Background: an optimization exercise with open tools, aiming at small area and a short achievable clock period. Do not read the settings as production practice.
Where RTL was checked, it was by simulation tests only, not by an equivalence proof against the original.
Some runs may be left out. An edit can pass the tests and still lose a function that they never use.
The RTL of runs 5 to 10 was laid out without a check of its function.
No activity file was given, so power comes from the tool's default toggle rates.

File: flow/run.sh
#!/bin/bash
# Layout flow: the standard flow (standard.sh, ORFS) with three changes
# made through ORFS's own variables:
#  - ports are buffered with sky130_fd_sc_hd__buf_1 rather than the delay
#    buffer buffer_ports picks by default;
#  - clock tree synthesis uses clkbuf_16 sink clusters and no dummy loads;
#  - everything else as in the standard flow (synthesis unchanged).
# Each step's full output goes to a log file in this folder.
set -euo pipefail
export BUFFER_PORTS_ARGS="-buffer_cell sky130_fd_sc_hd__buf_1"
export CTS_ARGS="-sink_clustering_enable -repair_clock_nets -dont_use_dummy_load -buf_list sky130_fd_sc_hd__clkbuf_16 -sink_clustering_size 24 -sink_clustering_max_diameter 70"
bash standard.sh synth > synth.log 2>&1
bash standard.sh floorplan > floorplan.log 2>&1
bash standard.sh place > place.log 2>&1
bash standard.sh cts > cts.log 2>&1
bash standard.sh route > route.log 2>&1
bash standard.sh finish > finish.log 2>&1
File: standard.sh
#!/bin/bash
# synth_recipe.tcl (not shown) runs the flow's synth.tcl, then flattens the netlist and writes it again
# the make line also repeats each setting of config.mk as NAME=value (left out here)
make -C /OpenROAD-flow-scripts/flow DESIGN_CONFIG=/design/flow/config.mk WORK_HOME=/design/flow/orfs CLKGATE_MAP_FILE= SYNTH_SCRIPT=/design/flow/synth_recipe.tcl "${@:-finish}"
File: config.mk
export PLATFORM = sky130hd
export DESIGN_NAME = ula
export DESIGN_NICKNAME = ula
export VERILOG_FILES = /design/flow/design.v
export SDC_FILE = /design/flow/constraint.sdc
export NUM_CORES = 4
export LEC_CHECK = 0
export CAP_MARGIN = 20
export CORE_MARGIN = 2
export CORE_UTILIZATION = 40
export PLACE_DENSITY = 0.6
export SETUP_SLACK_MARGIN = 4.6
export SLEW_MARGIN = 20
export TNS_END_PERCENT = 10
File: constraint.sdc
create_clock -name core_clock -period 10.0 [get_ports {clk14}]
set_input_delay 2.0000 -clock core_clock [delete_from_list [all_inputs] [get_ports {clk14}]]
set_output_delay 2.0000 -clock core_clock [all_outputs]
set_load 0.01 [all_outputs]
File: design.v
module ram64bytes(
    input clk,
    input [5:0] wa,
    input [7:0] din,
    input we,
    input [5:0] ra,
    output [7:0] douta,
    input [2:0] rb,
    output [7:0] doutb
    );
	reg [7:0] mem[0:63];
	always @(posedge clk) if (we) mem[wa] <= din;
	wire [7:0] hi = 8'b1 << ra[5:3];
	wire [7:0] lo = 8'b1 << ra[2:0];
	wire [7:0] lb = 8'b1 << rb;
	reg [7:0] a, b;
	integer k;
	always @(*) begin
		a = 8'h00;
		for (k = 0; k < 64; k = k + 1)
			a = a | (mem[k] & {8{hi[k/8] & lo[k%8]}});
		b = 8'h00;
		for (k = 0; k < 8; k = k + 1)
			b = b | (mem[8+k] & {8{lb[k]}});
	end
	assign douta = a;
	assign doutb = b;
endmodule
`timescale 1ns / 1ps
module ula(
    input clk14,			 
	 input reset,			 
    input [15:0] a,		 
    input [7:0] din,		 
	 output [7:0] dout,	 
    input mreq_n,			 
    input iorq_n,			 
    input rd_n,			 
    input wr_n,			 
	 input rfsh_n,			 
	 output clkcpu,		 
	 output msk_int_n,	 
    output [13:0] va,	  
	 input [7:0] vramdout, 
	 output [7:0] vramdin, 
    output vramoe,		 
    output vramcs,		  
    output vramwe,		 
    input ear,				   
    output mic,			    
    output spk,            
	 output [7:0] kbrows,    
    input [4:0] kbcolumns,	 
    output r,				
    output g,				 
    output b,				 
    output i,				 
	 output [7:0] rgbulaplus,	 
	 output ulaplus_enabled,	 
    output csync,			
    output hsync,
    output vsync
    );
	reg [2:0] BorderColor;
	reg TimexHiColorMode;
	reg ULAPlusConfig;	 
	reg [7:0] ULAPlusAddrReg;	 
	assign ulaplus_enabled = ULAPlusConfig;
	wire ulaplusport = !iorq_n && a[0] && !a[2] && (a[7:6]==2'b00) && a[15];	 
	wire addrportsel = ulaplusport && !a[14];	 
	wire dataportsel = ulaplusport && a[14];		 
	reg clk7;
	always @(posedge clk14)
		if (reset)
			clk7 <= 0;
		else
			clk7 <= !clk7;
	wire clk7_rise = !clk7;	 
	wire clk7_fall = clk7;	 
	reg [8:0] hc;
	always @(posedge clk14) begin
		if (reset)
			hc <= 0;
		else if (clk7_rise) begin
			if (hc==447)
				hc <= 0;
			else
				hc <= hc + 1;
		end
	end
	reg [8:0] vc;
	always @(posedge clk14) begin
		if (reset)
			vc <= 0;
		else if (clk7_rise && hc==447) begin
			if (vc == 311)
				vc <= 0;
			else
				vc <= vc + 1;
		end
	end
	reg HBlank_n;
	always @(posedge clk14) begin
		if (reset)
			HBlank_n <= 1;
		else if (clk7_fall) begin
			if (((hc)==(320)))
				HBlank_n <= 0;
			else if (((hc)==(415+1)))
				HBlank_n <= 1;
		end
	end
	reg HSync_n;
	always @(posedge clk14) begin
		if (reset)
			HSync_n <= 1;
		else if (clk7_fall) begin
			if (((hc)==(344)))
				HSync_n <= 0;
			else if (((hc)==(375+1)))
				HSync_n <= 1;
		end
	end
	reg VBlank_n;
	always @(posedge clk14) begin
		if (reset)
			VBlank_n <= 1;
		else if (clk7_fall) begin
			if (((vc)==(248)))
				VBlank_n <= 0;
			else if (((vc)==(255+1)))
				VBlank_n <= 1;
		end
	end
	reg VSync_n;
	wire VSync_fall = clk7_fall && VSync_n && ((vc)==(248));
	always @(posedge clk14) begin
		if (reset)
			VSync_n <= 1;
		else if (clk7_fall) begin
			if (((vc)==(248)))
				VSync_n <= 0;
			else if (((vc)==(251+1)))
				VSync_n <= 1;
		end
	end
	reg INT_n;
	assign msk_int_n = INT_n;
	always @(posedge clk14) begin
		if (reset)
			INT_n <= 1;
		else if (clk7_fall) begin
			if (((vc)==(248)) && ((hc)==(0)))
				INT_n <= 0;
			else if (((vc)==(248)) && ((hc)==(31+1)))
				INT_n <= 1;
		end
	end
	reg Border_n;
	always @(posedge clk14) begin
		if (reset)
			Border_n <= 1;
		else if (clk7_fall) begin
			if ( (vc[7] & vc[6]) | vc[8] | hc[8])
				Border_n <= 0;
			else
				Border_n <= 1;
		end
	end
	reg VidEN_n;
	always @(posedge clk14) begin
		if (reset)
			VidEN_n <= 1;
		else if (clk7_fall && hc[3])
			VidEN_n <= !Border_n;
	end
	wire DataLatch_fall = clk7_fall && hc[0] && hc[1] && Border_n && hc[3];
	wire AttrLatch_fall = clk7_fall && hc[0] && !hc[1] && Border_n && hc[3];
	wire AOLatch_fall = clk7_fall && hc[0] && !hc[1] && hc[2];
	reg SLoad;
	always @(posedge clk14) begin
		if (reset)
			SLoad <= 0;
		else if (clk7_fall) begin
			if (!hc[0] & !hc[1] & hc[2] & !VidEN_n)
				SLoad <= 1;
			else
				SLoad <= 0;
		end
	end
	reg [7:0] BitmapReg;
	always @(posedge clk14) begin
		if (reset)
			BitmapReg <= 0;
		else if (DataLatch_fall)
			BitmapReg <= vramdout;
	end
	reg [7:0] SRegister;
	always @(posedge clk14) begin
		if (reset)
			SRegister <= 0;
		else if (clk7_fall) begin
			if (SLoad)
				SRegister <= BitmapReg;
			else
				SRegister <= {SRegister[6:0],1'b0};
		end
	end
	reg [7:0] AttrReg;
	always @(posedge clk14) begin
		if (reset)
			AttrReg <= 0;
		else if (AttrLatch_fall)
			AttrReg <= vramdout;
	end
	reg [7:0] AttrOut;
	always @(posedge clk14) begin
		if (reset)
			AttrOut <= 0;
		else if (AOLatch_fall) begin
			if (!VidEN_n)
				AttrOut <= AttrReg;
			else
				AttrOut <= {2'b00,BorderColor,BorderColor};
		end
	end
	reg [4:0] FlashCnt;
	always @(posedge clk14) begin
		if (reset)
			FlashCnt <= 0;
		else if (VSync_fall)
			FlashCnt <= FlashCnt + 1;
	end
	wire Pixel = SRegister[7] ^ (AttrOut[7] & FlashCnt[4]);
	reg rI,rG,rR,rB;
	assign r = rR;
	assign g = rG;
	assign b = rB;
	assign i = rI;
	always @(*) begin
		if (HBlank_n && VBlank_n)
			{rI,rG,rR,rB} = (Pixel)? {AttrOut[6],AttrOut[2:0]} : {AttrOut[6],AttrOut[5:3]};
		else
			{rI,rG,rR,rB} = 4'b0000;
	end
	assign csync = HSync_n & VSync_n;
	assign vsync = VSync_n;
	assign hsync = HSync_n;
	wire ulaslot = Border_n && hc[3];
	wire cpublock = Border_n && (hc[3:0]==4'b0000);
	wire c3 = hc[2] | (hc[1] & hc[0] & !clk7);
	wire [4:0] col = {hc[7:4], c3};
	wire [12:0] dispaddr = {vc[7:6], vc[2:0], vc[5:3], col};
	wire [13:0] ulaaddr = hc[1] ? {1'b0, dispaddr} :
	                      TimexHiColorMode ? {1'b1, dispaddr} : {4'b0110, vc[7:3], col};
	assign va = ulaslot ? ulaaddr : a[13:0];
	assign vramcs = ulaslot | (!cpublock & !a[15] & a[14] & !mreq_n);
	assign vramoe = ulaslot ? !hc[0] : (!cpublock & !rd_n);
	assign vramwe = !ulaslot & !cpublock & !wr_n;
	wire fetchslot = Border_n && hc[3] && hc[1];
	wire palettewe = dataportsel && !wr_n && (ULAPlusAddrReg[7:6]==2'b00) && !fetchslot;
	wire Border_n_load = !((vc[7] & vc[6]) | vc[8] | hc[8]);
	wire fetchslot_next = !reset && (clk7 ? (Border_n_load && hc[3] && hc[1]) :
	                                        (Border_n && hc[3] && (hc[1] ^ hc[0])));
	wire ink_next = hc[0] ^ !clk7;
	wire [5:0] fetchaddr_next = ink_next ? { AttrReg[7:6],1'b0,AttrReg[2:0] } : { AttrReg[7:6],1'b1,AttrReg[5:3] };
	wire addrreg_wr = clk7_rise && addrportsel && !wr_n;
	wire [5:0] addrreg_next = reset ? 6'd0 : addrreg_wr ? din[5:0] : ULAPlusAddrReg[5:0];
	wire [5:0] paletteaddr_next = fetchslot_next ? fetchaddr_next : addrreg_next;
	wire palette_bypass = palettewe && (reset ? (ULAPlusAddrReg[5:0] == 6'd0) :
	                                    (!fetchslot_next || fetchaddr_next == ULAPlusAddrReg[5:0]));
	wire [7:0] paletteread;
	wire [7:0] paletteborder;
	reg [7:0] palettedout;
	always @(posedge clk14)
		palettedout <= palette_bypass ? din : paletteread;
	ram64bytes palette (
		.clk(clk14),
		.wa(ULAPlusAddrReg[5:0]),
		.din(din),
		.we(palettewe),
		.ra(paletteaddr_next),
		.douta(paletteread),
		.rb(BorderColor),
		.doutb(paletteborder)
		);
	reg [7:0] ULAPlusPaper;
	reg [7:0] ULAPlusInk;
	reg [7:0] ULAPlusBorder;
	wire ULAPlusPixel = SRegister[7];
	always @(posedge clk14) begin
		if (reset) begin
			ULAPlusPaper <= 0;
			ULAPlusInk <= 0;
		end
		else begin
			if (fetchslot && !hc[0] && !clk7)
				ULAPlusPaper <= palettedout;
			if (fetchslot && hc[0] && !clk7)
				ULAPlusInk <= palettedout;
		end
	end
	always @(posedge clk14) begin
		if (reset)
			ULAPlusBorder <= 0;
		else if (hc[3:0]==12 && !dataportsel)
			ULAPlusBorder <= paletteborder;
	end
	reg [7:0] ULAPlusPaperOut;
	reg [7:0] ULAPlusInkOut;
	always @(posedge clk14) begin
		if (reset) begin
			ULAPlusPaperOut <= 0;
			ULAPlusInkOut <= 0;
		end
		else if (AOLatch_fall) begin
			if (!VidEN_n) begin
				ULAPlusPaperOut <= ULAPlusPaper;
				ULAPlusInkOut <= ULAPlusInk;
			end
			else begin
				ULAPlusPaperOut <= ULAPlusBorder;
				ULAPlusInkOut <= ULAPlusBorder;
			end
		end
	end
	assign rgbulaplus = (HBlank_n && VBlank_n) ? (ULAPlusPixel ? ULAPlusInkOut : ULAPlusPaperOut) : 8'h00;
	reg CPUClk;
	assign clkcpu = CPUClk;
	reg ioreqtw3;
	reg mreqt23;
	wire ioreq_n = a[0] | iorq_n;
	wire Nor1 = (~(a[14] | ~ioreq_n)) |
	            (~(~a[15] | ~ioreq_n)) |
					(~(hc[2] | hc[3])) |
					(~Border_n | ~ioreqtw3 | ~CPUClk | ~mreqt23);
	wire Nor2 = (~(hc[2] | hc[3])) |
	            ~Border_n |
					~CPUClk |
					ioreq_n |
					~ioreqtw3;
	wire CLKContention = ~Nor1 | ~Nor2;
	always @(posedge clk14) begin
		if (reset) begin
			ioreqtw3 <= 0;
			mreqt23 <= 0;
		end
		else if (clk7_rise && !CPUClk) begin
			ioreqtw3 <= ioreq_n;
			mreqt23 <= mreq_n;
		end
	end
	always @(posedge clk14) begin	 
		if (reset)
			CPUClk <= 0;
		else if (clk7_rise) begin
			if (CPUClk && !CLKContention)    
				CPUClk <= 0;
			else
				CPUClk <= 1;
		end
	end
	always @(posedge clk14) begin
		if (reset) begin
			ULAPlusConfig <= 0;
			ULAPlusAddrReg <= 0;
		end
		else if (clk7_rise) begin
			if (addrportsel && !wr_n)
				ULAPlusAddrReg <= din;
			else if (dataportsel && !wr_n && ULAPlusAddrReg[7:6]==2'b01)
				ULAPlusConfig <= din[0];
		end
	end
	wire [7:0] idle_dout = Border_n ? AttrReg : 8'hFF;	 
	wire [7:0] data_dout = (ULAPlusAddrReg[7:6]==2'b01) ? {7'b0000000, ULAPlusConfig} :
	                       (ULAPlusAddrReg[7:6]==2'b00) ? palettedout : idle_dout;
	wire s_vram = !a[15] && a[14] && !mreq_n && !rd_n;	 
	wire io_rd = !iorq_n && !rd_n;
	wire s_kb = io_rd && !a[0] && !s_vram;	 
	wire s_tmx = io_rd && (a[7:0]==8'hFF) && !s_vram;	 
	wire s_ulap = io_rd && a[0] && !a[2] && (a[7:6]==2'b00) && a[15];	 
	wire s_addr = s_ulap && !a[14];
	wire s_data = s_ulap && a[14];
	wire s_idle = !s_vram && !(io_rd && (!a[0] || (&a[7:1]) || (!a[2] && a[7:6]==2'b00 && a[15])));
	assign dout = ({8{s_vram}} & vramdout) |
	              ({8{s_kb}} & {1'b1,ear,1'b1,kbcolumns}) |
	              ({8{s_tmx}} & {6'b000000,TimexHiColorMode,1'b0}) |
	              ({8{s_addr}} & ULAPlusAddrReg) |
	              ({8{s_data}} & data_dout) |
	              ({8{s_idle}} & idle_dout);
	assign vramdin = din;		 
	assign kbrows = {a[11], a[10], a[9], a[12], a[13], a[8], a[14], a[15]};
	reg rMic;
	reg rSpk;
	assign mic = rMic;
	assign spk = rSpk;
	always @(posedge clk14) begin
		if (reset) begin
			TimexHiColorMode <= 0;
			rSpk <= 0;
			rMic <= 0;
			BorderColor <= 3'b100;
		end
		else if (clk7_fall) begin
			if (!iorq_n && a[7:0]==8'hFF && !wr_n)
				TimexHiColorMode <= din[1];
			else if (!iorq_n & !a[0] & !wr_n)
				{rSpk,rMic,BorderColor} <= din[4:0];
		end
	end
endmodule
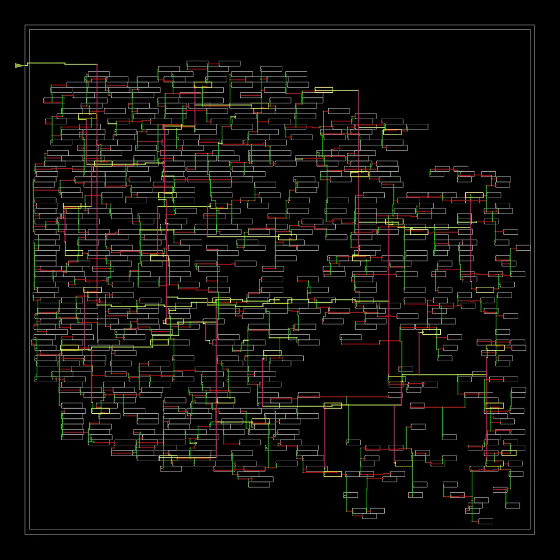
*Clock wiring as the flow saved it, run 1*
seq_cells: 642
clock sink count: 642

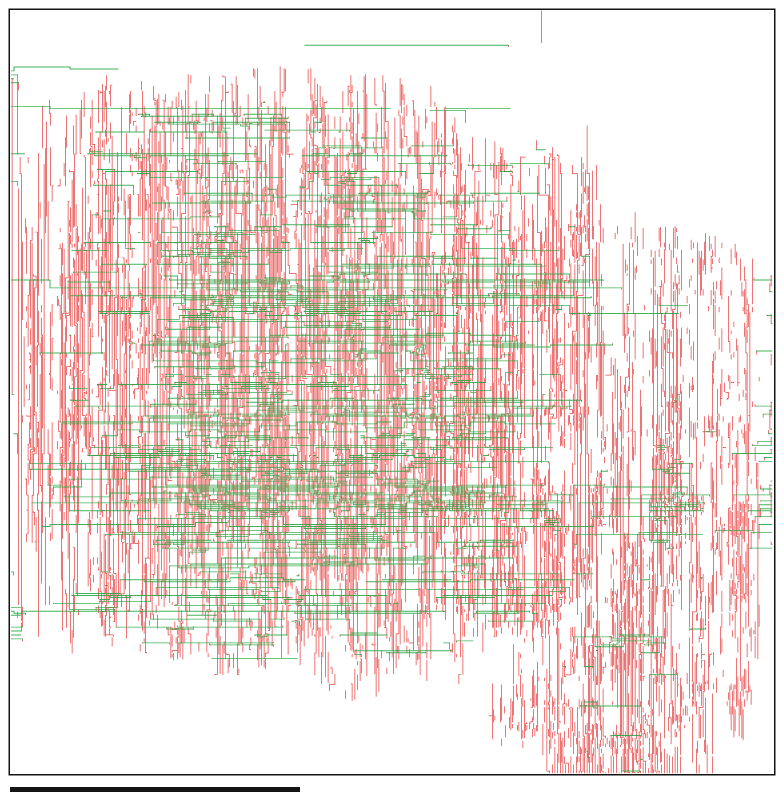
*Signal wires by layer, run 1*
The bar under the picture is 100 um long. Two of the layers only.
legend:
  M3:
    color: green
    wire_length: 13000 um
  M2:
    color: red
    wire_length: 44.7 mm

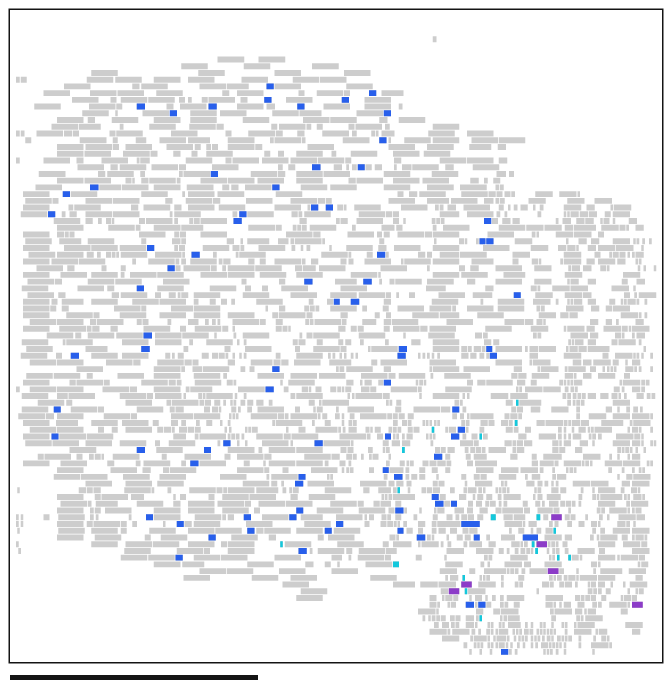
*Selected gate families, run 1*
The bar under the picture is 100 um long.
legend:
  non-inverting ao/oa cells:
    color: blue
    cells: 83
  fa/ha/maj cells:
    color: purple
    cells: 6
    where: lower right
  inv cells:
    color: cyan
    cells: 18
    where: lower right
commonest non-fill, non-tap cell in the layout: edfxtp_1
Non-Filler Instances: 3063
multi-input combinational area share: 28.78%

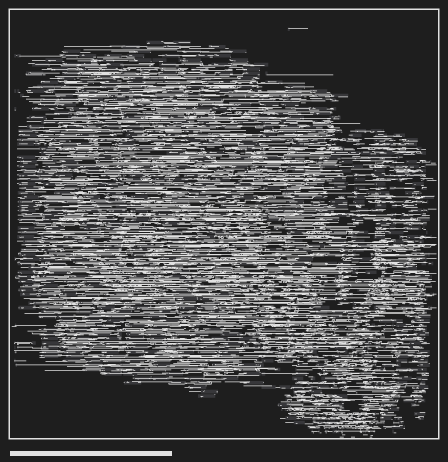
*The metal 1 layer, run 1*
The bar under the picture is 100 um long.
main direction: horizontal
longest straight run: 108 um
nets with wire on the layer: 2120
wire length on this layer: 38.5 mm
share of all routed wire: 38%

==> run 1: metal layers <==
layer | GRT usage, % | vias to the layer above | share of wire (%)
li1 | - | 8298 | -
met1 | 37.17 | 10050 | 38
met2 | 43.85 | 1451 | 44
met3 | 8.690 | 311 | 13
met4 | 14.56 | 4 | 5.9
met5 | 0 | - | 0.026
==> run 1: area by class of cell <==
cell class / instances / area, sq um / area share [%]
Multi-Input combinational cell: 1294 / 8588 / 28.78
Inverter: 17 / 70.07 / 0.2348
Timing Repair Buffer: 197 / 1157 / 3.878
Antenna cell: 1 / 2.502 / 0.008385
Tap cell: 873 / 1092 / 3.660
Timing Repair inverter: 1 / 5.005 / 0.01677
Clock buffer: 38 / 950.9 / 3.186
Sequential cell: 642 / 17980 / 60.24
==> run 1: power by group through the flow <==
stage | logic, uW | registers (uW) | clock network (uW)
floorplan | 75.5 | 2940 | 0
global placement | 153 | 2950 | 0
detailed placement | 156 | 2950 | 0
CTS | 163 | 2890 | 1540
global route | 176 | 2890 | 1620
finish | 167 | 2890 | 1530
==> run 1: through the flow <==
step	hold slack, ns	worst slack (ns)
after floorplan	0.4360	4.599
after global placement	0.4433	3.215
final	0.4659	4.318
after CTS	0.4616	4.451
after global routing	0.4850	4.419
after detailed placement	0.4522	3.175
==> run 1: worst max path at each step <==
stage,startpoint,endpoint
2_1_floorplan,a[2],dout[2]
3_3_place_gp,a[0],palettedout[4]$_DFF_P_
3_5_place_dp,a[0],palettedout[4]$_DFF_P_
4_1_cts,a[6],palettedout[2]$_DFF_P_
5_1_grt,a[6],dout[2]
6_report,a[6],palettedout[4]$_DFF_P_
==> run 1: what timing repair did <==
item	in CTS	in global routing
endpoints found under the hold margin	0	0
buffers inserted	15	3
cloned	1	0
pin swaps	11	8
endpoints found under the setup margin	75	16
resized for setup	62	32
==> run 1: placed cells by master (no fill, tap or decap), types with 41 or more instances in the layout <==
| master | synthesis | routed |
|---|---|---|
| a21oi_1 | 79 | 78 |
| buf_4 | 17 | 91 |
| dfxtp_1 | 130 | 130 |
| buf_1 | 17 | 83 |
| mux2i_1 | 87 | 87 |
| o21ai_0 | 48 | 43 |
| nand3_1 | 55 | 53 |
| nand2_1 | 183 | 180 |
| a22o_1 | 41 | 41 |
| nor2_1 | 215 | 199 |
| edfxtp_1 | 512 | 512 |
| a22oi_1 | 97 | 95 |
==> impl_metrics.env, run 1 <==
export IMPL_status="timing/DRC/antenna clean"
export IMPL_globalplace_congestion=0.9920
export IMPL_whs_endpoint="BitmapReg[2]$_SDFFE_PP0P_"
export IMPL_drt_iter0_markers=3095
export IMPL_whs_path_depth=2
export IMPL_tns_ns=0
export IMPL_synthTopCellsByCount="edfxtp_1 (512), nor2_1 (215), nand2_1 (183)"
export IMPL_wl_per_cell_um=33.38
export IMPL_grt_setup_unrepaired="true"
export IMPL_cp_required_ns=10.40
export IMPL_start_kind="input port"
export IMPL_dieWidth_um=263.4
export IMPL_final_setup_skew_ns=0.08163
export IMPL_p_sw_uw=989.8
export IMPL_synth_area_mux_share_pct=3.988
export IMPL_critPathSlowestCell="a2111oi_1"
export IMPL_antenna_found_initial=5
export IMPL_coreArea_sq_um=66920
export IMPL_synth_area_leaders="edfxtp_1 (57%), dfxtp_1 (9.7%), mux2i_1 (3.2%)"
export IMPL_initial_core_util_pct=40.23
export IMPL_slew_violations=0
export IMPL_routed_wl_um=102300
export IMPL_synth_compound_area_share_pct=14.01
export IMPL_synthFlopType="edfxtp_1"
export IMPL_cp_slowest_stage_delay_ns=0.79
export IMPL_root_buffer="clkbuf_16"
export IMPL_regMostFlops="palette.mem"
export IMPL_maxCapViolCount=0
export IMPL_crit_family="compound AO/OA/AOI/OAI gates"
export IMPL_sw_frac_of_total_pct=21.56
export IMPL_antenna_left=0
export IMPL_viasPerCell=6.565
export IMPL_clockBufferDepth=3
export IMPL_critical_path_peak_fanout=9
export IMPL_clkLatencyLatePin_ns=0.62
export IMPL_seq_power_share_pct=62.9
export IMPL_grt_pass1_wl_um=141700
export IMPL_cts_max_level=2
export IMPL_vias=20110
export IMPL_grt_total_usage_pct=28.76
export IMPL_dp_cells=3003
export IMPL_synth_area_sq_um=26920
export IMPL_timing_rr_start="hc[1]$_SDFFE_PP0N_"
export IMPL_min_period_ns=5.682
export IMPL_intPower_uw=3601
export IMPL_power_leakage_uw=0.009544
export IMPL_cp_buffers_inverters=3
export IMPL_grt_max_degree=75
export IMPL_crit_chain="buf_6 -> or4b_4 -> buf_4 -> buf_4 -> o31ai_1 -> nand2_1 -> a21oi_1 -> nor2_1 -> a31oi_1 -> nand4_1 -> a2111oi_1 -> and4_1 -> a21oi_1"
export IMPL_drive_gt1_share_pct=11.15
export IMPL_drc=0
export IMPL_final_util_pct=44.60
export IMPL_synth_simple_gate_area_share_pct=11.57
export IMPL_num_fill_cells=6088
export IMPL_async_flop_share_pct=0
export IMPL_yosys_area_top_type="edfxtp_1"
export IMPL_yosysTopAreaCellShare_pct=57.11
### M4 wires, run 1

The bar under the picture is 100 um long.
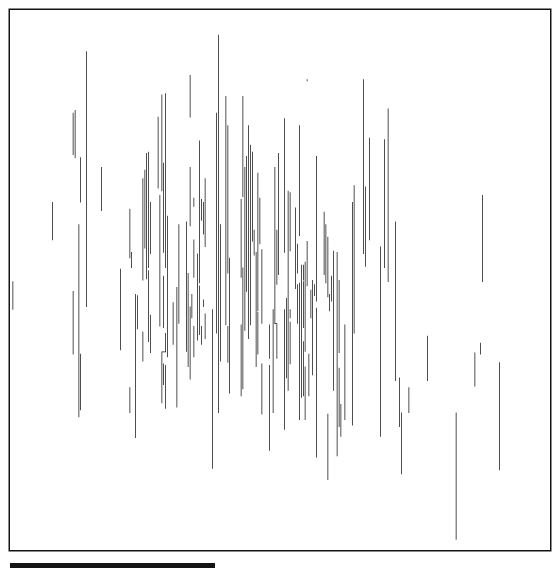

==> run 2: changes to the inputs <==
--- a/config.mk
+++ b/config.mk
@@ -10,5 +10,5 @@
 export CORE_UTILIZATION = 40
 export PLACE_DENSITY = 0.6
-export SETUP_SLACK_MARGIN = 4.6
+export SETUP_SLACK_MARGIN = 5
 export SLEW_MARGIN = 20
 export TNS_END_PERCENT = 10
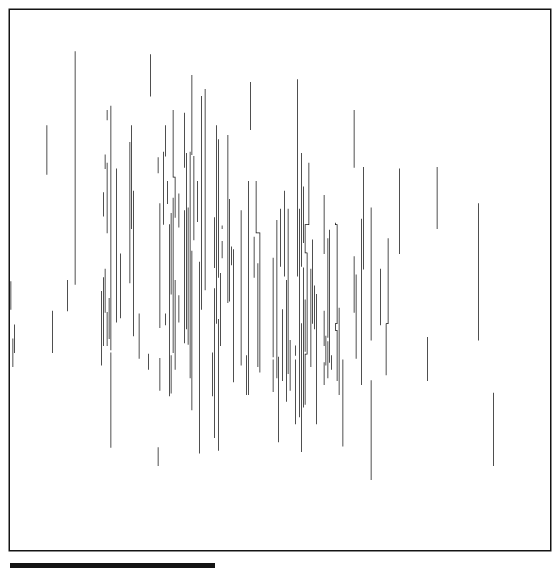
*M4 wires, run 2*
The bar under the picture is 100 um long.
share of all routed wire: 5.3%
main direction: vertical
wire length on this layer: 5430 um

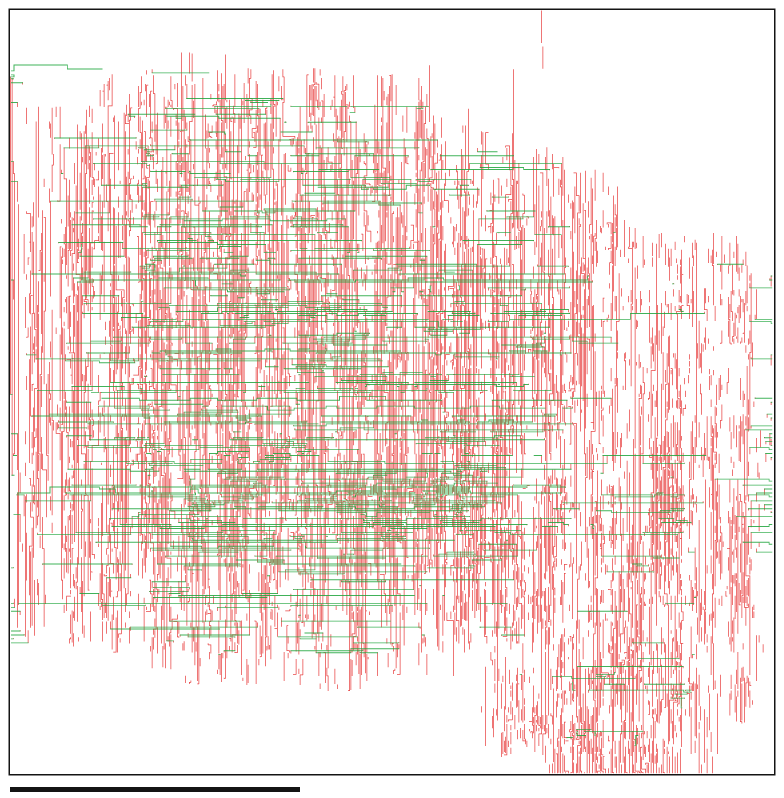
*Signal wires by layer, run 2*
The bar under the picture is 100 um long. Two of the layers only.
legend:
  M2:
    color: red
    wire_length: 44.9 mm
  M3:
    color: green
    wire_length: 13000 um
total global-route track usage: 28.63%
via count: 20.15k
WL per Instance: 33.05 um

==> run 2 against run 1 <==
Still clean; non-clock buffer count grew 31; final cell count grew 1.1%; via count grew 0.18%; utilization grew 1.2 points; synthesized cell count is the same; combinational power grew 5%; clock power is essentially flat; clock skew grew 0.0023 ns; synthesized area is the same; critical path depth grew 1; power grew 0.53%; largest power group unchanged.
==> impl_metrics.env, run 2 <==
export IMPL_status="timing/DRC/antenna clean"
export IMPL_maxCapViolCount=0
export IMPL_synthTopCellsByCount="edfxtp_1 (512), nor2_1 (215), nand2_1 (183)"
export IMPL_grt_pass1_wl_um=141100
export IMPL_grt_busiest_layer="met2"
export IMPL_drc=0
export IMPL_cp_slowest_stage_delay_ns=0.63
export IMPL_antenna_found_initial=5
export IMPL_slew_violations=0
export IMPL_root_buffer="clkbuf_16"
export IMPL_clkLatencyLatePin_ns=0.62
export IMPL_yosys_area_top_type="edfxtp_1"
export IMPL_min_period_ns=5.579
export IMPL_routed_wl_um=102300
export IMPL_use_met1_pct=38.63
export IMPL_yosysTopAreaCellShare_pct=57.11
export IMPL_coreArea_sq_um=66920
export IMPL_layout_commonest_cell="edfxtp_1"
export IMPL_cp_buffers_inverters=5
export IMPL_regMostFlops="palette.mem"
export IMPL_multi_input_area_sq_um=8960
export IMPL_synthFlopType="edfxtp_1"
export IMPL_synth_area_leaders="edfxtp_1 (57%), dfxtp_1 (9.7%), mux2i_1 (3.2%)"
export IMPL_synth_area_sq_um=26920
export IMPL_final_util_pct=45.80
export IMPL_viasPerCell=6.507
export IMPL_cp_required_ns=10.42
export IMPL_drive_gt1_share_pct=14.81
export IMPL_power_leakage_uw=0.009892
export IMPL_grt_use_met3_pct=7.614
export IMPL_globalplace_congestion=0.9806
export IMPL_timing_rr_start="hc[1]$_SDFFE_PP0N_"
export IMPL_async_flop_share_pct=0
export IMPL_final_cell_mix="edfxtp_1 (512), nor2_1 (198), nand2_1 (180), dfxtp_1 (130), buf_4 (108)"
export IMPL_clockBufferDepth=3
export IMPL_critical_path_peak_fanout=14
export IMPL_critPathSlowestCell="o21ai_0"
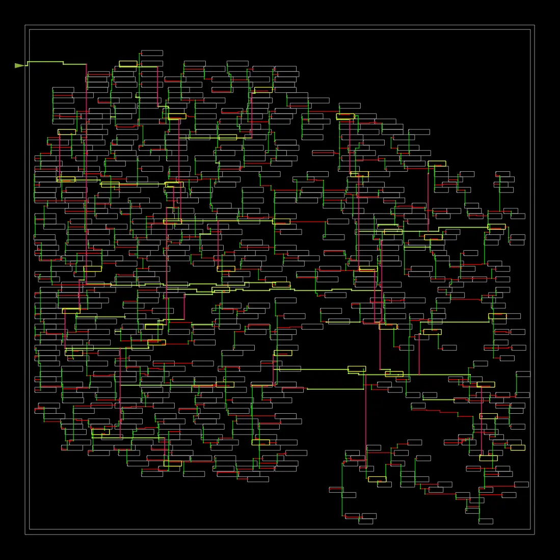
*Clock wiring as the flow saved it, run 2*
clk pwr: 1550 uW
Worst Skew: 0.08391 ns

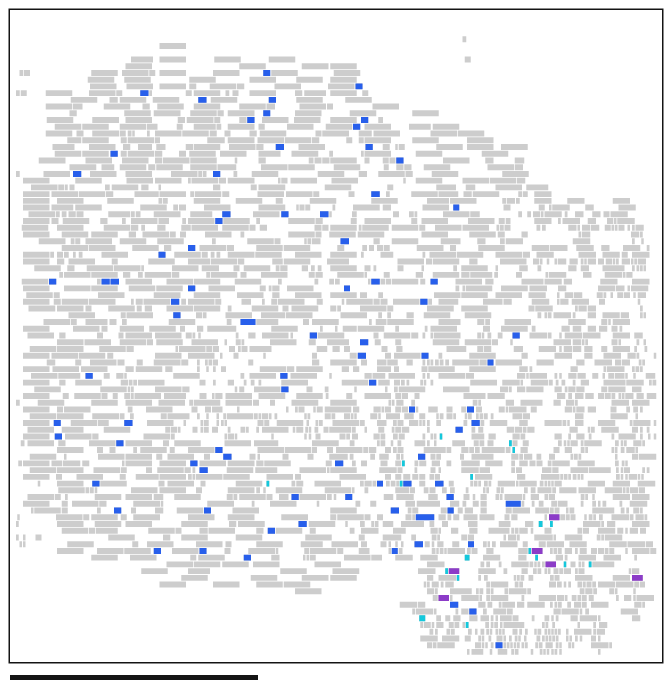
*Selected gate families, run 2*
The bar under the picture is 100 um long.
legend:
  non-inverting ao/oa cells:
    color: blue
    cells: 83
  inv cells:
    color: cyan
    cells: 18
  fa/ha/maj cells:
    color: purple
    cells: 6
    where: lower right
Non-Filler Instances: 3096
multi-input combinational area share: 29.23%

[run 2: cell counts after synthesis]
No cell type changed its count.
[run 2: final timing paths]
kind                               endpoint  slack (ns)  cells after the start
hold / removal    BitmapReg[7]$_SDFFE_PP0P_        0.46                      2
setup reg to reg     palettedout[4]$_DFF_P_        4.96                     13
setup / recovery     palettedout[4]$_DFF_P_        4.42                     14
hold reg to reg   BitmapReg[7]$_SDFFE_PP0P_        0.46                      2
[run 2: repair_timing]
item,CTS,global route
pin swaps,24,38
cloned,2,0
endpoints found under the setup margin,135,122
resized for setup,104,98
buffers inserted,20,27
[run 2: layout make-up]
type | instances | area share, %
Sequential cell | 642 | 58.65
Timing Repair inverter | 1 | 0.01633
Multi-Input combinational cell | 1294 | 29.23
Antenna cell | 2 | 0.01633
Inverter | 17 | 0.2286
Tap cell | 873 | 3.564
Timing Repair Buffer | 228 | 5.103
Clock buffer | 39 | 3.184
[run 2: per-layer routing]
| metal | vias up | share of wire (%) |
|---|---|---|
| met2 | 1396 | 44 |
| met1 | 10110 | 38 |
| met3 | 264 | 13 |
| met5 | - | 0.018 |
| met4 | 2 | 5.3 |
| li1 | 8374 | - |
[run 2: worst min-delay path: stages (launching register included)]
cell and delay, ns:
dfxtp_1 0.31, nand2_1 0.05, a21oi_1 0.06
[run 2: stage by stage]
stage	setup slack, ns	hold WS (ns)	std cells
6_report	4.421	0.4619	3096
5_1_grt	4.380	0.4843	3094
4_1_cts	4.436	0.4638	3067
3_5_place_dp	3.162	0.4548	3006
3_3_place_gp	3.175	0.4449	3005
2_1_floorplan	4.690	0.4360	2098
[run 2: cell families (layout without fill, tap and decap cells)]
| group | count (synthesis) | count (layout) | synth area share, % |
|---|---|---|---|
| and+or+nand+nor | 659 | 659 | 11.57 |
| DFF | 642 | 642 | 66.78 |
| AOI/OAI and AO/OA | 506 | 506 | 14.01 |
| buffers and inverters | 162 | 285 | 2.589 |
| muxes | 99 | 99 | 3.988 |
| xor gates and xnor gates | 24 | 24 | 0.7808 |
| adders and majority gates | 6 | 6 | 0.2789 |
| other | 0 | 2 | 0 |
[run 2: where the power goes]
group / leakage, uW / internal, uW / switching, uW / total (uW)
registers: 0.00565 / 2880 / 8.39 / 2890
logic: 0.00376 / 47.9 / 128 / 175
clock network: 0.000481 / 695 / 855 / 1550
total: 0.00989 / 3620 / 991 / 4610
### The metal 1 layer, run 2

The bar under the picture is 100 um long.
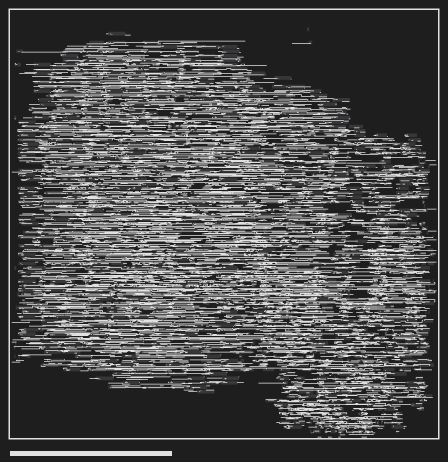

==> run 3: changes to the inputs <==
--- a/config.mk
+++ b/config.mk
@@ -12,3 +12,4 @@
 export SETUP_SLACK_MARGIN = 5
 export SLEW_MARGIN = 20
+export SYNTH_HIERARCHICAL = 1
 export TNS_END_PERCENT = 10
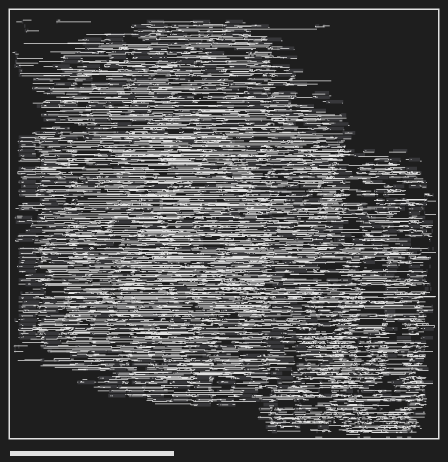
*The metal 1 layer, run 3*
The bar under the picture is 100 um long.
main direction: horizontal
wire length on this layer: 39.8 mm
share of all routed wire: 40%
nets with wire on the layer: 2109

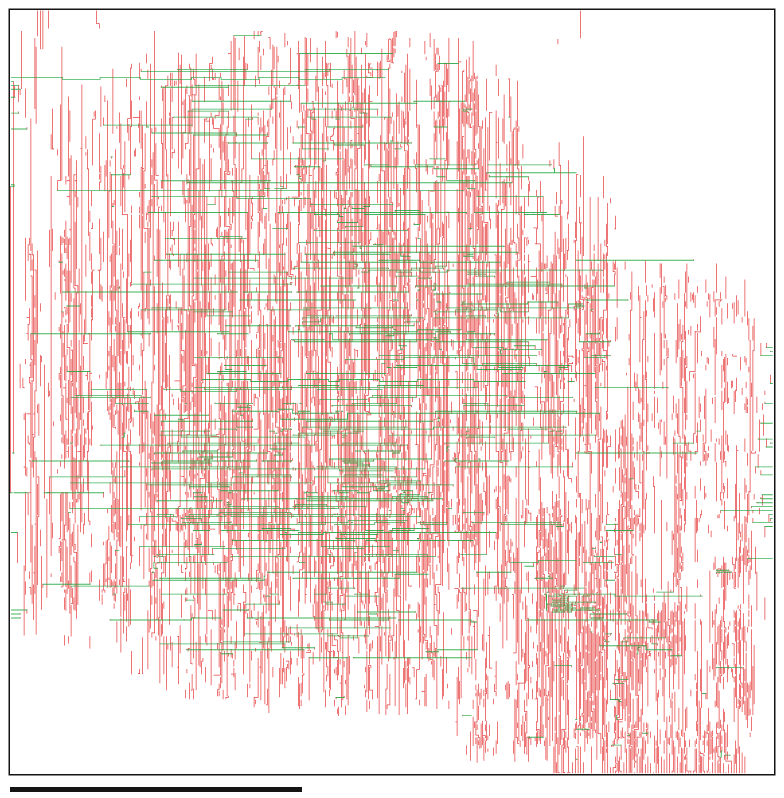
*Signal wires by layer, run 3*
The bar under the picture is 100 um long. Two of the layers only.
legend:
  M3:
    color: green
    wire_length: 8890 um
  M2:
    color: red
    wire_length: 45.2 mm

==> run 3 against run 2 <==
Still clean; sequential share of layout area fell by 0.22 points; combinational power down 12%; maximum frequency down 7.3%; critical path type unchanged; critical endpoint is now palettedout[0]$_DFF_P_; highest routed layer unchanged.
==> impl_metrics.env, run 3 <==
export IMPL_regMostFlops="palette.mem"
export IMPL_slew_violations=0
export IMPL_grt_pass1_vias=17770
export IMPL_holdWs_ns=0.4664
export IMPL_antenna_found_initial=7
export IMPL_power_leakage_uw=0.009942
export IMPL_numClockSinks=642
export IMPL_status="timing/DRC/antenna clean"
export IMPL_hold_viol=0
export IMPL_start_kind="input port"
export IMPL_antenna_left=0
export IMPL_critical_path_peak_fanout=7
export IMPL_wl_per_cell_um=32.64
export IMPL_grt_pass1_wl_um=136000
export IMPL_grt_setup_unrepaired="true"
export IMPL_clockBufferDepth=3
export IMPL_setup_ws_ns=3.983
export IMPL_coreArea_sq_um=65630
export IMPL_dieWidth_um=261.4
export IMPL_cp_required_ns=10.44
export IMPL_maxCapViolCount=0
export IMPL_grt_total_usage_pct=28.65
export IMPL_yosys_area_top_type="edfxtp_1"
export IMPL_worst_slew_pin_transition_ns=1.160
export IMPL_drc=0
export IMPL_viasPerCell=6.214
export IMPL_cp_slowest_stage_delay_ns=0.62
export IMPL_globalplace_congestion=1.053
export IMPL_drive_gt1_share_pct=18.54
export IMPL_tns_ns=0
export IMPL_root_buffer="clkbuf_16"
export IMPL_gr_total_overflow=0
export IMPL_final_util_pct=46.88
export IMPL_multi_input_area_sq_um=8807
export IMPL_num_fill_cells=5845
export IMPL_fin_cells=3023
export IMPL_cts_max_level=2
export IMPL_synth_seq_cells=642
export IMPL_synth_area_sq_um=26500
export IMPL_yosysTopAreaCellShare_pct=58.02
export IMPL_critPathSlowestCell="or4_4"
export IMPL_synthFlopType="edfxtp_1"
export IMPL_crit_chain="buf_6 -> or4b_4 -> or2_4 -> nor4_4 -> buf_4 -> buf_6 -> mux2i_4 -> a211oi_4 -> buf_6 -> nand3b_4 -> nor2_1 -> buf_6 -> a22o_4 -> nor4_4 -> nand4_1 -> or4_4 -> mux2_2"
export IMPL_hp_class="reg2reg"
export IMPL_grt_max_degree=68
export IMPL_syn_nets=2029
export IMPL_drt_iter0_markers=2441
export IMPL_dp_slack_ns=1.932
export IMPL_initial_core_util_pct=40.38
export IMPL_ff_latch_area_sq_um=17980
export IMPL_synthTopCellsByCount="edfxtp_1 (512), nor2_1 (252), a22oi_1 (161)"
export IMPL_layout_commonest_cell="edfxtp_1"
export IMPL_final_cell_mix="edfxtp_1 (512), nor2_1 (218), dfxtp_1 (130), a22oi_1 (128), nand2_1 (117)"
export IMPL_dp_cells=2896
export IMPL_min_period_ns=6.017
export IMPL_async_flop_share_pct=0
export IMPL_synth_area_leaders="edfxtp_1 (58%), dfxtp_1 (9.8%), a22oi_1 (4.6%)"
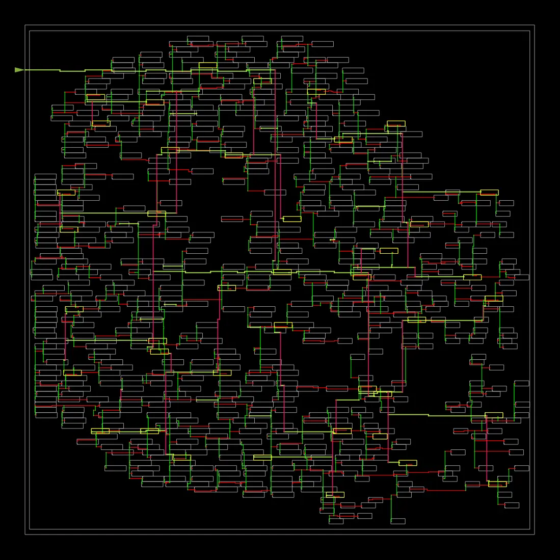
*Clock wiring as the flow saved it, run 3*
insertion delay to the later sink of the worst-skew pair: 0.62 ns
Clock buffer cells: 40
Worst Skew: 0.09478 ns

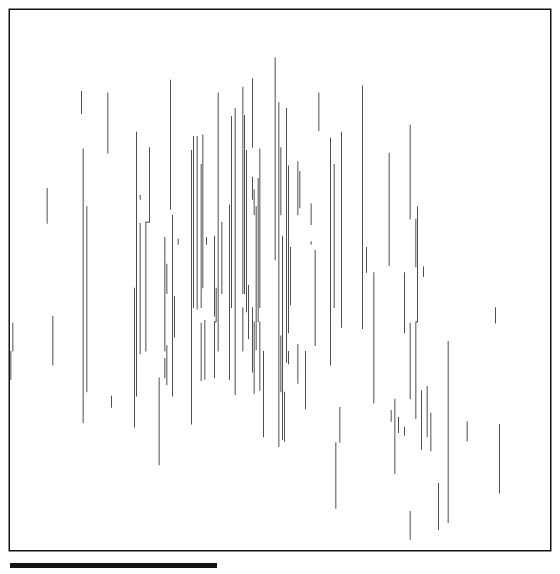
*M4 wires, run 3*
The bar under the picture is 100 um long.
nets with wire on the layer: 71
longest straight run: 167 um
main direction: vertical
wire length on this layer: 4760 um
final wirelength: 98660 um
via count: 18.79k

==> run 3: layer usage <==
layer  up-vias  global-route usage (%)  routed length (um)
li1       7985                       -                   -
met1      9622                   38.48               39760
met2       969                   45.63               45230
met3       206                   5.585                8888
met4         4                   11.95                4758
met5         -                       0                  28
==> run 3: Yosys stat by module (local to each module, per instance) <==
module	times used	cells	flip-flops and latches
ram64bytes	1	1217	512
ula	1	761	130
==> run 3: timing repair <==
item                                    in CTS  in global routing
cloned                                       3                  0
endpoints found under the setup margin      21                117
buffers inserted                            73                 10
pin swaps                                   45                 27
gates resized for setup                    184                 51
==> run 3: where the power goes <==
group	internal [uW]	switching [uW]	total [uW]
registers	2880	8.72	2890
logic	39.0	115	154
clock network	711	856	1570
total	3630	980	4610
==> run 3: final timing paths <==
check                                    to  slack [ns]                       from  cells after the start
setup / recovery     palettedout[0]$_DFF_P_        3.98                       a[6]                     17
setup reg to reg     palettedout[0]$_DFF_P_        4.62         hc[1]$_SDFFE_PP0N_                     15
hold reg to reg   BitmapReg[4]$_SDFFE_PP0P_        0.47  BitmapReg[4]$_SDFFE_PP0P_                      2
hold / removal    BitmapReg[4]$_SDFFE_PP0P_        0.47  BitmapReg[4]$_SDFFE_PP0P_                      2
==> run 3: metrics by stage <==
stage	total power [uW]	cell area [sq um]
2_1_floorplan	3010	26540
3_3_place_gp	3092	27920
3_5_place_dp	3096	27940
4_1_cts	4621	30440
5_1_grt	4720	30760
6_report	4611	30770
==> run 3: kinds of logic (layout without fill, tap and decap cells) <==
kind of cell / count (synthesis) / in the layout / synth area share [%]
fa+ha+maj: 6 / 6 / 0.2833
buf+inv: 131 / 311 / 2.531
xor+xnor: 22 / 22 / 0.7271
flops: 642 / 642 / 67.84
other cells: 0 / 1 / 0
compound gates: 411 / 411 / 11.35
simple gates: 626 / 626 / 11.62
mux: 140 / 140 / 5.647
==> run 3: final cells by class <==
cell class / count / area share [%]
multi-input cells: 1205 / 28.63
repair buffers: 254 / 5.958
diodes: 1 / 0.008134
inverters: 17 / 0.2074
flip-flops and latches: 642 / 58.43
well taps: 864 / 3.514
clock buffers: 40 / 3.253
==> run 3: critical path: cells and delay by family <==
kind / cells / cell delay (ns)
AND/OR/NAND/NOR: 8 / 2.43
buffers and inverters: 5 / 0.82
AO/OA/AOI/OAI: 2 / 0.82
multiplexers: 2 / 0.35
### Selected gate families, run 3

The bar under the picture is 100 um long.
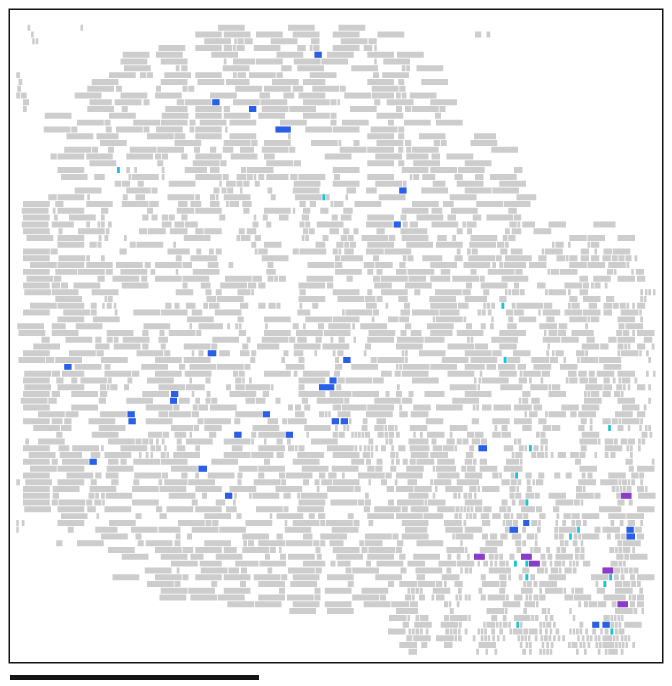

==> run 4: changes to the inputs <==
--- a/config.mk
+++ b/config.mk
@@ -8,8 +8,7 @@
 export CAP_MARGIN = 20
 export CORE_MARGIN = 2
-export CORE_UTILIZATION = 40
-export PLACE_DENSITY = 0.6
-export SETUP_SLACK_MARGIN = 5
+export CORE_UTILIZATION = 65
+export PLACE_DENSITY = 0.75
+export SETUP_SLACK_MARGIN = 4.6
 export SLEW_MARGIN = 20
-export SYNTH_HIERARCHICAL = 1
 export TNS_END_PERCENT = 10
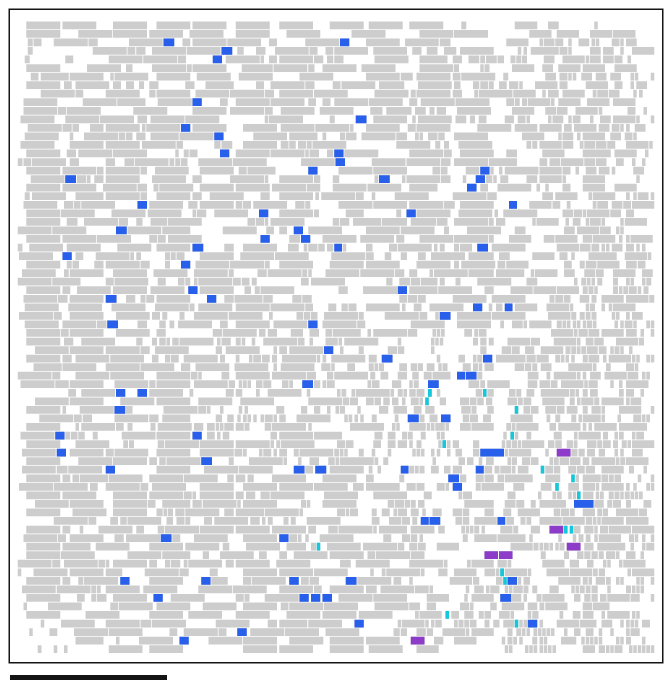
*Selected gate families, run 4*
The bar under the picture is 50 um long.
legend:
  inv cells:
    color: cyan
    cells: 17
  non-inverting ao/oa cells:
    color: blue
    cells: 83
  fa/ha/maj cells:
    color: purple
    cells: 6
    where: lower right
multi-input combinational area share: 29.33%
Non-Filler Instances: 2707

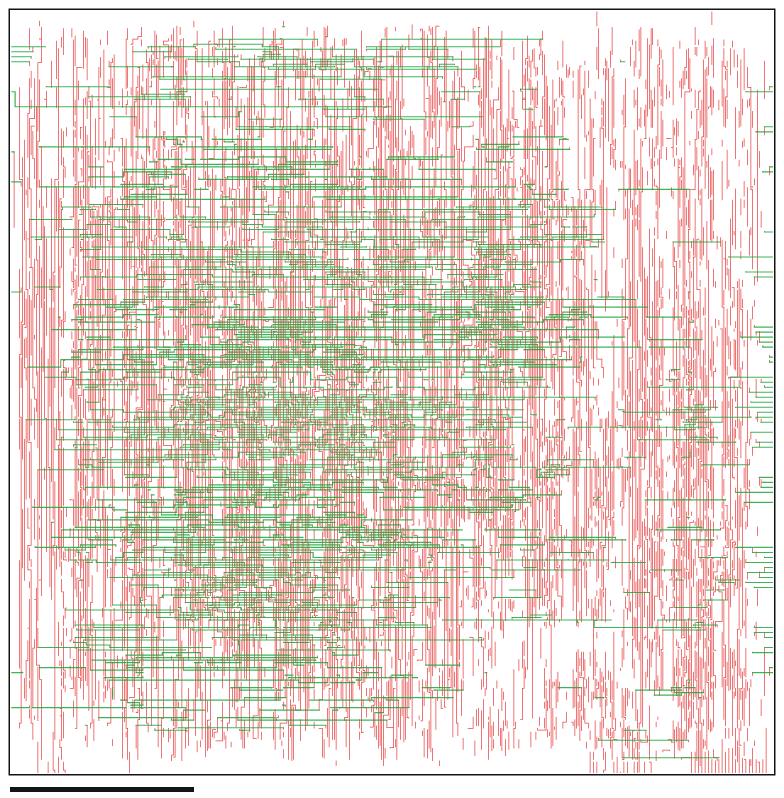
*Signal wires by layer, run 4*
The bar under the picture is 50 um long. Two of the layers only.
legend:
  M2:
    color: red
    wire_length: 40.9 mm
  M3:
    color: green
    wire_length: 14400 um

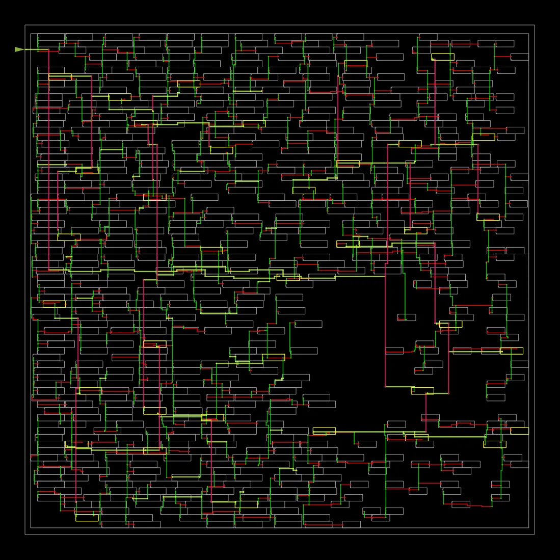
*Clock wiring as the flow saved it, run 4*
Clock buffer cells: 36
insertion delay to the later sink of the worst-skew pair: 0.61 ns
Worst Skew: 0.06692 ns

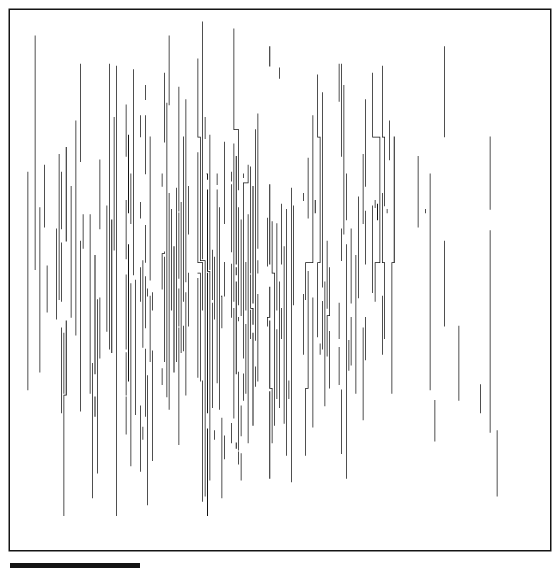
*M4 wires, run 4*
The bar under the picture is 50 um long.
nets with wire on the layer: 146
wire length on this layer: 7820 um
main direction: vertical
share of all routed wire: 8.2%

==> run 4 against run 3 <==
Critical endpoint is now palettedout[6]$_DFF_P_; maximum frequency up 5.2%; sequential power about the same; clock power down 6%; routed wire length down 3.8%; via count up 8.8%; hold slack worse by 0.0069 ns; first-iteration DRC count up 75%; combinational power up 6%.
==> impl_metrics.env, run 4 <==
export IMPL_status="timing/DRC/antenna clean"
export IMPL_drc=0
export IMPL_critPathSlowestCell="a221oi_1"
export IMPL_crit_path_end="palettedout[6]$_DFF_P_"
export IMPL_startpoint="a[2]"
export IMPL_wl_per_cell_um=35.05
export IMPL_root_buffer="clkbuf_16"
export IMPL_min_period_ns=5.720
export IMPL_start_kind="input port"
export IMPL_grt_pass1_wl_um=133800
export IMPL_viasPerCell=7.552
export IMPL_clk_pin_slew_ns=0.10
export IMPL_syn_nets=2149
export IMPL_maxCapViolCount=0
export IMPL_slew_violations=0
export IMPL_antenna_left=0
export IMPL_synth_seq_cells=642
export IMPL_synth_area_sq_um=26920
export IMPL_globalplace_congestion=1.089
export IMPL_grt_setup_unrepaired="true"
export IMPL_cp_required_ns=10.44
export IMPL_synth_area_leaders="edfxtp_1 (57%), dfxtp_1 (9.7%), mux2i_1 (3.2%)"
export IMPL_final_cell_mix="edfxtp_1 (512), nor2_1 (198), nand2_1 (181), dfxtp_1 (130), a22oi_1 (94)"
export IMPL_vias=20440
export IMPL_critical_path_peak_fanout=14
export IMPL_synth_compound_area_share_pct=14.01
export IMPL_coreArea_sq_um=40830
export IMPL_synth_area_mux_share_pct=3.988
export IMPL_grt_pass1_vias=18940
export IMPL_r2r_slack_ns=5.07
export IMPL_setup_ws_ns=4.280
export IMPL_layout_commonest_cell="edfxtp_1"
export IMPL_regMostFlops="palette.mem"
export IMPL_routed_wl_um=94890
export IMPL_synth_top_family_by_area="compound AO/OA/AOI/OAI gates"
export IMPL_initial_core_util_pct=65.93
export IMPL_numClockSinks=642
export IMPL_worst_slew_pin_transition_ns=1.171
export IMPL_dieArea_sq_um=43060
export IMPL_yosys_area_top_type="edfxtp_1"
export IMPL_antenna_found_initial=7
export IMPL_synthFlopType="edfxtp_1"
export IMPL_clockBufferDepth=3
export IMPL_grt_max_degree=76
export IMPL_power_uw=4519
export IMPL_async_flop_share_pct=0
export IMPL_synthTopCellsByCount="edfxtp_1 (512), nor2_1 (215), nand2_1 (183)"
export IMPL_timing_rr_start="hc[1]$_SDFFE_PP0N_"
export IMPL_reg2regPathDepth=13
export IMPL_drive_gt1_share_pct=10.22
export IMPL_synth_xor_area_share_pct=0.7808
export IMPL_power_leakage_uw=0.009460
export IMPL_cp_slowest_stage_delay_ns=0.81
export IMPL_r2r_end="palettedout[4]$_DFF_P_"
export IMPL_cts_max_level=2
export IMPL_grt_total_usage_pct=43.75
export IMPL_hp_class="reg2reg"
export IMPL_hold_viol=0
export IMPL_gr_total_overflow=0
export IMPL_crit_chain="buf_2 -> nor4b_2 -> buf_4 -> buf_12 -> nand3_2 -> mux2i_1 -> a21oi_1 -> nor2_1 -> buf_4 -> a22oi_1 -> o22ai_1 -> a221oi_1 -> o2111ai_1 -> o22a_1"
## run 4: power by group
part / switching [uW] / internal, uW
clock network: 824 / 644
registers: 8.28 / 2880
logic: 121 / 41.9
total: 953 / 3570
## run 4: final cells by class
type	count	area (sq um)
repair buffers	184	1076
multi-input cells	1294	8587
diodes	2	5.005
flip-flops and latches	642	17980
inverters	17	63.81
well taps	532	665.6
fillers	2781	11560
clock buffers	36	900.9
## run 4: routing by layer
metal  share of wire [%]  track usage [%]
met1                  33            55.64
met2                  43            64.24
met3                  15            15.02
met4                 8.2            28.57
met5               0.093           0.7786
## run 4: worst max-delay path: cells and delay by family
| family | cells | cell delay [ns] |
|---|---|---|
| buffers and inverters | 4 | 0.73 |
| muxes | 1 | 0.29 |
| and+or+nand+nor | 3 | 0.81 |
| AOI/OAI and AO/OA | 6 | 2.31 |
## run 4: cells by family after synthesis
group,Yosys count
xor+xnor,24
buf+inv,162
simple gates,659
compound gates,506
mux,99
fa+ha+maj,6
flops,642
## run 4: how the worst min path moves through the flow
| stage | depth (start not counted) | end | startpoint |
|---|---|---|---|
| final | 2 | BitmapReg[0]$_SDFFE_PP0P_ | BitmapReg[0]$_SDFFE_PP0P_ |
| after global placement | 2 | BitmapReg[1]$_SDFFE_PP0P_ | BitmapReg[1]$_SDFFE_PP0P_ |
| after CTS | 2 | BitmapReg[0]$_SDFFE_PP0P_ | BitmapReg[0]$_SDFFE_PP0P_ |
| after floorplan | 2 | BitmapReg[1]$_SDFFE_PP0P_ | BitmapReg[1]$_SDFFE_PP0P_ |
| after global routing | 2 | BitmapReg[0]$_SDFFE_PP0P_ | BitmapReg[0]$_SDFFE_PP0P_ |
| after detailed placement | 2 | BitmapReg[4]$_SDFFE_PP0P_ | BitmapReg[4]$_SDFFE_PP0P_ |
## run 4: stage by stage
step | hold WS (ns) | instances | area (sq um) | util, %
6_report | 0.4595 | 2707 | 29280 | 71.70
5_1_grt | 0.4770 | 2705 | 29270 | 71.69
4_1_cts | 0.4569 | 2703 | 29140 | 71.36
3_5_place_dp | 0.4523 | 2656 | 27960 | 68.48
3_3_place_gp | 0.4411 | 2656 | 27950 | 68.44
2_1_floorplan | 0.4360 | 2098 | 26950 | -
## run 4: timing repair
item	in CTS	in global routing
gates resized for setup	50	25
setup endpoints to repair	16	16
hold endpoints to repair	0	0
setup buffers	11	1
cloned	0	0
pin swaps	11	4
### The metal 1 layer, run 4

The bar under the picture is 50 um long.
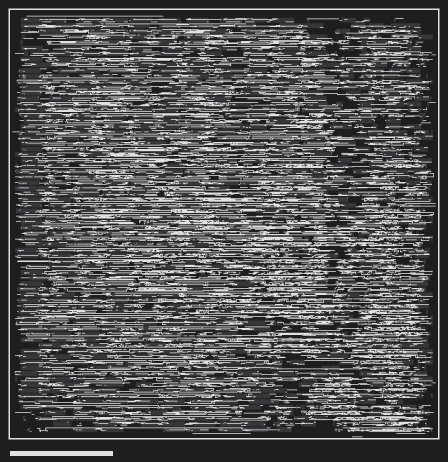

==> run 5: changes to the inputs <==
--- a/design.v
+++ b/design.v
@@ -1,2 +1,3 @@
+`timescale 1ns / 1ps
 module ram64bytes(
     input clk,
@@ -4,5 +5,6 @@
     input [7:0] din,
     input we,
-    input [5:0] ra,
+    input [7:0] ra_hi,	 
+    input [7:0] ra_lo,	 
     output [7:0] douta,
     input [2:0] rb,
@@ -11,6 +13,4 @@
 	reg [7:0] mem[0:63];
 	always @(posedge clk) if (we) mem[wa] <= din;
-	wire [7:0] hi = 8'b1 << ra[5:3];
-	wire [7:0] lo = 8'b1 << ra[2:0];
 	wire [7:0] lb = 8'b1 << rb;
 	reg [7:0] a, b;
@@ -19,5 +19,5 @@
 		a = 8'h00;
 		for (k = 0; k < 64; k = k + 1)
-			a = a | (mem[k] & {8{hi[k/8] & lo[k%8]}});
+			a = a | (mem[k] & {8{ra_hi[k/8] & ra_lo[k%8]}});
 		b = 8'h00;
 		for (k = 0; k < 8; k = k + 1)
@@ -266,6 +266,8 @@
 	wire [5:0] fetchaddr_next = ink_next ? { AttrReg[7:6],1'b0,AttrReg[2:0] } : { AttrReg[7:6],1'b1,AttrReg[5:3] };
 	wire addrreg_wr = clk7_rise && addrportsel && !wr_n;
-	wire [5:0] addrreg_next = reset ? 6'd0 : addrreg_wr ? din[5:0] : ULAPlusAddrReg[5:0];
-	wire [5:0] paletteaddr_next = fetchslot_next ? fetchaddr_next : addrreg_next;
+	wire next_from_din = addrreg_wr && !fetchslot_next && !reset;
+	wire [5:0] paletteaddr_reg = reset ? 6'd0 : fetchslot_next ? fetchaddr_next : ULAPlusAddrReg[5:0];
+	wire [7:0] ra_hi = next_from_din ? (8'b1 << din[5:3]) : (8'b1 << paletteaddr_reg[5:3]);
+	wire [7:0] ra_lo = next_from_din ? (8'b1 << din[2:0]) : (8'b1 << paletteaddr_reg[2:0]);
 	wire palette_bypass = palettewe && (reset ? (ULAPlusAddrReg[5:0] == 6'd0) :
 	                                    (!fetchslot_next || fetchaddr_next == ULAPlusAddrReg[5:0]));
@@ -280,5 +282,6 @@
 		.din(din),
 		.we(palettewe),
-		.ra(paletteaddr_next),
+		.ra_hi(ra_hi),
+		.ra_lo(ra_lo),
 		.douta(paletteread),
 		.rb(BorderColor),
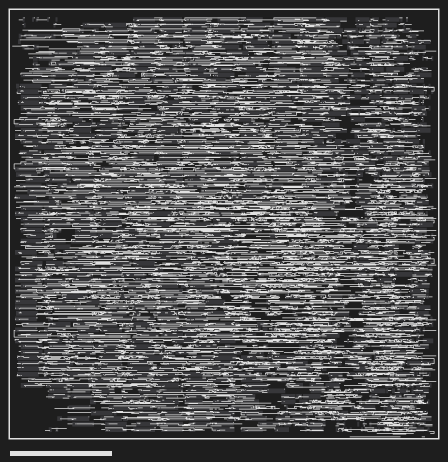
*The metal 1 layer, run 5*
The bar under the picture is 50 um long.
share of all routed wire: 35%
nets with wire on the layer: 2152
longest straight run: 100 um

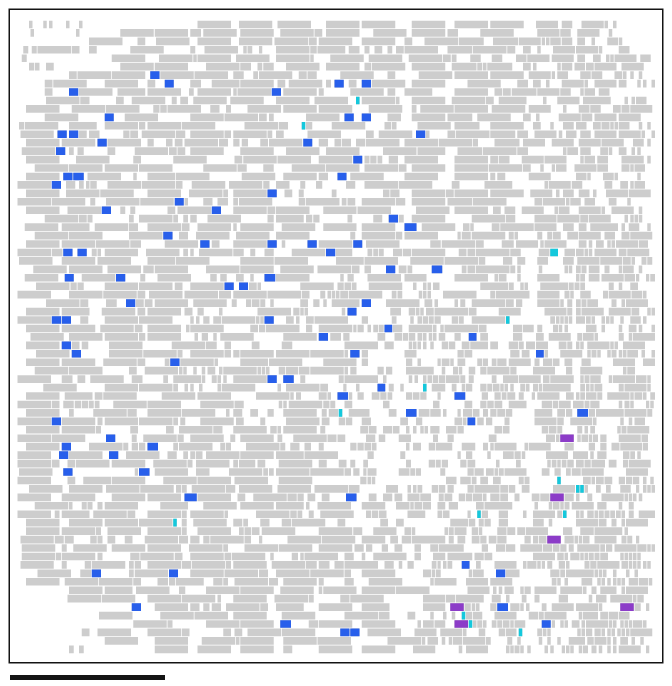
*Selected gate families, run 5*
The bar under the picture is 50 um long.
legend:
  fa/ha/maj cells:
    color: purple
    cells: 6
    where: lower right
  inv cells:
    color: cyan
    cells: 15
  non-inverting ao/oa cells:
    color: blue
    cells: 83
Non-Filler Instances: 2766
multi-input combinational area share: 30.58%

==> run 5 against run 4 <==
Still clean; register-to-register slack worse by 0.36 ns; count of clock-buffer cells in the layout up 2; worst setup slack worse by 0.14 ns; final area up 1.5%; first-iteration DRC count down 7.7%; clock skew up 0.026 ns; clock power up 3%; die area up 2.4%; sequential cell count unchanged; critical path depth down 6; combinational power about the same; critical path type is now in2out; largest cell class unchanged.
==> impl_metrics.env, run 5 <==
export IMPL_status="timing/DRC/antenna clean"
export IMPL_use_met1_pct=54.50
export IMPL_intPower_uw=3601
export IMPL_synthFlopType="edfxtp_1"
export IMPL_vias=20470
export IMPL_viasPerCell=7.399
export IMPL_holdWs_ns=0.4602
export IMPL_drc=0
export IMPL_synth_adder_area_share_pct=0.2721
export IMPL_met2_length_um=40390
export IMPL_gr_usage_met2_pct=62.31
export IMPL_drive_gt1_share_pct=9.479
export IMPL_synth_simple_gate_area_share_pct=12.95
export IMPL_grt_busiest_layer="met2"
export IMPL_slew_violations=0
export IMPL_final_setup_skew_ns=0.09250
export IMPL_grt_setup_unrepaired="true"
export IMPL_hp_class="reg2reg"
export IMPL_yosys_area_top_type="edfxtp_1"
export IMPL_routed_top_layer="met5"
export IMPL_root_buffer="clkbuf_16"
export IMPL_tns_ns=0
export IMPL_layout_commonest_cell="edfxtp_1"
export IMPL_grt_pass1_wl_um=131000
export IMPL_sw_frac_of_total_pct=21.09
export IMPL_synth_compound_area_share_pct=13.12
export IMPL_clk_pin_slew_ns=0.06
export IMPL_cts_max_level=2
export IMPL_grt_pass1_vias=19090
export IMPL_clockBufferDepth=3
export IMPL_async_flop_share_pct=0
export IMPL_dieArea_sq_um=44110
export IMPL_dieWidth_um=210.0
export IMPL_hold_viol=0
export IMPL_synth_area_sq_um=27590
export IMPL_synth_seq_cells=642
export IMPL_regMostFlops="palette.mem"
export IMPL_globalplace_congestion=0.9719
export IMPL_grt_total_usage_pct=41.56
export IMPL_met3WireLength_um=12950
export IMPL_cp_required_ns=8.00
export IMPL_grt_use_met3_pct=12.05
export IMPL_maxCapViolCount=0
export IMPL_power_uw=4563
export IMPL_combPwrFrac_pct=3.6
export IMPL_synth_xor_area_share_pct=0.7619
export IMPL_dp_slack_ns=2.696
export IMPL_setup_ws_ns=4.143
export IMPL_clkLatencyLatePin_ns=0.63
export IMPL_clkPwrFrac_pct=33.0
export IMPL_antenna_found_initial=1
export IMPL_p_sw_uw=962.3
export IMPL_critical_path_peak_fanout=7
export IMPL_worst_slew_pin_transition_ns=1.267
export IMPL_coreArea_sq_um=41950
export IMPL_start_kind="input port"
export IMPL_seq_power_share_pct=63.3
export IMPL_synth_top_family_by_area="compound AO/OA/AOI/OAI gates"
export IMPL_firstDrtPassIters=9
export IMPL_syn_nets=2241
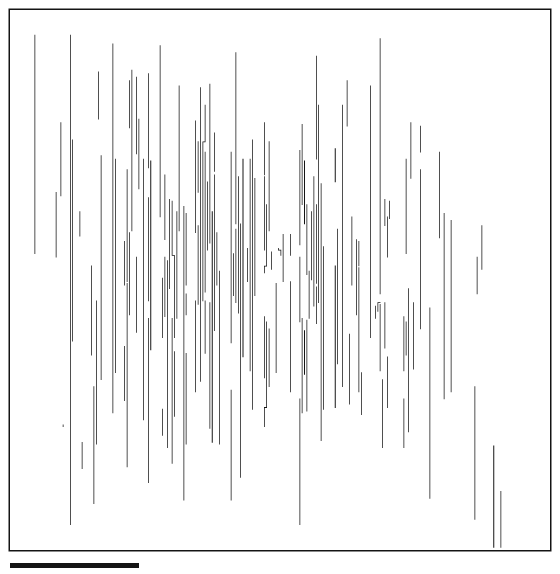
*M4 wires, run 5*
The bar under the picture is 50 um long.
main direction: vertical
share of all routed wire: 6.7%
longest straight run: 190 um
nets with wire on the layer: 117

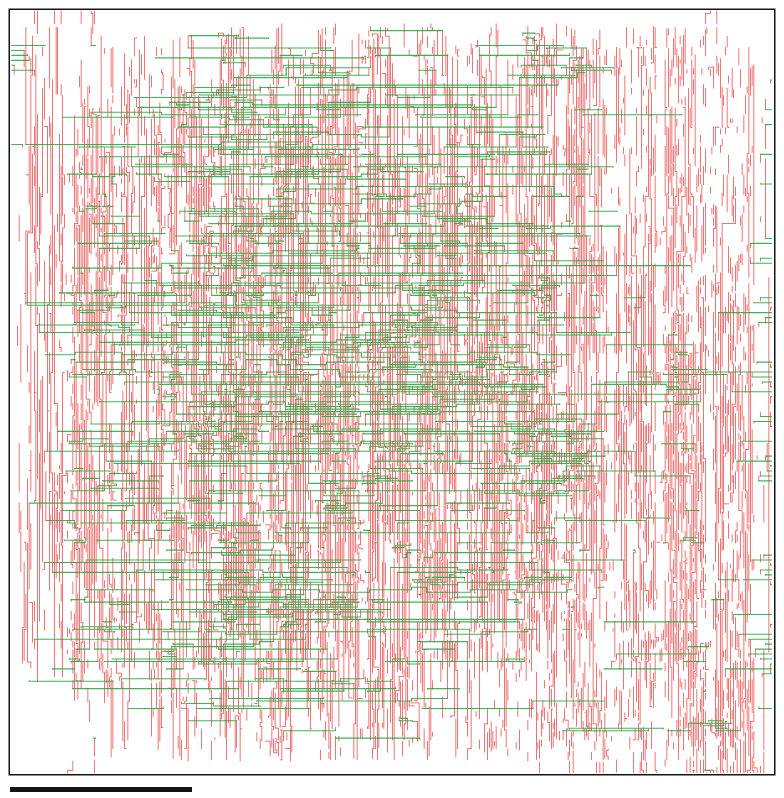
*Signal wires by layer, run 5*
The bar under the picture is 50 um long. Two of the layers only.
legend:
  M3:
    color: green
    wire_length: 12900 um
  M2:
    color: red
    wire_length: 40.4 mm
WL per Instance: 32.96 um
final wirelength: 91180 um

==> run 5: cell count changes after synthesis, moves of 15 or more <==
| cell | before | now |
|---|---|---|
| a22oi_1 | 97 | 75 |
| nand2_1 | 183 | 167 |
| nand3_1 | 55 | 113 |
| a221oi_1 | 35 | 20 |
| nor2_1 | 215 | 200 |
| a222oi_1 | 11 | 30 |
| and2_1 | 35 | 17 |
==> run 5: worst paths after layout <==
check / start / end / slack [ns] / cells after the start
setup reg to reg: clk7$_SDFF_PP0_ / palettedout[0]$_DFF_P_ / 4.71 / 11
hold reg to reg: BitmapReg[1]$_SDFFE_PP0P_ / BitmapReg[1]$_SDFFE_PP0P_ / 0.46 / 2
hold / removal: BitmapReg[1]$_SDFFE_PP0P_ / BitmapReg[1]$_SDFFE_PP0P_ / 0.46 / 2
setup / recovery: a[2] / dout[7] / 4.14 / 8
==> run 5: metrics by stage <==
step	area [sq um]	util [%]
after floorplan	27600	-
after global placement	28510	67.98
after detailed placement	28540	68.03
after CTS	29600	70.56
after global routing	29700	70.80
final	29700	70.81
==> run 5: power groups by stage <==
stage | clock [uW] | sequential, uW | combinational [uW]
global route | 1590 | 2890 | 175
floorplan | 0 | 2950 | 81.2
detailed placement | 0 | 2950 | 155
global placement | 0 | 2950 | 151
finish | 1510 | 2890 | 166
CTS | 1500 | 2890 | 159
==> run 5: cells by family (layout without fill, tap and decap cells) <==
family                   after synthesis  after routing
other                                  0              1
AND/OR/NAND/NOR                      728            728
buffers and inverters                189            225
adder cells (fa/ha/maj)                6              6
AO/OA/AOI/OAI                        485            485
flip-flops                           642            642
XOR/XNOR                              24             24
multiplexers                         116            116
==> run 5: repair_timing <==
item                                    in CTS  in global routing
pin swaps                                    3                  9
buffers inserted                             5                  1
resized for setup                           20                 29
endpoints found under the setup margin      17                 17
==> run 5: worst max-delay path, stage by stage <==
cell     delay [ns]
buf_8          0.10
or4b_4         0.59
a31oi_1        0.20
nor2_1         0.09
a311o_1        0.43
o21ai_1        0.14
nand3_1        0.12
buf_2          0.17
==> run 5: area by class of cell <==
type                            instances  area (sq um)
Antenna cell                            1         2.502
Clock buffer                           38         950.9
Fill cell                            2917         12240
Inverter                               15         60.06
Multi-Input combinational cell       1359          9082
Sequential cell                       642         17980
Tap cell                              539         674.4
Timing Repair Buffer                  172         954.7
### Clock wiring as the flow saved it, run 5

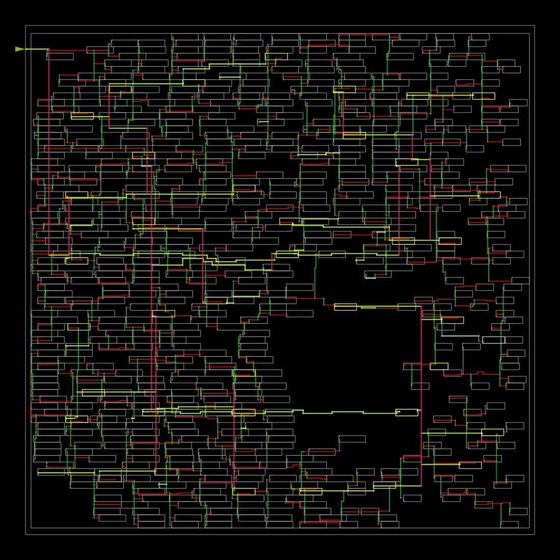

==> run 6: changes to the inputs <==
--- a/config.mk
+++ b/config.mk
@@ -8,7 +8,7 @@
 export CAP_MARGIN = 20
 export CORE_MARGIN = 2
-export CORE_UTILIZATION = 65
-export PLACE_DENSITY = 0.75
-export SETUP_SLACK_MARGIN = 4.6
+export CORE_UTILIZATION = 40
+export PLACE_DENSITY = 0.6
+export SETUP_SLACK_MARGIN = 5
 export SLEW_MARGIN = 20
 export TNS_END_PERCENT = 10
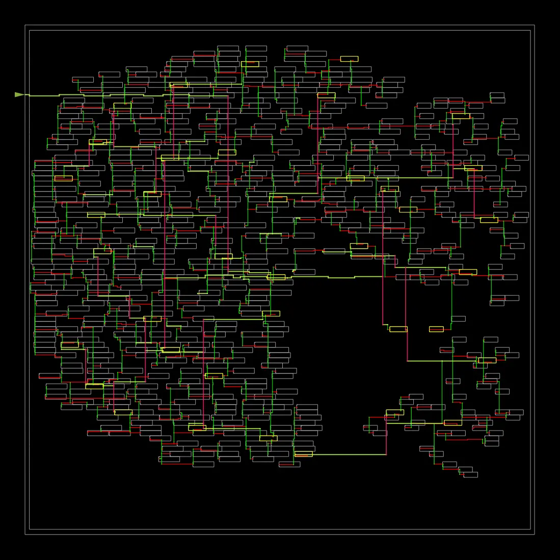
*Clock wiring as the flow saved it, run 6*
CTS Buf Count: 37
Worst Skew: 0.1005 ns
clk pwr: 1500 uW
Clock buffer cells: 37

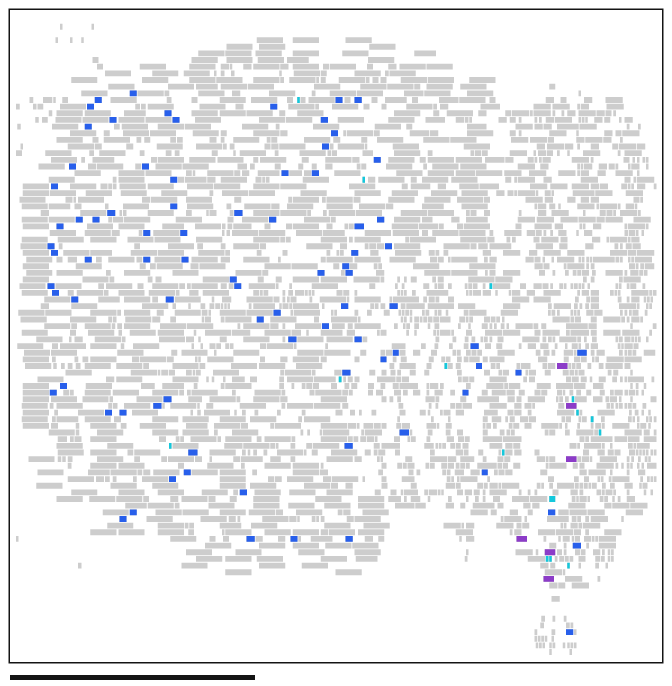
*Selected gate families, run 6*
The bar under the picture is 100 um long.
legend:
  fa/ha/maj cells:
    color: purple
    cells: 6
    where: lower right
  inv cells:
    color: cyan
    cells: 15
  non-inverting ao/oa cells:
    color: blue
    cells: 83

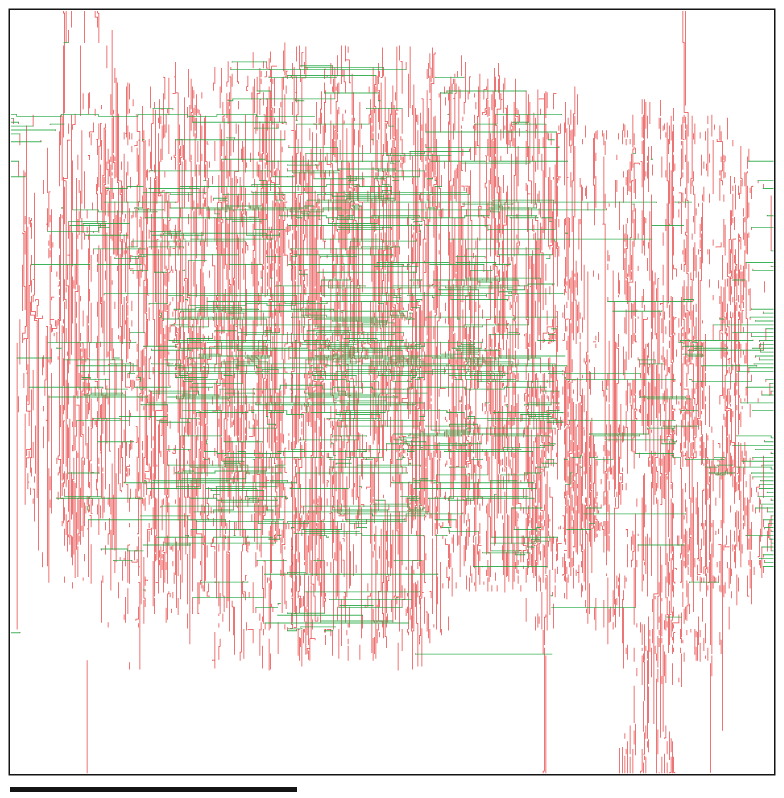
*Signal wires by layer, run 6*
The bar under the picture is 100 um long. Two of the layers only.
legend:
  M3:
    color: green
    wire_length: 10800 um
  M2:
    color: red
    wire_length: 43.8 mm
total global-route track usage: 26.91%
via count: 20.34k

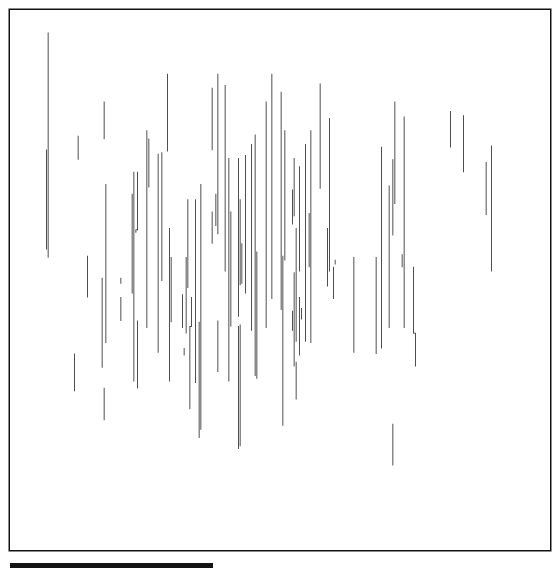
*M4 wires, run 6*
The bar under the picture is 100 um long.
wire length on this layer: 4280 um
nets with wire on the layer: 62

==> run 6 against run 5 <==
Still clean; clock skew up 0.0080 ns; critical path depth is the same; maximum frequency rose by 2.4%; clock power barely moved; global-route usage down 15 points; utilization decreased by 26 points; synthesized cell count unchanged; die area increased by 61%; sequential power is essentially flat; combinational power is 5% higher; first-iteration DRC count down 14%; worst setup slack gained 0.14 ns; critical path type unchanged; largest cell class unchanged.
==> impl_metrics.env, run 6 <==
export IMPL_power_uw=4564
export IMPL_cp_slowest_stage_delay_ns=0.55
export IMPL_crit_family="simple AND/OR/NAND/NOR gates"
export IMPL_status="timing/DRC/antenna clean"
export IMPL_worstSetupPathDepth=8
export IMPL_initial_core_util_pct=40.30
export IMPL_grt_max_degree=76
export IMPL_globalplace_congestion=0.9218
export IMPL_syn_nets=2241
export IMPL_critical_path_peak_fanout=7
export IMPL_critPathSlowestCell="or4b_4"
export IMPL_firstDrtPassIters=6
export IMPL_regMostFlops="palette.mem"
export IMPL_maxCapViolCount=0
export IMPL_cts_max_level=2
export IMPL_grt_setup_unrepaired="true"
export IMPL_tns_ns=0
export IMPL_min_period_ns=5.721
export IMPL_whs_path_depth=2
export IMPL_synth_seq_cells=642
export IMPL_synth_area_leaders="edfxtp_1 (56%), dfxtp_1 (9.4%), mux2i_1 (3.4%)"
export IMPL_yosys_area_top_type="edfxtp_1"
export IMPL_clockBufferDepth=3
export IMPL_reg2regPathDepth=11
export IMPL_clk_pin_slew_ns=0.06
export IMPL_wl_per_cell_um=30.98
export IMPL_final_cell_mix="edfxtp_1 (512), nor2_1 (192), nand2_1 (164), dfxtp_1 (130), nand3_1 (111)"
export IMPL_dieWidth_um=266.6
export IMPL_synth_area_sq_um=27590
export IMPL_hold_viol=0
export IMPL_crit_chain="buf_8 -> or4b_4 -> a31oi_1 -> nor2_1 -> a311o_2 -> o21ai_0 -> nand3_1 -> buf_2"
export IMPL_root_buffer="clkbuf_16"
export IMPL_hp_class="reg2reg"
export IMPL_drc=0
export IMPL_drt_iter0_markers=3382
export IMPL_cp_required_ns=8.00
export IMPL_grt_pass1_vias=18890
export IMPL_antenna_left=0
export IMPL_yosysTopAreaCellShare_pct=55.73
export IMPL_grt_pass1_wl_um=137500
export IMPL_power_leakage_uw=0.009823
export IMPL_antenna_found_initial=3
export IMPL_coreArea_sq_um=68470
export IMPL_ff_latch_area_sq_um=17980
export IMPL_drive_gt1_share_pct=11.48
export IMPL_synthFlopType="edfxtp_1"
export IMPL_synthTopCellsByCount="edfxtp_1 (512), nor2_1 (200), nand2_1 (167)"
export IMPL_dieArea_sq_um=71090
export IMPL_slew_violations=0
-- run 6: cell counts after synthesis --
No cell type changed its count.
-- run 6: worst paths after layout --
path,to,slack [ns],startpoint
hold reg to reg,BitmapReg[5]$_SDFFE_PP0P_,0.46,BitmapReg[5]$_SDFFE_PP0P_
setup / recovery,dout[6],4.28,a[2]
setup reg to reg,palettedout[0]$_DFF_P_,4.97,hc[1]$_SDFFE_PP0N_
hold / removal,BitmapReg[5]$_SDFFE_PP0P_,0.46,BitmapReg[5]$_SDFFE_PP0P_
-- run 6: layer usage --
| metal | vias to the layer above | part of all wire (%) | global-route usage [%] |
|---|---|---|---|
| met5 | - | 0.12 | 1.247 |
| met4 | 4 | 4.4 | 10.93 |
| met3 | 191 | 11 | 5.157 |
| met2 | 1346 | 45 | 41.76 |
| met1 | 10200 | 39 | 37.06 |
| li1 | 8598 | - | - |
-- run 6: metrics by stage --
stage / std cells / worst slack [ns] / util (%) / hold slack, ns / instance area, sq um
floorplan: 2190 / 4.493 / - / 0.4360 / 27600
global placement: 3071 / 3.056 / 42.40 / 0.4409 / 29030
detailed placement: 3072 / 3.036 / 42.43 / 0.4479 / 29050
CTS: 3135 / 4.264 / 44.67 / 0.4570 / 30580
global route: 3139 / 4.191 / 44.78 / 0.4840 / 30660
finish: 3139 / 4.279 / 44.78 / 0.4559 / 30660
-- run 6: where the power goes --
group	internal [uW]	switching [uW]	leakage [uW]
registers	2880	9.61	0.00565
logic	47.3	127	0.00371
clock network	661	838	0.000456
-- run 6: area by class of cell --
cell class / count / share of cell area, %
clock buffer: 37 / 3.020
inverter: 15 / 0.1959
multi-input combinational: 1360 / 30.16
sequential: 642 / 58.64
tap: 882 / 3.600
timing repair buffer: 203 / 4.383
-- run 6: repair_timing --
item	in CTS	in global routing
pin swaps	20	5
cloned	1	0
setup endpoints to repair	215	69
gates resized for setup	101	14
setup buffers	25	2
-- run 6: logic make-up (layout without fill, tap and decap cells) --
kind of cell	after synthesis	after routing	synth area share, %
AND/OR/NAND/NOR	728	728	12.95
flip-flops	642	642	65.16
AO/OA/AOI/OAI	485	486	13.12
buffers and inverters	189	255	2.934
multiplexers	116	116	4.807
XOR/XNOR	24	24	0.7619
adder cells (fa/ha/maj)	6	6	0.2721
### The metal 1 layer, run 6

The bar under the picture is 100 um long.
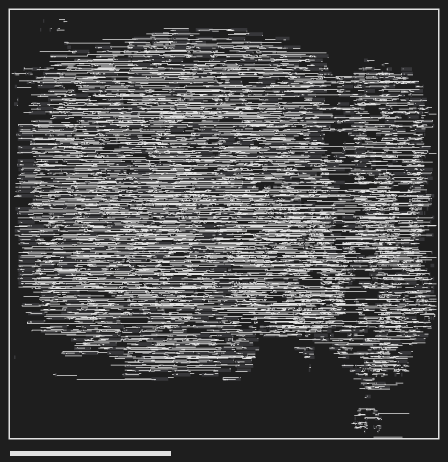

==> run 7: changes to the inputs <==
--- a/design.v
+++ b/design.v
@@ -260,7 +260,5 @@
 	wire fetchslot = Border_n && hc[3] && hc[1];
 	wire palettewe = dataportsel && !wr_n && (ULAPlusAddrReg[7:6]==2'b00) && !fetchslot;
-	wire Border_n_load = !((vc[7] & vc[6]) | vc[8] | hc[8]);
-	wire fetchslot_next = !reset && (clk7 ? (Border_n_load && hc[3] && hc[1]) :
-	                                        (Border_n && hc[3] && (hc[1] ^ hc[0])));
+	wire fetchslot_next = !reset && (clk7 ? fetchslot : (Border_n && hc[3] && (hc[1] ^ hc[0])));
 	wire ink_next = hc[0] ^ !clk7;
 	wire [5:0] fetchaddr_next = ink_next ? { AttrReg[7:6],1'b0,AttrReg[2:0] } : { AttrReg[7:6],1'b1,AttrReg[5:3] };
--- a/config.mk
+++ b/config.mk
@@ -10,5 +10,5 @@
 export CORE_UTILIZATION = 40
 export PLACE_DENSITY = 0.6
-export SETUP_SLACK_MARGIN = 5
+export SETUP_SLACK_MARGIN = 4.6
 export SLEW_MARGIN = 20
 export TNS_END_PERCENT = 10
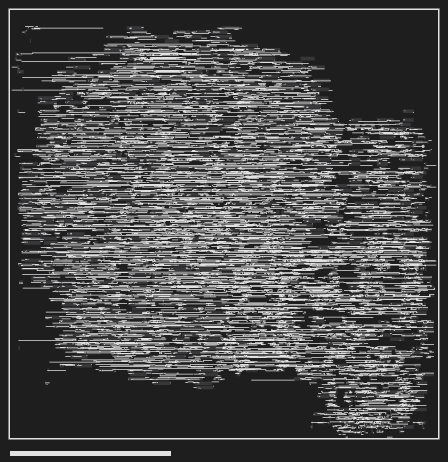
*The metal 1 layer, run 7*
The bar under the picture is 100 um long.
nets with wire on the layer: 2186
share of all routed wire: 38%
wire length on this layer: 37.2 mm
final wirelength: 98230 um
met1 Resource Use GR: 37.11%

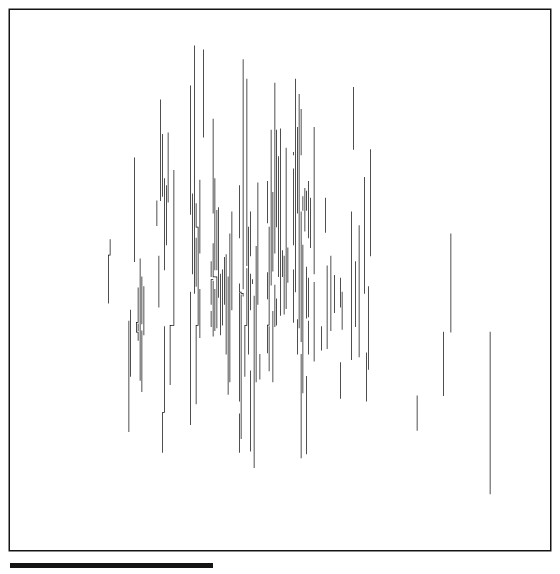
*M4 wires, run 7*
The bar under the picture is 100 um long.
main direction: vertical
nets with wire on the layer: 88
via count: 20.44k

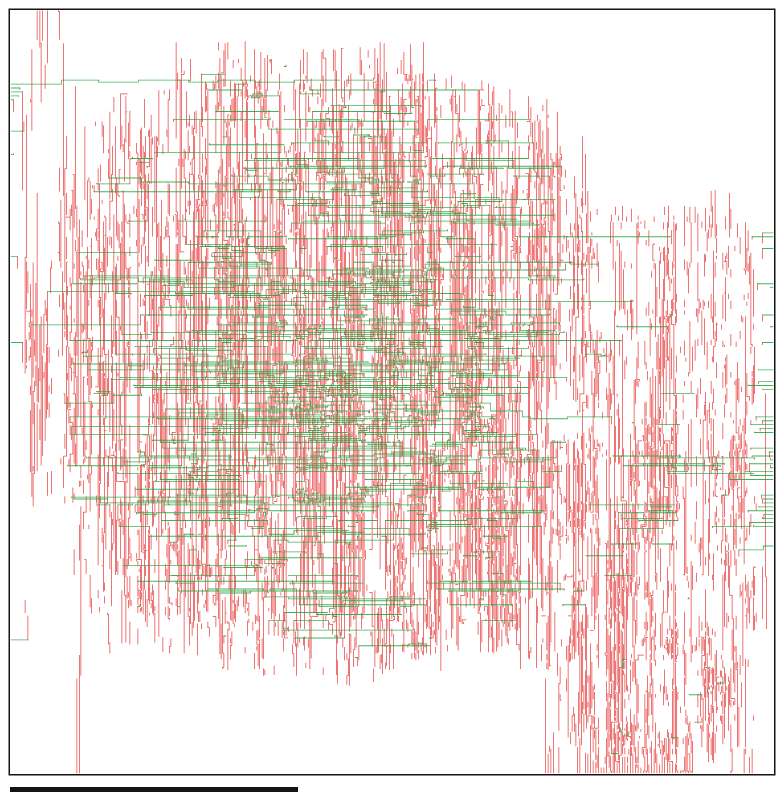
*Signal wires by layer, run 7*
The bar under the picture is 100 um long. Two of the layers only.
legend:
  M2:
    color: red
    wire_length: 43.7 mm
  M3:
    color: green
    wire_length: 12400 um
total global-route track usage: 27.23%
WL per Instance: 31.47 um

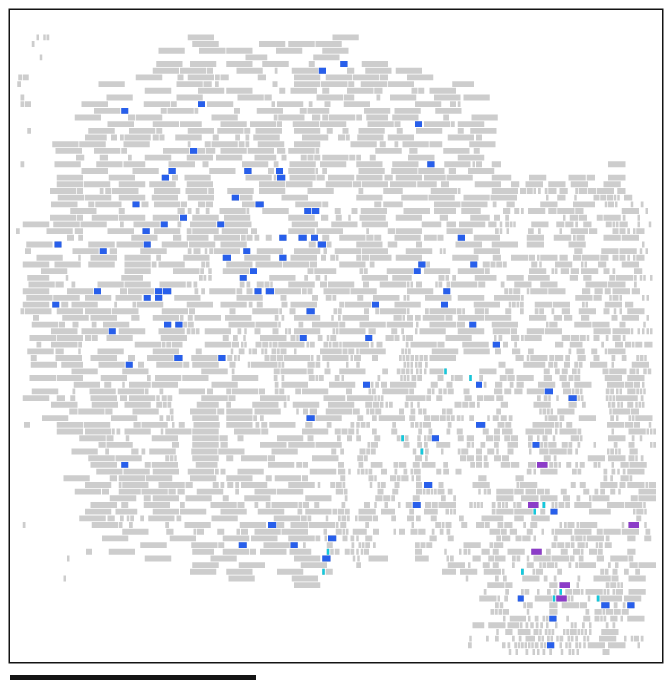
*Selected gate families, run 7*
The bar under the picture is 100 um long.
legend:
  fa/ha/maj cells:
    color: purple
    cells: 6
    where: lower right
  inv cells:
    color: cyan
    cells: 12
  non-inverting ao/oa cells:
    color: blue
    cells: 81

==> run 7 against run 6 <==
Clock power grew 3%; highest routed layer is now met4; still clean on timing, DRC and antenna; worst setup slack lost 0.083 ns; sequential power barely moved.
==> impl_metrics.env, run 7 <==
export IMPL_drc=0
export IMPL_tns_ns=0
export IMPL_regMostFlops="palette.mem"
export IMPL_synthTopCellsByCount="edfxtp_1 (512), nor2_1 (226), nand2_1 (178)"
export IMPL_async_flop_share_pct=0
export IMPL_cts_max_level=2
export IMPL_clockBufferDepth=3
export IMPL_slew_violations=0
export IMPL_start_kind="input port"
export IMPL_synthFlopType="edfxtp_1"
export IMPL_grt_busiest_layer="met2"
export IMPL_hp_class="reg2reg"
export IMPL_antenna_found_initial=1
export IMPL_drt_iter0_markers=3658
export IMPL_worstPathArrival_ns=6.17
export IMPL_dieArea_sq_um=70460
export IMPL_synth_seq_cells=642
export IMPL_reg2regPathDepth=11
export IMPL_grt_pass1_vias=19090
export IMPL_grt_setup_unrepaired="true"
export IMPL_gr_total_overflow=0
export IMPL_drive_gt1_share_pct=10.95
export IMPL_grt_use_met3_pct=5.842
export IMPL_power_leakage_uw=0.009509
export IMPL_setup_ws_ns=4.196
export IMPL_final_util_pct=44.89
export IMPL_min_period_ns=5.804
export IMPL_clk_pin_slew_ns=0.07
export IMPL_critical_path_peak_fanout=15
export IMPL_synth_area_sq_um=27340
export IMPL_combPwrFrac_pct=3.9
export IMPL_dieWidth_um=265.4
export IMPL_clkPwrFrac_pct=33.4
export IMPL_holdWs_ns=0.4566
export IMPL_cts_buffers=39
export IMPL_grt_max_degree=77
export IMPL_yosys_area_top_type="edfxtp_1"
export IMPL_final_cell_mix="edfxtp_1 (512), nor2_1 (209), nand2_1 (175), dfxtp_1 (130), nand3_1 (96)"
export IMPL_viasPerCell=6.549
export IMPL_clkLatencyLatePin_ns=0.62
export IMPL_met3WireLength_um=12400
export IMPL_coreArea_sq_um=67400
export IMPL_antenna_left=0
export IMPL_cp_required_ns=10.37
export IMPL_met2_length_um=43660
export IMPL_status="timing/DRC/antenna clean"
export IMPL_yosysTopAreaCellShare_pct=56.23
export IMPL_syn_nets=2219
export IMPL_whs_path_depth=2
export IMPL_gr_usage_met2_pct=42.13
export IMPL_p_sw_uw=988.7
export IMPL_initial_core_util_pct=40.57
export IMPL_root_buffer="clkbuf_16"
export IMPL_maxCapViolCount=0
export IMPL_synth_area_leaders="edfxtp_1 (56%), dfxtp_1 (9.5%), mux2i_1 (3.1%)"
export IMPL_power_uw=4613
export IMPL_dp_slack_ns=2.645
export IMPL_numClockSinks=642
[run 7: layout make-up]
cell class                      count  area (sq um)
Fill cell                        6156         37140
Sequential cell                   642         17980
Multi-Input combinational cell   1354          8975
Timing Repair Buffer              199          1184
Tap cell                          873          1092
Clock buffer                       39         975.9
Inverter                           12         45.04
Antenna cell                        2         5.005
[run 7: cell families (layout without fill, tap and decap cells)]
family,after synthesis,count (layout),synth area share (%)
XOR/XNOR,27,27,0.8649
multiplexers,100,100,4.059
AO/OA/AOI/OAI,535,535,14.39
AND/OR/NAND/NOR,686,686,11.98
buffers and inverters,172,250,2.682
other,0,2,0
flip-flops,642,642,65.75
adder cells (fa/ha/maj),6,6,0.2746
[run 7: critical path, stage by stage]
cell and delay, ns:
buf_8 0.09, or4b_4 0.61, or4_4 0.63, or3_2 0.73
a21oi_4 0.57, mux2_2 0.39, a32oi_1 0.24, o2111ai_1 0.28
nor4_1 0.37, a31oi_1 0.23
[run 7: power by group through the flow]
stage / registers (uW) / logic (uW) / clock network, uW
3_3_place_gp: 2950 / 166 / 0
6_report: 2890 / 178 / 1540
5_1_grt: 2890 / 189 / 1630
2_1_floorplan: 2950 / 90.3 / 0
4_1_cts: 2890 / 174 / 1550
3_5_place_dp: 2950 / 170 / 0
[run 7: final timing paths]
path	end	startpoint	slack (ns)
max	palettedout[4]$_DFF_P_	a[6]	4.20
min	BitmapReg[4]$_SDFFE_PP0P_	BitmapReg[4]$_SDFFE_PP0P_	0.46
max reg2reg	palettedout[0]$_DFF_P_	clk7$_SDFF_PP0_	4.76
min reg2reg	BitmapReg[4]$_SDFFE_PP0P_	BitmapReg[4]$_SDFFE_PP0P_	0.46
[run 7: per-stage QoR]
| step | cell area [sq um] | std cells |
|---|---|---|
| 3_3_place_gp | 28940 | 3065 |
| 2_1_floorplan | 27460 | 2168 |
| 5_1_grt | 30250 | 3119 |
| 4_1_cts | 30110 | 3110 |
| 6_report | 30250 | 3121 |
| 3_5_place_dp | 28950 | 3065 |
[run 7: repair_timing]
action / in CTS / in global routing
hold buffers: 0 / 0
pin swaps: 7 / 1
buffers inserted: 6 / 8
endpoints found under the setup margin: 17 / 17
gates resized for setup: 34 / 9
### Clock wiring as the flow saved it, run 7

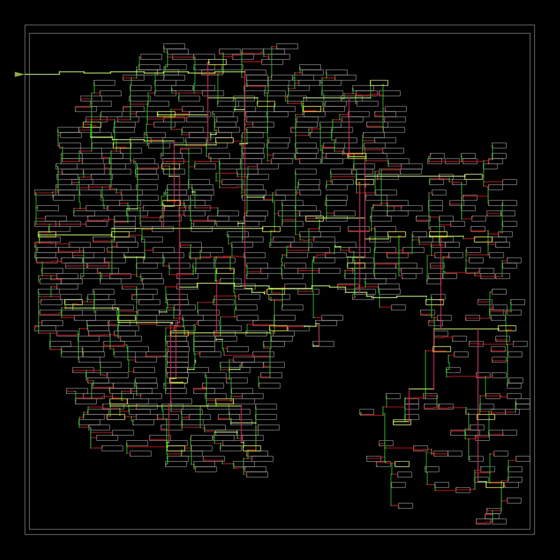

==> run 8: changes to the inputs <==
--- a/design.v
+++ b/design.v
@@ -9,5 +9,6 @@
     output [7:0] douta,
     input [2:0] rb,
-    output [7:0] doutb
+    output [7:0] doutb,
+    output [7:0] dout0	 
     );
 	reg [7:0] mem[0:63];
@@ -26,4 +27,5 @@
 	assign douta = a;
 	assign doutb = b;
+	assign dout0 = mem[0];
 endmodule
 `timescale 1ns / 1ps
@@ -260,10 +262,10 @@
 	wire fetchslot = Border_n && hc[3] && hc[1];
 	wire palettewe = dataportsel && !wr_n && (ULAPlusAddrReg[7:6]==2'b00) && !fetchslot;
-	wire fetchslot_next = !reset && (clk7 ? fetchslot : (Border_n && hc[3] && (hc[1] ^ hc[0])));
+	wire fetchslot_next = (clk7 ? fetchslot : (Border_n && hc[3] && (hc[1] ^ hc[0])));
 	wire ink_next = hc[0] ^ !clk7;
 	wire [5:0] fetchaddr_next = ink_next ? { AttrReg[7:6],1'b0,AttrReg[2:0] } : { AttrReg[7:6],1'b1,AttrReg[5:3] };
 	wire addrreg_wr = clk7_rise && addrportsel && !wr_n;
-	wire next_from_din = addrreg_wr && !fetchslot_next && !reset;
-	wire [5:0] paletteaddr_reg = reset ? 6'd0 : fetchslot_next ? fetchaddr_next : ULAPlusAddrReg[5:0];
+	wire next_from_din = addrreg_wr && !fetchslot_next;
+	wire [5:0] paletteaddr_reg = fetchslot_next ? fetchaddr_next : ULAPlusAddrReg[5:0];
 	wire [7:0] ra_hi = next_from_din ? (8'b1 << din[5:3]) : (8'b1 << paletteaddr_reg[5:3]);
 	wire [7:0] ra_lo = next_from_din ? (8'b1 << din[2:0]) : (8'b1 << paletteaddr_reg[2:0]);
@@ -272,7 +274,8 @@
 	wire [7:0] paletteread;
 	wire [7:0] paletteborder;
+	wire [7:0] palettefirst;	 
 	reg [7:0] palettedout;
 	always @(posedge clk14)
-		palettedout <= palette_bypass ? din : paletteread;
+		palettedout <= palette_bypass ? din : reset ? palettefirst : paletteread;
 	ram64bytes palette (
 		.clk(clk14),
@@ -284,5 +287,6 @@
 		.douta(paletteread),
 		.rb(BorderColor),
-		.doutb(paletteborder)
+		.doutb(paletteborder),
+		.dout0(palettefirst)
 		);
 	reg [7:0] ULAPlusPaper;
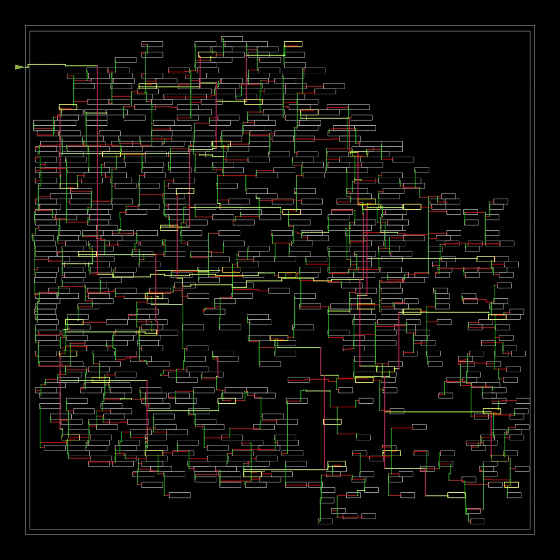
*Clock wiring as the flow saved it, run 8*
CTS Buf Count: 41
clk pwr: 1620 uW
insertion delay to the later sink of the worst-skew pair: 0.62 ns
Clock buffer cells: 41
Worst Skew: 0.09454 ns

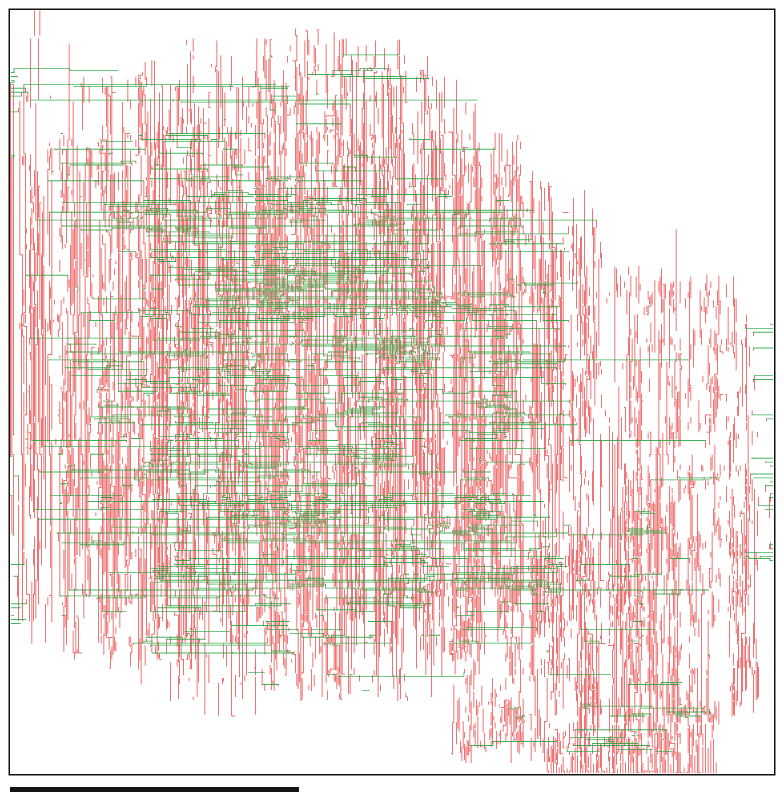
*Signal wires by layer, run 8*
The bar under the picture is 100 um long. Two of the layers only.
legend:
  M3:
    color: green
    wire_length: 13500 um
  M2:
    color: red
    wire_length: 48.6 mm
final wirelength: 110200 um
total global-route track usage: 30.84%

==> run 8 against run 7 <==
Routed wire length is 12% higher; hold slack better by 0.0020 ns; critical path depth is 2 higher; count of clock-buffer cells in the layout is 2 higher; largest cell class unchanged; largest power group unchanged.
==> impl_metrics.env, run 8 <==
export IMPL_status="timing/DRC/antenna clean"
export IMPL_critical_path_peak_fanout=11
export IMPL_regMostFlops="palette.mem"
export IMPL_setup_ws_ns=4.375
export IMPL_clk_pin_slew_ns=0.09
export IMPL_gr_total_overflow=0
export IMPL_crit_path_end="palettedout[4]$_DFF_P_"
export IMPL_synthFlopType="edfxtp_1"
export IMPL_firstDrtPassIters=6
export IMPL_cp_slowest_stage_delay_ns=0.64
export IMPL_r2r_end="palettedout[4]$_DFF_P_"
export IMPL_syn_nets=2137
export IMPL_multi_input_area_sq_um=8915
export IMPL_hp_class="reg2reg"
export IMPL_fin_cells=3072
export IMPL_hold_viol=0
export IMPL_dp_slack_ns=3.075
export IMPL_root_buffer="clkbuf_16"
export IMPL_min_period_ns=5.625
export IMPL_async_flop_share_pct=0
export IMPL_tns_ns=0
export IMPL_synth_area_sq_um=27050
export IMPL_timing_rr_start="hc[3]$_SDFFE_PP0N_"
export IMPL_yosysTopAreaCellShare_pct=56.84
export IMPL_antenna_left=0
export IMPL_holdWs_ns=0.4586
export IMPL_num_fill_cells=6077
export IMPL_power_uw=4700
export IMPL_vias=20580
export IMPL_dieArea_sq_um=69720
export IMPL_synth_seq_cells=642
export IMPL_grt_setup_unrepaired="true"
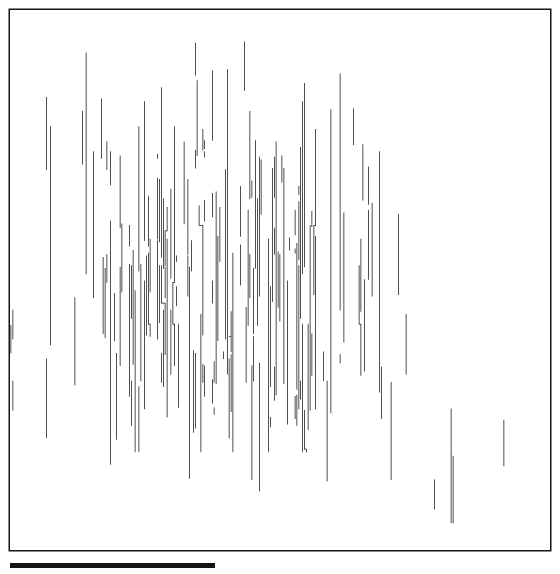
*M4 wires, run 8*
The bar under the picture is 100 um long.
main direction: vertical
longest straight run: 149 um

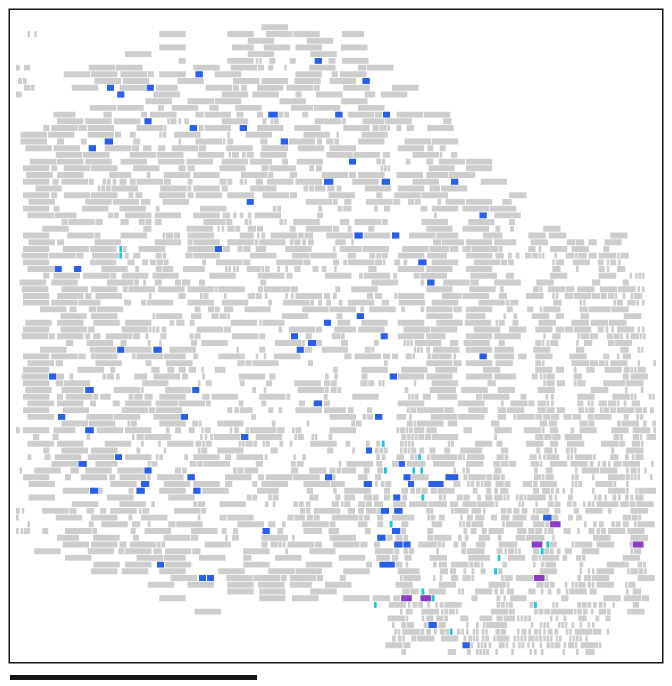
*Selected gate families, run 8*
The bar under the picture is 100 um long.
legend:
  non-inverting ao/oa cells:
    color: blue
    cells: 78
  inv cells:
    color: cyan
    cells: 18
  fa/ha/maj cells:
    color: purple
    cells: 6
    where: lower right

[run 8: changes by cell type after synthesis, moves of 12 or more]
cell	previous run	this run
nor3_1	17	51
a21oi_1	92	59
nand3_1	96	64
a32oi_1	44	66
nand4_1	23	44
clkbuf_1	108	88
a222oi_1	29	11
nor2b_1	24	7
a221oi_1	27	11
nor2_1	226	210
a31oi_1	30	16
a2111oi_0	1	13
[run 8: worst min path at each step]
stage                                   start                   endpoint  slack [ns]  cells after the start
floorplan           BitmapReg[1]$_SDFFE_PP0P_  BitmapReg[1]$_SDFFE_PP0P_        0.44                      2
finish              BitmapReg[5]$_SDFFE_PP0P_  BitmapReg[5]$_SDFFE_PP0P_        0.46                      2
detailed placement  BitmapReg[5]$_SDFFE_PP0P_  BitmapReg[5]$_SDFFE_PP0P_        0.45                      2
global placement    BitmapReg[4]$_SDFFE_PP0P_  BitmapReg[4]$_SDFFE_PP0P_        0.44                      2
CTS                 BitmapReg[0]$_SDFFE_PP0P_  BitmapReg[0]$_SDFFE_PP0P_        0.46                      2
global route        BitmapReg[2]$_SDFFE_PP0P_  BitmapReg[2]$_SDFFE_PP0P_        0.48                      2
[run 8: cell type report]
class | count | share of cell area, %
flip-flops and latches | 642 | 59.06
clock buffers | 41 | 3.370
well taps | 873 | 3.588
multi-input cells | 1278 | 29.29
diodes | 5 | 0.04110
repair buffers | 215 | 4.435
inverters | 18 | 0.2220
[run 8: timing repair]
action,CTS,global route
buffers inserted,6,16
gates resized for setup,62,70
pin swaps,8,18
setup endpoints to repair,416,16
[run 8: power by group]
part	internal, uW	switching, uW	total [uW]
Clock	728	891	1620
Combinational	50.8	138	189
Sequential	2880	9.91	2890
[run 8: cell families (layout without fill, tap and decap cells)]
family	count (synthesis)	count (layout)	synth area share, %
multiplexers	110	110	4.654
buffers and inverters	166	274	2.669
XOR/XNOR	23	23	0.7447
adder cells (fa/ha/maj)	6	6	0.2775
other	0	5	0
AND/OR/NAND/NOR	668	668	11.87
AO/OA/AOI/OAI	471	471	13.32
flip-flops	642	642	66.46
[run 8: metal layers]
metal | track usage (%) | routed length, um | up-vias
li1 | - | - | 8377
met1 | 41.24 | 41400 | 10220
met2 | 47.11 | 48610 | 1621
met3 | 7.839 | 13470 | 361
met4 | 14.56 | 6766 | 0
met5 | 0 | 0 | -
### The metal 1 layer, run 8

The bar under the picture is 100 um long.
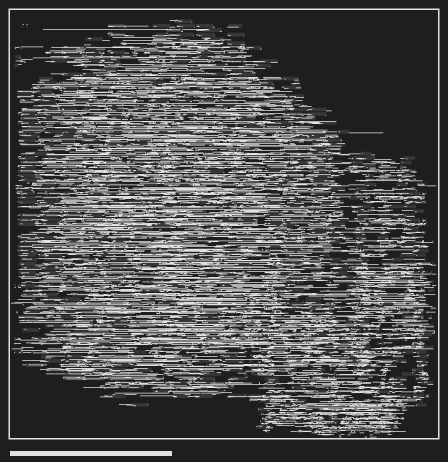

==> run 9: changes to the inputs <==
--- a/design.v
+++ b/design.v
@@ -262,14 +262,25 @@
 	wire fetchslot = Border_n && hc[3] && hc[1];
 	wire palettewe = dataportsel && !wr_n && (ULAPlusAddrReg[7:6]==2'b00) && !fetchslot;
-	wire fetchslot_next = (clk7 ? fetchslot : (Border_n && hc[3] && (hc[1] ^ hc[0])));
-	wire ink_next = hc[0] ^ !clk7;
-	wire [5:0] fetchaddr_next = ink_next ? { AttrReg[7:6],1'b0,AttrReg[2:0] } : { AttrReg[7:6],1'b1,AttrReg[5:3] };
+	reg fetchslot_next;
+	reg [5:0] paletteaddr_reg;
+	wire fetchslot_next2 = Border_n && hc[3] && (hc[1] ^ hc[0]);
+	wire [7:0] AttrReg_next = AttrLatch_fall ? vramdout : AttrReg;
+	wire [5:0] fetchaddr_next2 = hc[0] ? { AttrReg_next[7:6],1'b1,AttrReg_next[5:3] } : { AttrReg_next[7:6],1'b0,AttrReg_next[2:0] };
+	always @(posedge clk14) begin
+		if (reset) begin
+			fetchslot_next <= 0;
+			paletteaddr_reg <= 0;
+		end
+		else begin
+			fetchslot_next <= fetchslot_next2;
+			paletteaddr_reg <= fetchslot_next2 ? fetchaddr_next2 :
+			                   (clk7_rise && addrportsel && !wr_n) ? din[5:0] : ULAPlusAddrReg[5:0];
+		end
+	end
 	wire addrreg_wr = clk7_rise && addrportsel && !wr_n;
 	wire next_from_din = addrreg_wr && !fetchslot_next;
-	wire [5:0] paletteaddr_reg = fetchslot_next ? fetchaddr_next : ULAPlusAddrReg[5:0];
 	wire [7:0] ra_hi = next_from_din ? (8'b1 << din[5:3]) : (8'b1 << paletteaddr_reg[5:3]);
 	wire [7:0] ra_lo = next_from_din ? (8'b1 << din[2:0]) : (8'b1 << paletteaddr_reg[2:0]);
-	wire palette_bypass = palettewe && (reset ? (ULAPlusAddrReg[5:0] == 6'd0) :
-	                                    (!fetchslot_next || fetchaddr_next == ULAPlusAddrReg[5:0]));
+	wire palette_bypass = palettewe && ((reset ? 6'd0 : paletteaddr_reg) == ULAPlusAddrReg[5:0]);
 	wire [7:0] paletteread;
 	wire [7:0] paletteborder;
@@ -378,5 +389,11 @@
 		end
 	end
-	wire [7:0] idle_dout = Border_n ? AttrReg : 8'hFF;	 
+	reg [7:0] idle_dout;
+	wire Border_n_next = clk7_fall ? !((vc[7] & vc[6]) | vc[8] | hc[8]) : Border_n;
+	always @(posedge clk14)
+		if (reset)
+			idle_dout <= 0;
+		else
+			idle_dout <= Border_n_next ? AttrReg_next : 8'hFF;
 	wire [7:0] data_dout = (ULAPlusAddrReg[7:6]==2'b01) ? {7'b0000000, ULAPlusConfig} :
 	                       (ULAPlusAddrReg[7:6]==2'b00) ? palettedout : idle_dout;
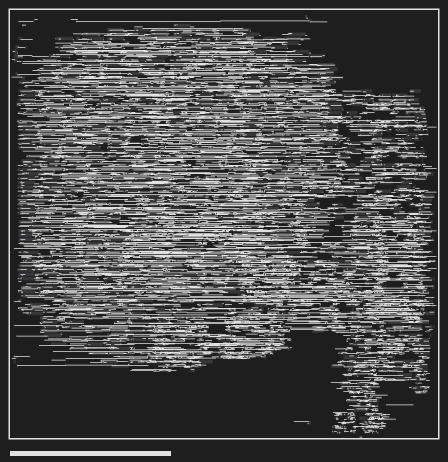
*The metal 1 layer, run 9*
The bar under the picture is 100 um long.
nets with wire on the layer: 2109
longest straight run: 96.6 um
share of all routed wire: 40%
main direction: horizontal
wire length on this layer: 40.3 mm

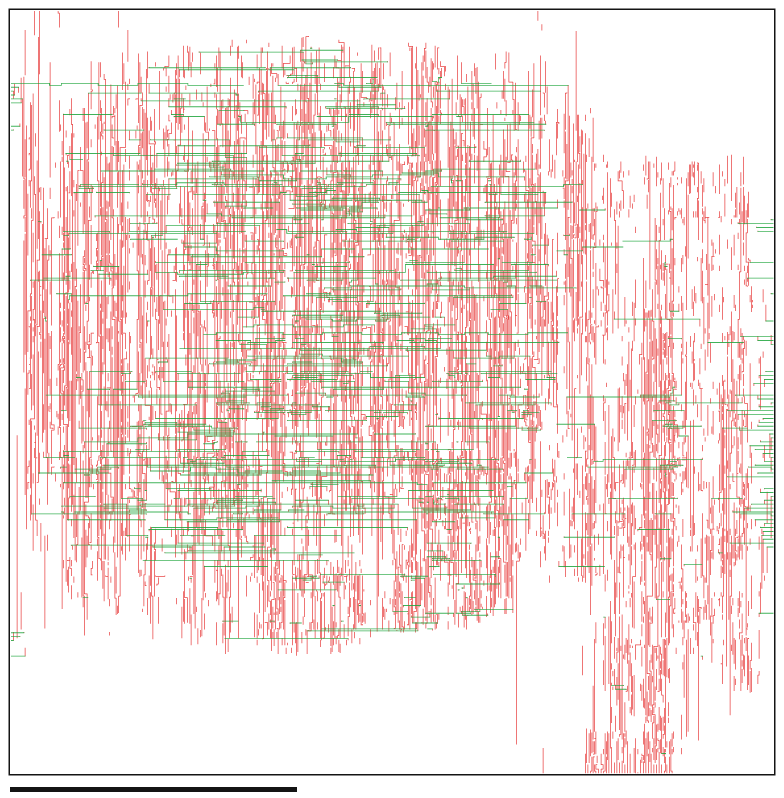
*Signal wires by layer, run 9*
The bar under the picture is 100 um long. Two of the layers only.
legend:
  M3:
    color: green
    wire_length: 11200 um
  M2:
    color: red
    wire_length: 44.7 mm

==> run 9 against run 8 <==
Non-clock buffer count is 24 lower; sequential cell count increased by 15; power fell by 0.24%; sequential power rose by 2%; routed wire length down 7.5%; maximum frequency down 1.3%; final area barely moved; still clean; synthesized cell count fell by 0.67%.
==> impl_metrics.env, run 9 <==
export IMPL_start_kind="input port"
export IMPL_gr_total_overflow=0
export IMPL_synth_seq_cells=657
export IMPL_regMostFlops="palette.mem"
export IMPL_globalplace_congestion=1.020
export IMPL_firstDrtPassIters=6
export IMPL_diodes=0
export IMPL_layout_commonest_cell="edfxtp_1"
export IMPL_dieWidth_um=266.7
export IMPL_clk_pin_slew_ns=0.08
export IMPL_worstPathArrival_ns=3.70
export IMPL_cp_buffers_inverters=2
export IMPL_initial_core_util_pct=40.31
export IMPL_crit_family="compound AO/OA/AOI/OAI gates"
export IMPL_hp_class="reg2reg"
export IMPL_crit_chain="buf_1 -> and4_1 -> nand4_1 -> a31oi_4 -> o21bai_1 -> a21o_1 -> a221o_1 -> buf_2"
export IMPL_wl_per_cell_um=33.24
export IMPL_synthFlopType="edfxtp_1"
export IMPL_syn_nets=2122
export IMPL_grt_pass1_wl_um=140500
export IMPL_final_util_pct=44.49
export IMPL_async_flop_share_pct=0
export IMPL_antenna_left=0
export IMPL_yosysTopAreaCellShare_pct=55.71
export IMPL_root_buffer="clkbuf_16"
export IMPL_cts_buffers=39
export IMPL_clkLatencyLatePin_ns=0.62
export IMPL_gr_usage_met2_pct=43.13
export IMPL_grt_pass1_vias=18170
export IMPL_drive_gt1_share_pct=12.07
export IMPL_synth_area_mux_share_pct=6.996
export IMPL_status="timing/DRC/antenna clean"
export IMPL_grt_max_degree=84
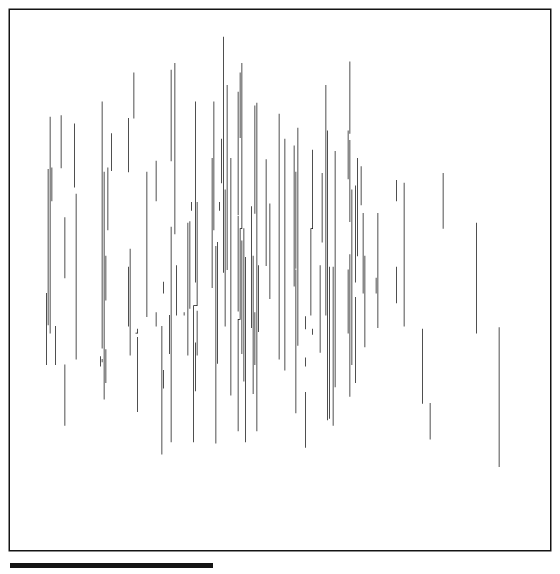
*M4 wires, run 9*
The bar under the picture is 100 um long.
longest straight run: 162 um
main direction: vertical
nets with wire on the layer: 72
final wirelength: 102000 um
via count: 19.71k

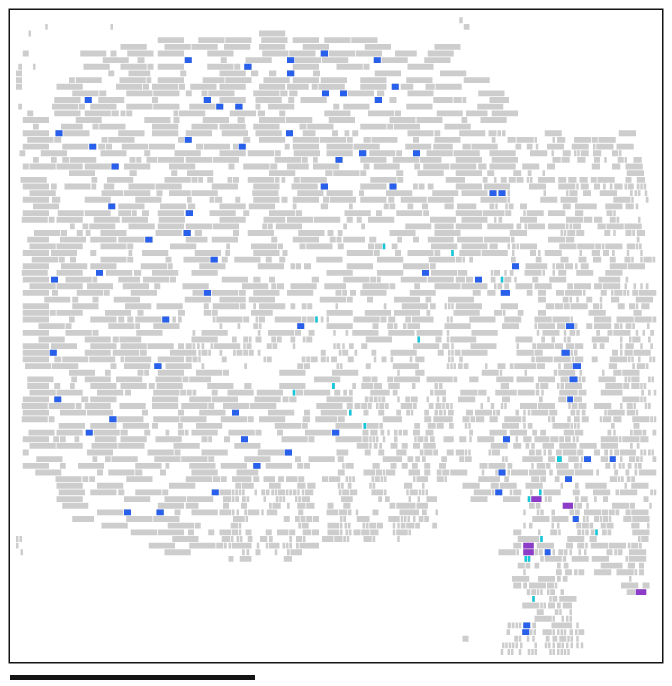
*Selected gate families, run 9*
The bar under the picture is 100 um long.
legend:
  inv cells:
    color: cyan
    cells: 17
  fa/ha/maj cells:
    color: purple
    cells: 5
    where: lower right
  non-inverting ao/oa cells:
    color: blue
    cells: 69
    where: all over the die
multi-input combinational area share: 29.32%
Non-Filler Instances: 3069

[run 9: cell count changes after synthesis, moves of 14 or more]
cell / before / now
a22oi_1: 72 / 154
a32oi_1: 66 / 1
a221oi_1: 11 / 54
a21oi_1: 59 / 27
mux2i_1: 94 / 126
nor3_1: 51 / 19
clkbuf_1: 88 / 62
mux2i_2: 1 / 20
dfxtp_1: 130 / 145
o21ai_0: 46 / 31
nor2b_1: 7 / 21
[run 9: cells by family (layout without fill, tap and decap cells)]
group / Yosys count / in the layout
compound gates: 424 / 424
xor+xnor: 17 / 17
fa+ha+maj: 5 / 5
buf+inv: 133 / 247
flops: 657 / 657
mux: 167 / 167
simple gates: 669 / 670
[run 9: what timing repair did]
action | in CTS | in global routing
cloned | 1 | 0
resized for setup | 20 | 15
endpoints found under the setup margin | 16 | 16
pin swaps | 9 | 6
hold buffers | 0 | 0
setup buffers | 6 | 5
[run 9: final timing paths]
kind                                                    start                        end  slack (ns)  depth (start not counted)
worst max-delay path                                     a[3]                    dout[5]        4.30                          8
worst min-delay path                SRegister[0]$_SDFFE_PP0P_  SRegister[0]$_SDFFE_PP0P_        0.47                          2
worst max register to register  paletteaddr_reg[3]$_SDFF_PP0_     palettedout[0]$_DFF_P_        5.85                          9
worst min register to register      SRegister[0]$_SDFFE_PP0P_  SRegister[0]$_SDFFE_PP0P_        0.47                          2
[run 9: per-layer routing]
layer | part of all wire, % | vias to the layer above
met4 | 5.6 | 6
li1 | - | 8280
met2 | 44 | 1249
met3 | 11 | 244
met1 | 40 | 9934
met5 | 0.040 | -
[run 9: final cells by class]
class	count	area, sq um
clock buffer	39	975.9
fill	6194	38000
inverter	17	66.31
multi-input combinational	1283	8931
sequential	657	18280
tap	882	1104
timing repair buffer	191	1107
[run 9: power breakdown]
| part | internal (uW) | total, uW | leakage (uW) | switching [uW] |
|---|---|---|---|---|
| clock network | 695 | 1560 | 0.000481 | 866 |
| registers | 2940 | 2960 | 0.00578 | 11.5 |
| logic | 44.4 | 172 | 0.00350 | 128 |
| total | 3680 | 4690 | 0.00976 | 1010 |
[run 9: stage by stage]
stage               setup slack, ns  instance area (sq um)  power [uW]
finish                        4.301                  30460        4688
global route                  4.291                  30460        4804
CTS                           4.376                  30350        4689
detailed placement            3.076                  29220        3181
global placement              3.137                  29190        3177
floorplan                     4.676                  27600        3092
### Clock wiring as the flow saved it, run 9

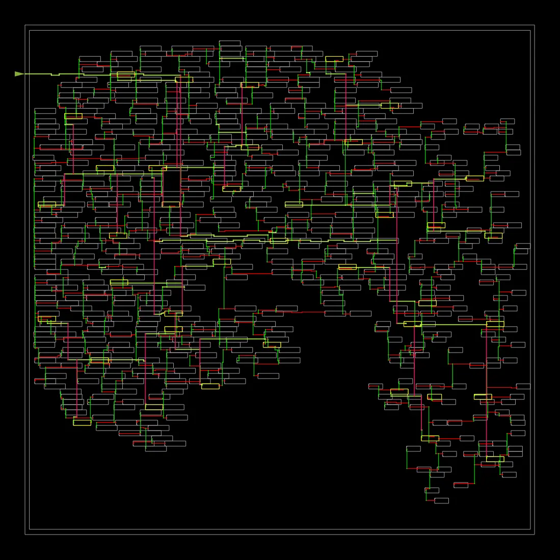

==> run 10: changes to the inputs <==
--- a/config.mk
+++ b/config.mk
@@ -12,3 +12,3 @@
 export SETUP_SLACK_MARGIN = 4.6
 export SLEW_MARGIN = 20
-export TNS_END_PERCENT = 10
+export TNS_END_PERCENT = 100
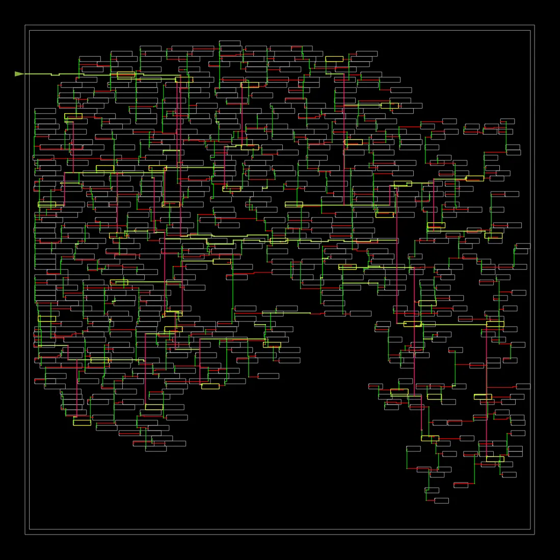
*Clock wiring as the flow saved it, run 10*
Clock buffer cells: 39
Worst Skew: 0.1056 ns
CTS Buf Count: 39
clock sink count: 657

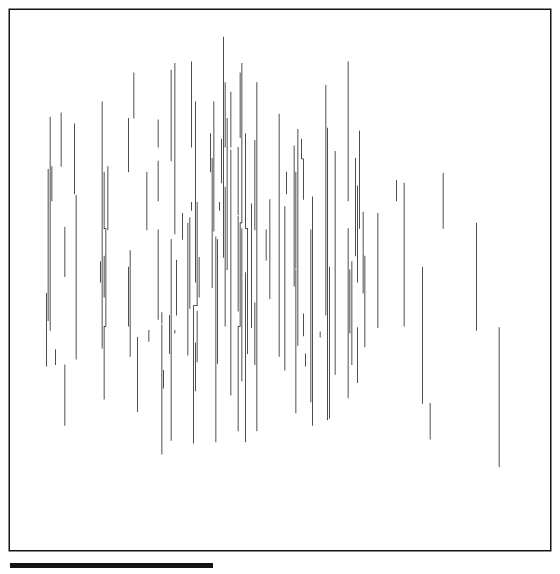
*M4 wires, run 10*
The bar under the picture is 100 um long.
main direction: vertical
nets with wire on the layer: 70
longest straight run: 172 um
wire length on this layer: 5580 um
share of all routed wire: 5.5%
final wirelength: 102100 um
via count: 19.68k

==> run 10 against run 9 <==
Sequential cell count unchanged; largest cell class unchanged; combinational power up 2%; critical path type unchanged; synthesized area unchanged; largest power group unchanged; sequential share of layout area down 0.16 points; still clean; maximum frequency up 0.62%; power up 0.13%; routed wire length about the same; clock power about the same; sequential power about the same; utilization up 0.12 points; first-iteration DRC count down 3.0%; critical endpoint unchanged.
==> impl_metrics.env, run 10 <==
export IMPL_globalplace_congestion=1.020
export IMPL_viasPerCell=6.410
export IMPL_yosys_area_top_type="edfxtp_1"
export IMPL_status="timing/DRC/antenna clean"
export IMPL_syn_nets=2122
export IMPL_antenna_left=0
export IMPL_grt_pass1_vias=18180
export IMPL_synthFlopType="edfxtp_1"
export IMPL_drive_gt1_share_pct=12.47
export IMPL_tns_ns=0
export IMPL_drc=0
export IMPL_dieWidth_um=266.7
export IMPL_critPathSlowestCell="a221o_1"
export IMPL_cp_required_ns=8.00
export IMPL_final_cell_mix="edfxtp_1 (512), nor2_1 (197), nand2_1 (180), a22oi_1 (154), dfxtp_1 (145)"
export IMPL_met1_length_um=40340
export IMPL_async_flop_share_pct=0
export IMPL_yosysTopAreaCellShare_pct=55.71
export IMPL_gr_total_overflow=0
export IMPL_crit_chain="buf_1 -> and4_1 -> nand4_1 -> a31oi_2 -> o21bai_1 -> a21o_1 -> a221o_1 -> buf_2"
export IMPL_firstDrtPassIters=6
export IMPL_synth_area_sq_um=27600
export IMPL_initial_core_util_pct=40.31
export IMPL_layout_commonest_cell="edfxtp_1"
export IMPL_cts_max_level=2
export IMPL_diodes=0
export IMPL_hold_viol=0
export IMPL_critical_path_peak_fanout=6
export IMPL_crit_family="compound AO/OA/AOI/OAI gates"
export IMPL_grt_pass1_wl_um=140600
export IMPL_maxCapViolCount=0
export IMPL_clockBufferDepth=3
export IMPL_worst_slew_pin_transition_ns=1.182
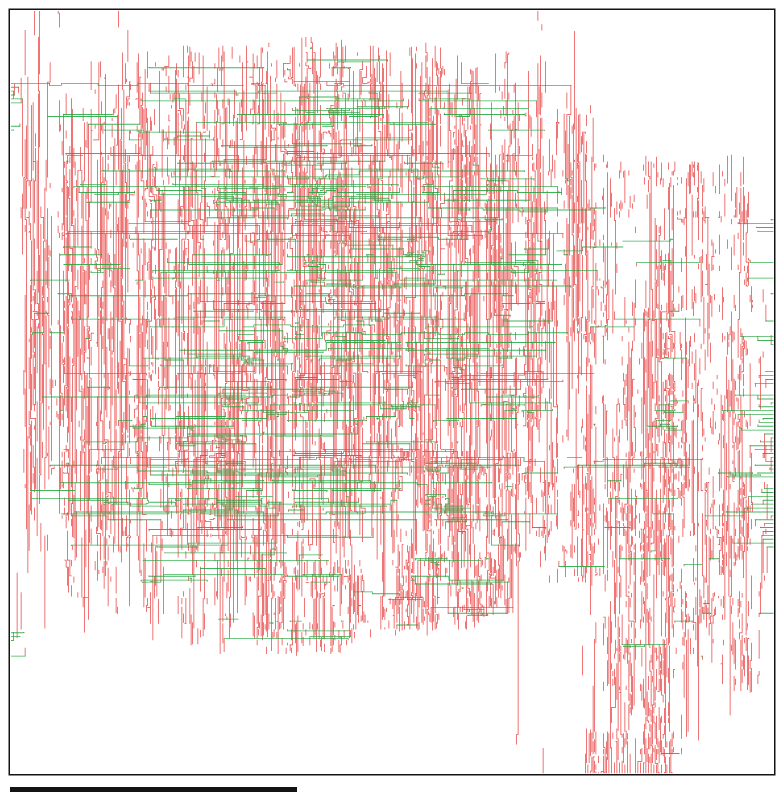
*Signal wires by layer, run 10*
The bar under the picture is 100 um long. Two of the layers only.
legend:
  M2:
    color: red
    wire_length: 44.9 mm
  M3:
    color: green
    wire_length: 11300 um
total global-route track usage: 28.36%
WL per Instance: 33.25 um

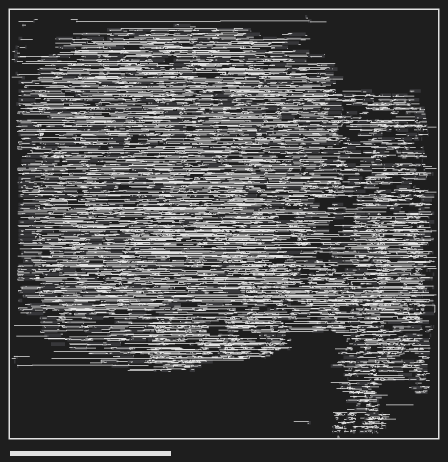
*The metal 1 layer, run 10*
The bar under the picture is 100 um long.
main direction: horizontal
share of all routed wire: 40%
met1 Resource Use GR: 39.12%

==> run 10: cell counts after synthesis <==
No cell type changed its count.
==> run 10: cell type report <==
cell class / count / area, sq um / area share (%)
inverter: 17 / 63.81 / 0.2089
timing repair buffer: 193 / 1142 / 3.740
multi-input combinational: 1283 / 8982 / 29.41
sequential: 657 / 18280 / 59.84
clock buffer: 39 / 975.9 / 3.195
tap: 882 / 1104 / 3.613
==> run 10: what timing repair did <==
action	in CTS	in global routing
gates resized for setup	32	20
pin swaps	9	10
setup buffers	9	4
cloned	1	0
hold buffers	0	0
endpoints found under the setup margin	16	13
hold endpoints to repair	0	0
==> run 10: metrics by stage <==
step / area, sq um / cells / worst slack (ns)
final: 30550 / 3071 / 4.336
after global routing: 30550 / 3071 / 4.267
after CTS: 30420 / 3066 / 4.377
after detailed placement: 29220 / 3017 / 3.076
after global placement: 29190 / 3016 / 3.137
after floorplan: 27600 / 2072 / 4.676
==> run 10: metal layers <==
metal  global-route usage, %  up-vias
met3                   5.379      242
met4                   13.38        6
li1                        -     8280
met2                   43.26     1264
met1                   39.12     9892
met5                       0        -
==> run 10: worst min-delay path: cells and delay by family (launching register included) <==
| family | cells | cell delay (ns) |
|---|---|---|
| AOI/OAI and AO/OA | 1 | 0.05 |
| and+or+nand+nor | 1 | 0.06 |
| DFF | 1 | 0.32 |
==> run 10: power breakdown <==
part	internal, uW	total, uW	switching [uW]
combinational	46.7	176	129
sequential	2940	2950	11.5
clock	695	1560	869
total	3690	4690	1010
==> run 10: cell families (layout without fill, tap and decap cells) <==
logic type	after synthesis	count (layout)	synth area share, %
compound gates	424	424	11.72
xor+xnor	17	17	0.5395
fa+ha+maj	5	5	0.2267
buf+inv	133	249	2.339
flops	657	657	66.23
mux	167	167	6.996
simple gates	669	670	11.95
==> run 10: final timing paths <==
| path | from | to | slack, ns | cells after the start |
|---|---|---|---|---|
| max reg2reg | paletteaddr_reg[3]$_SDFF_PP0_ | palettedout[0]$_DFF_P_ | 5.81 | 9 |
| min | SRegister[0]$_SDFFE_PP0P_ | SRegister[0]$_SDFFE_PP0P_ | 0.47 | 2 |
| min reg2reg | SRegister[0]$_SDFFE_PP0P_ | SRegister[0]$_SDFFE_PP0P_ | 0.47 | 2 |
| max | a[3] | dout[5] | 4.34 | 8 |

==> static timing again, ports no longer ideal <==
No port has a modelled driver above. Below, the same layouts with a new extraction and two added sets of constraints.
Step 1 (the two cells are an assumption about what drives the block):
set clk [get_ports {clk14}]
set_driving_cell -lib_cell sky130_fd_sc_hd__clkbuf_16 $clk
set_driving_cell -lib_cell sky130_fd_sc_hd__buf_2 [delete_from_list [all_inputs] $clk]
Step 2 adds t to the input delays and takes it off the output delays; t is the mean of the earliest and latest rising clock arrival at the registers after step 1. Input paths then give back, and output paths get back, about the clock's delay inside the block.
Three values: no drivers, after step 1, after step 2; two values: the first two.
| run | t (ns) | setup WS [ns] | hold slack, ns | worst setup path after step 2 | worst data-port slew with drivers (ns) |
|---|---|---|---|---|---|
| run 1 | 0.637 | 4.318 / 4.352 / 3.715 | 0.466 / 0.466 / 0.466 | input to register | 0.13 |
| run 2 | 0.643 | 4.421 / 4.378 / 3.797 | 0.462 / 0.462 / 0.462 | input to register | 0.12 |
| run 3 | 0.640 | 3.983 / 4.012 / 3.371 | 0.466 / 0.466 / 0.466 | input to register | 0.09 |
| run 4 | 0.637 | 4.280 / 4.301 / 3.664 | 0.460 / 0.460 / 0.460 | input to register | 0.13 |
| run 5 | 0.648 | 4.143 / 4.088 / 3.548 | 0.460 / 0.460 / 0.460 | input to register | 0.07 |
| run 6 | 0.627 | 4.279 / 4.238 / 4.126 | 0.456 / 0.456 / 0.456 | input to register | 0.06 |
| run 7 | 0.640 | 4.196 / 4.156 / 3.579 | 0.457 / 0.457 / 0.457 | input to register | 0.05 |
| run 8 | 0.646 | 4.375 / 4.393 / 3.747 | 0.459 / 0.459 / 0.459 | input to register | 0.13 |
| run 9 | 0.627 | 4.301 / 4.271 / 3.749 | 0.471 / 0.471 / 0.471 | input to register | 0.04 |
| run 10 | 0.629 | 4.336 / 4.310 / 4.039 | 0.469 / 0.469 / 0.469 | input to register | 0.04 |
After both steps every run listed still meets setup and hold. The setup slack of run 8, which loses most, moves by +0.018 ns with the drivers and by -0.628 ns with both steps.
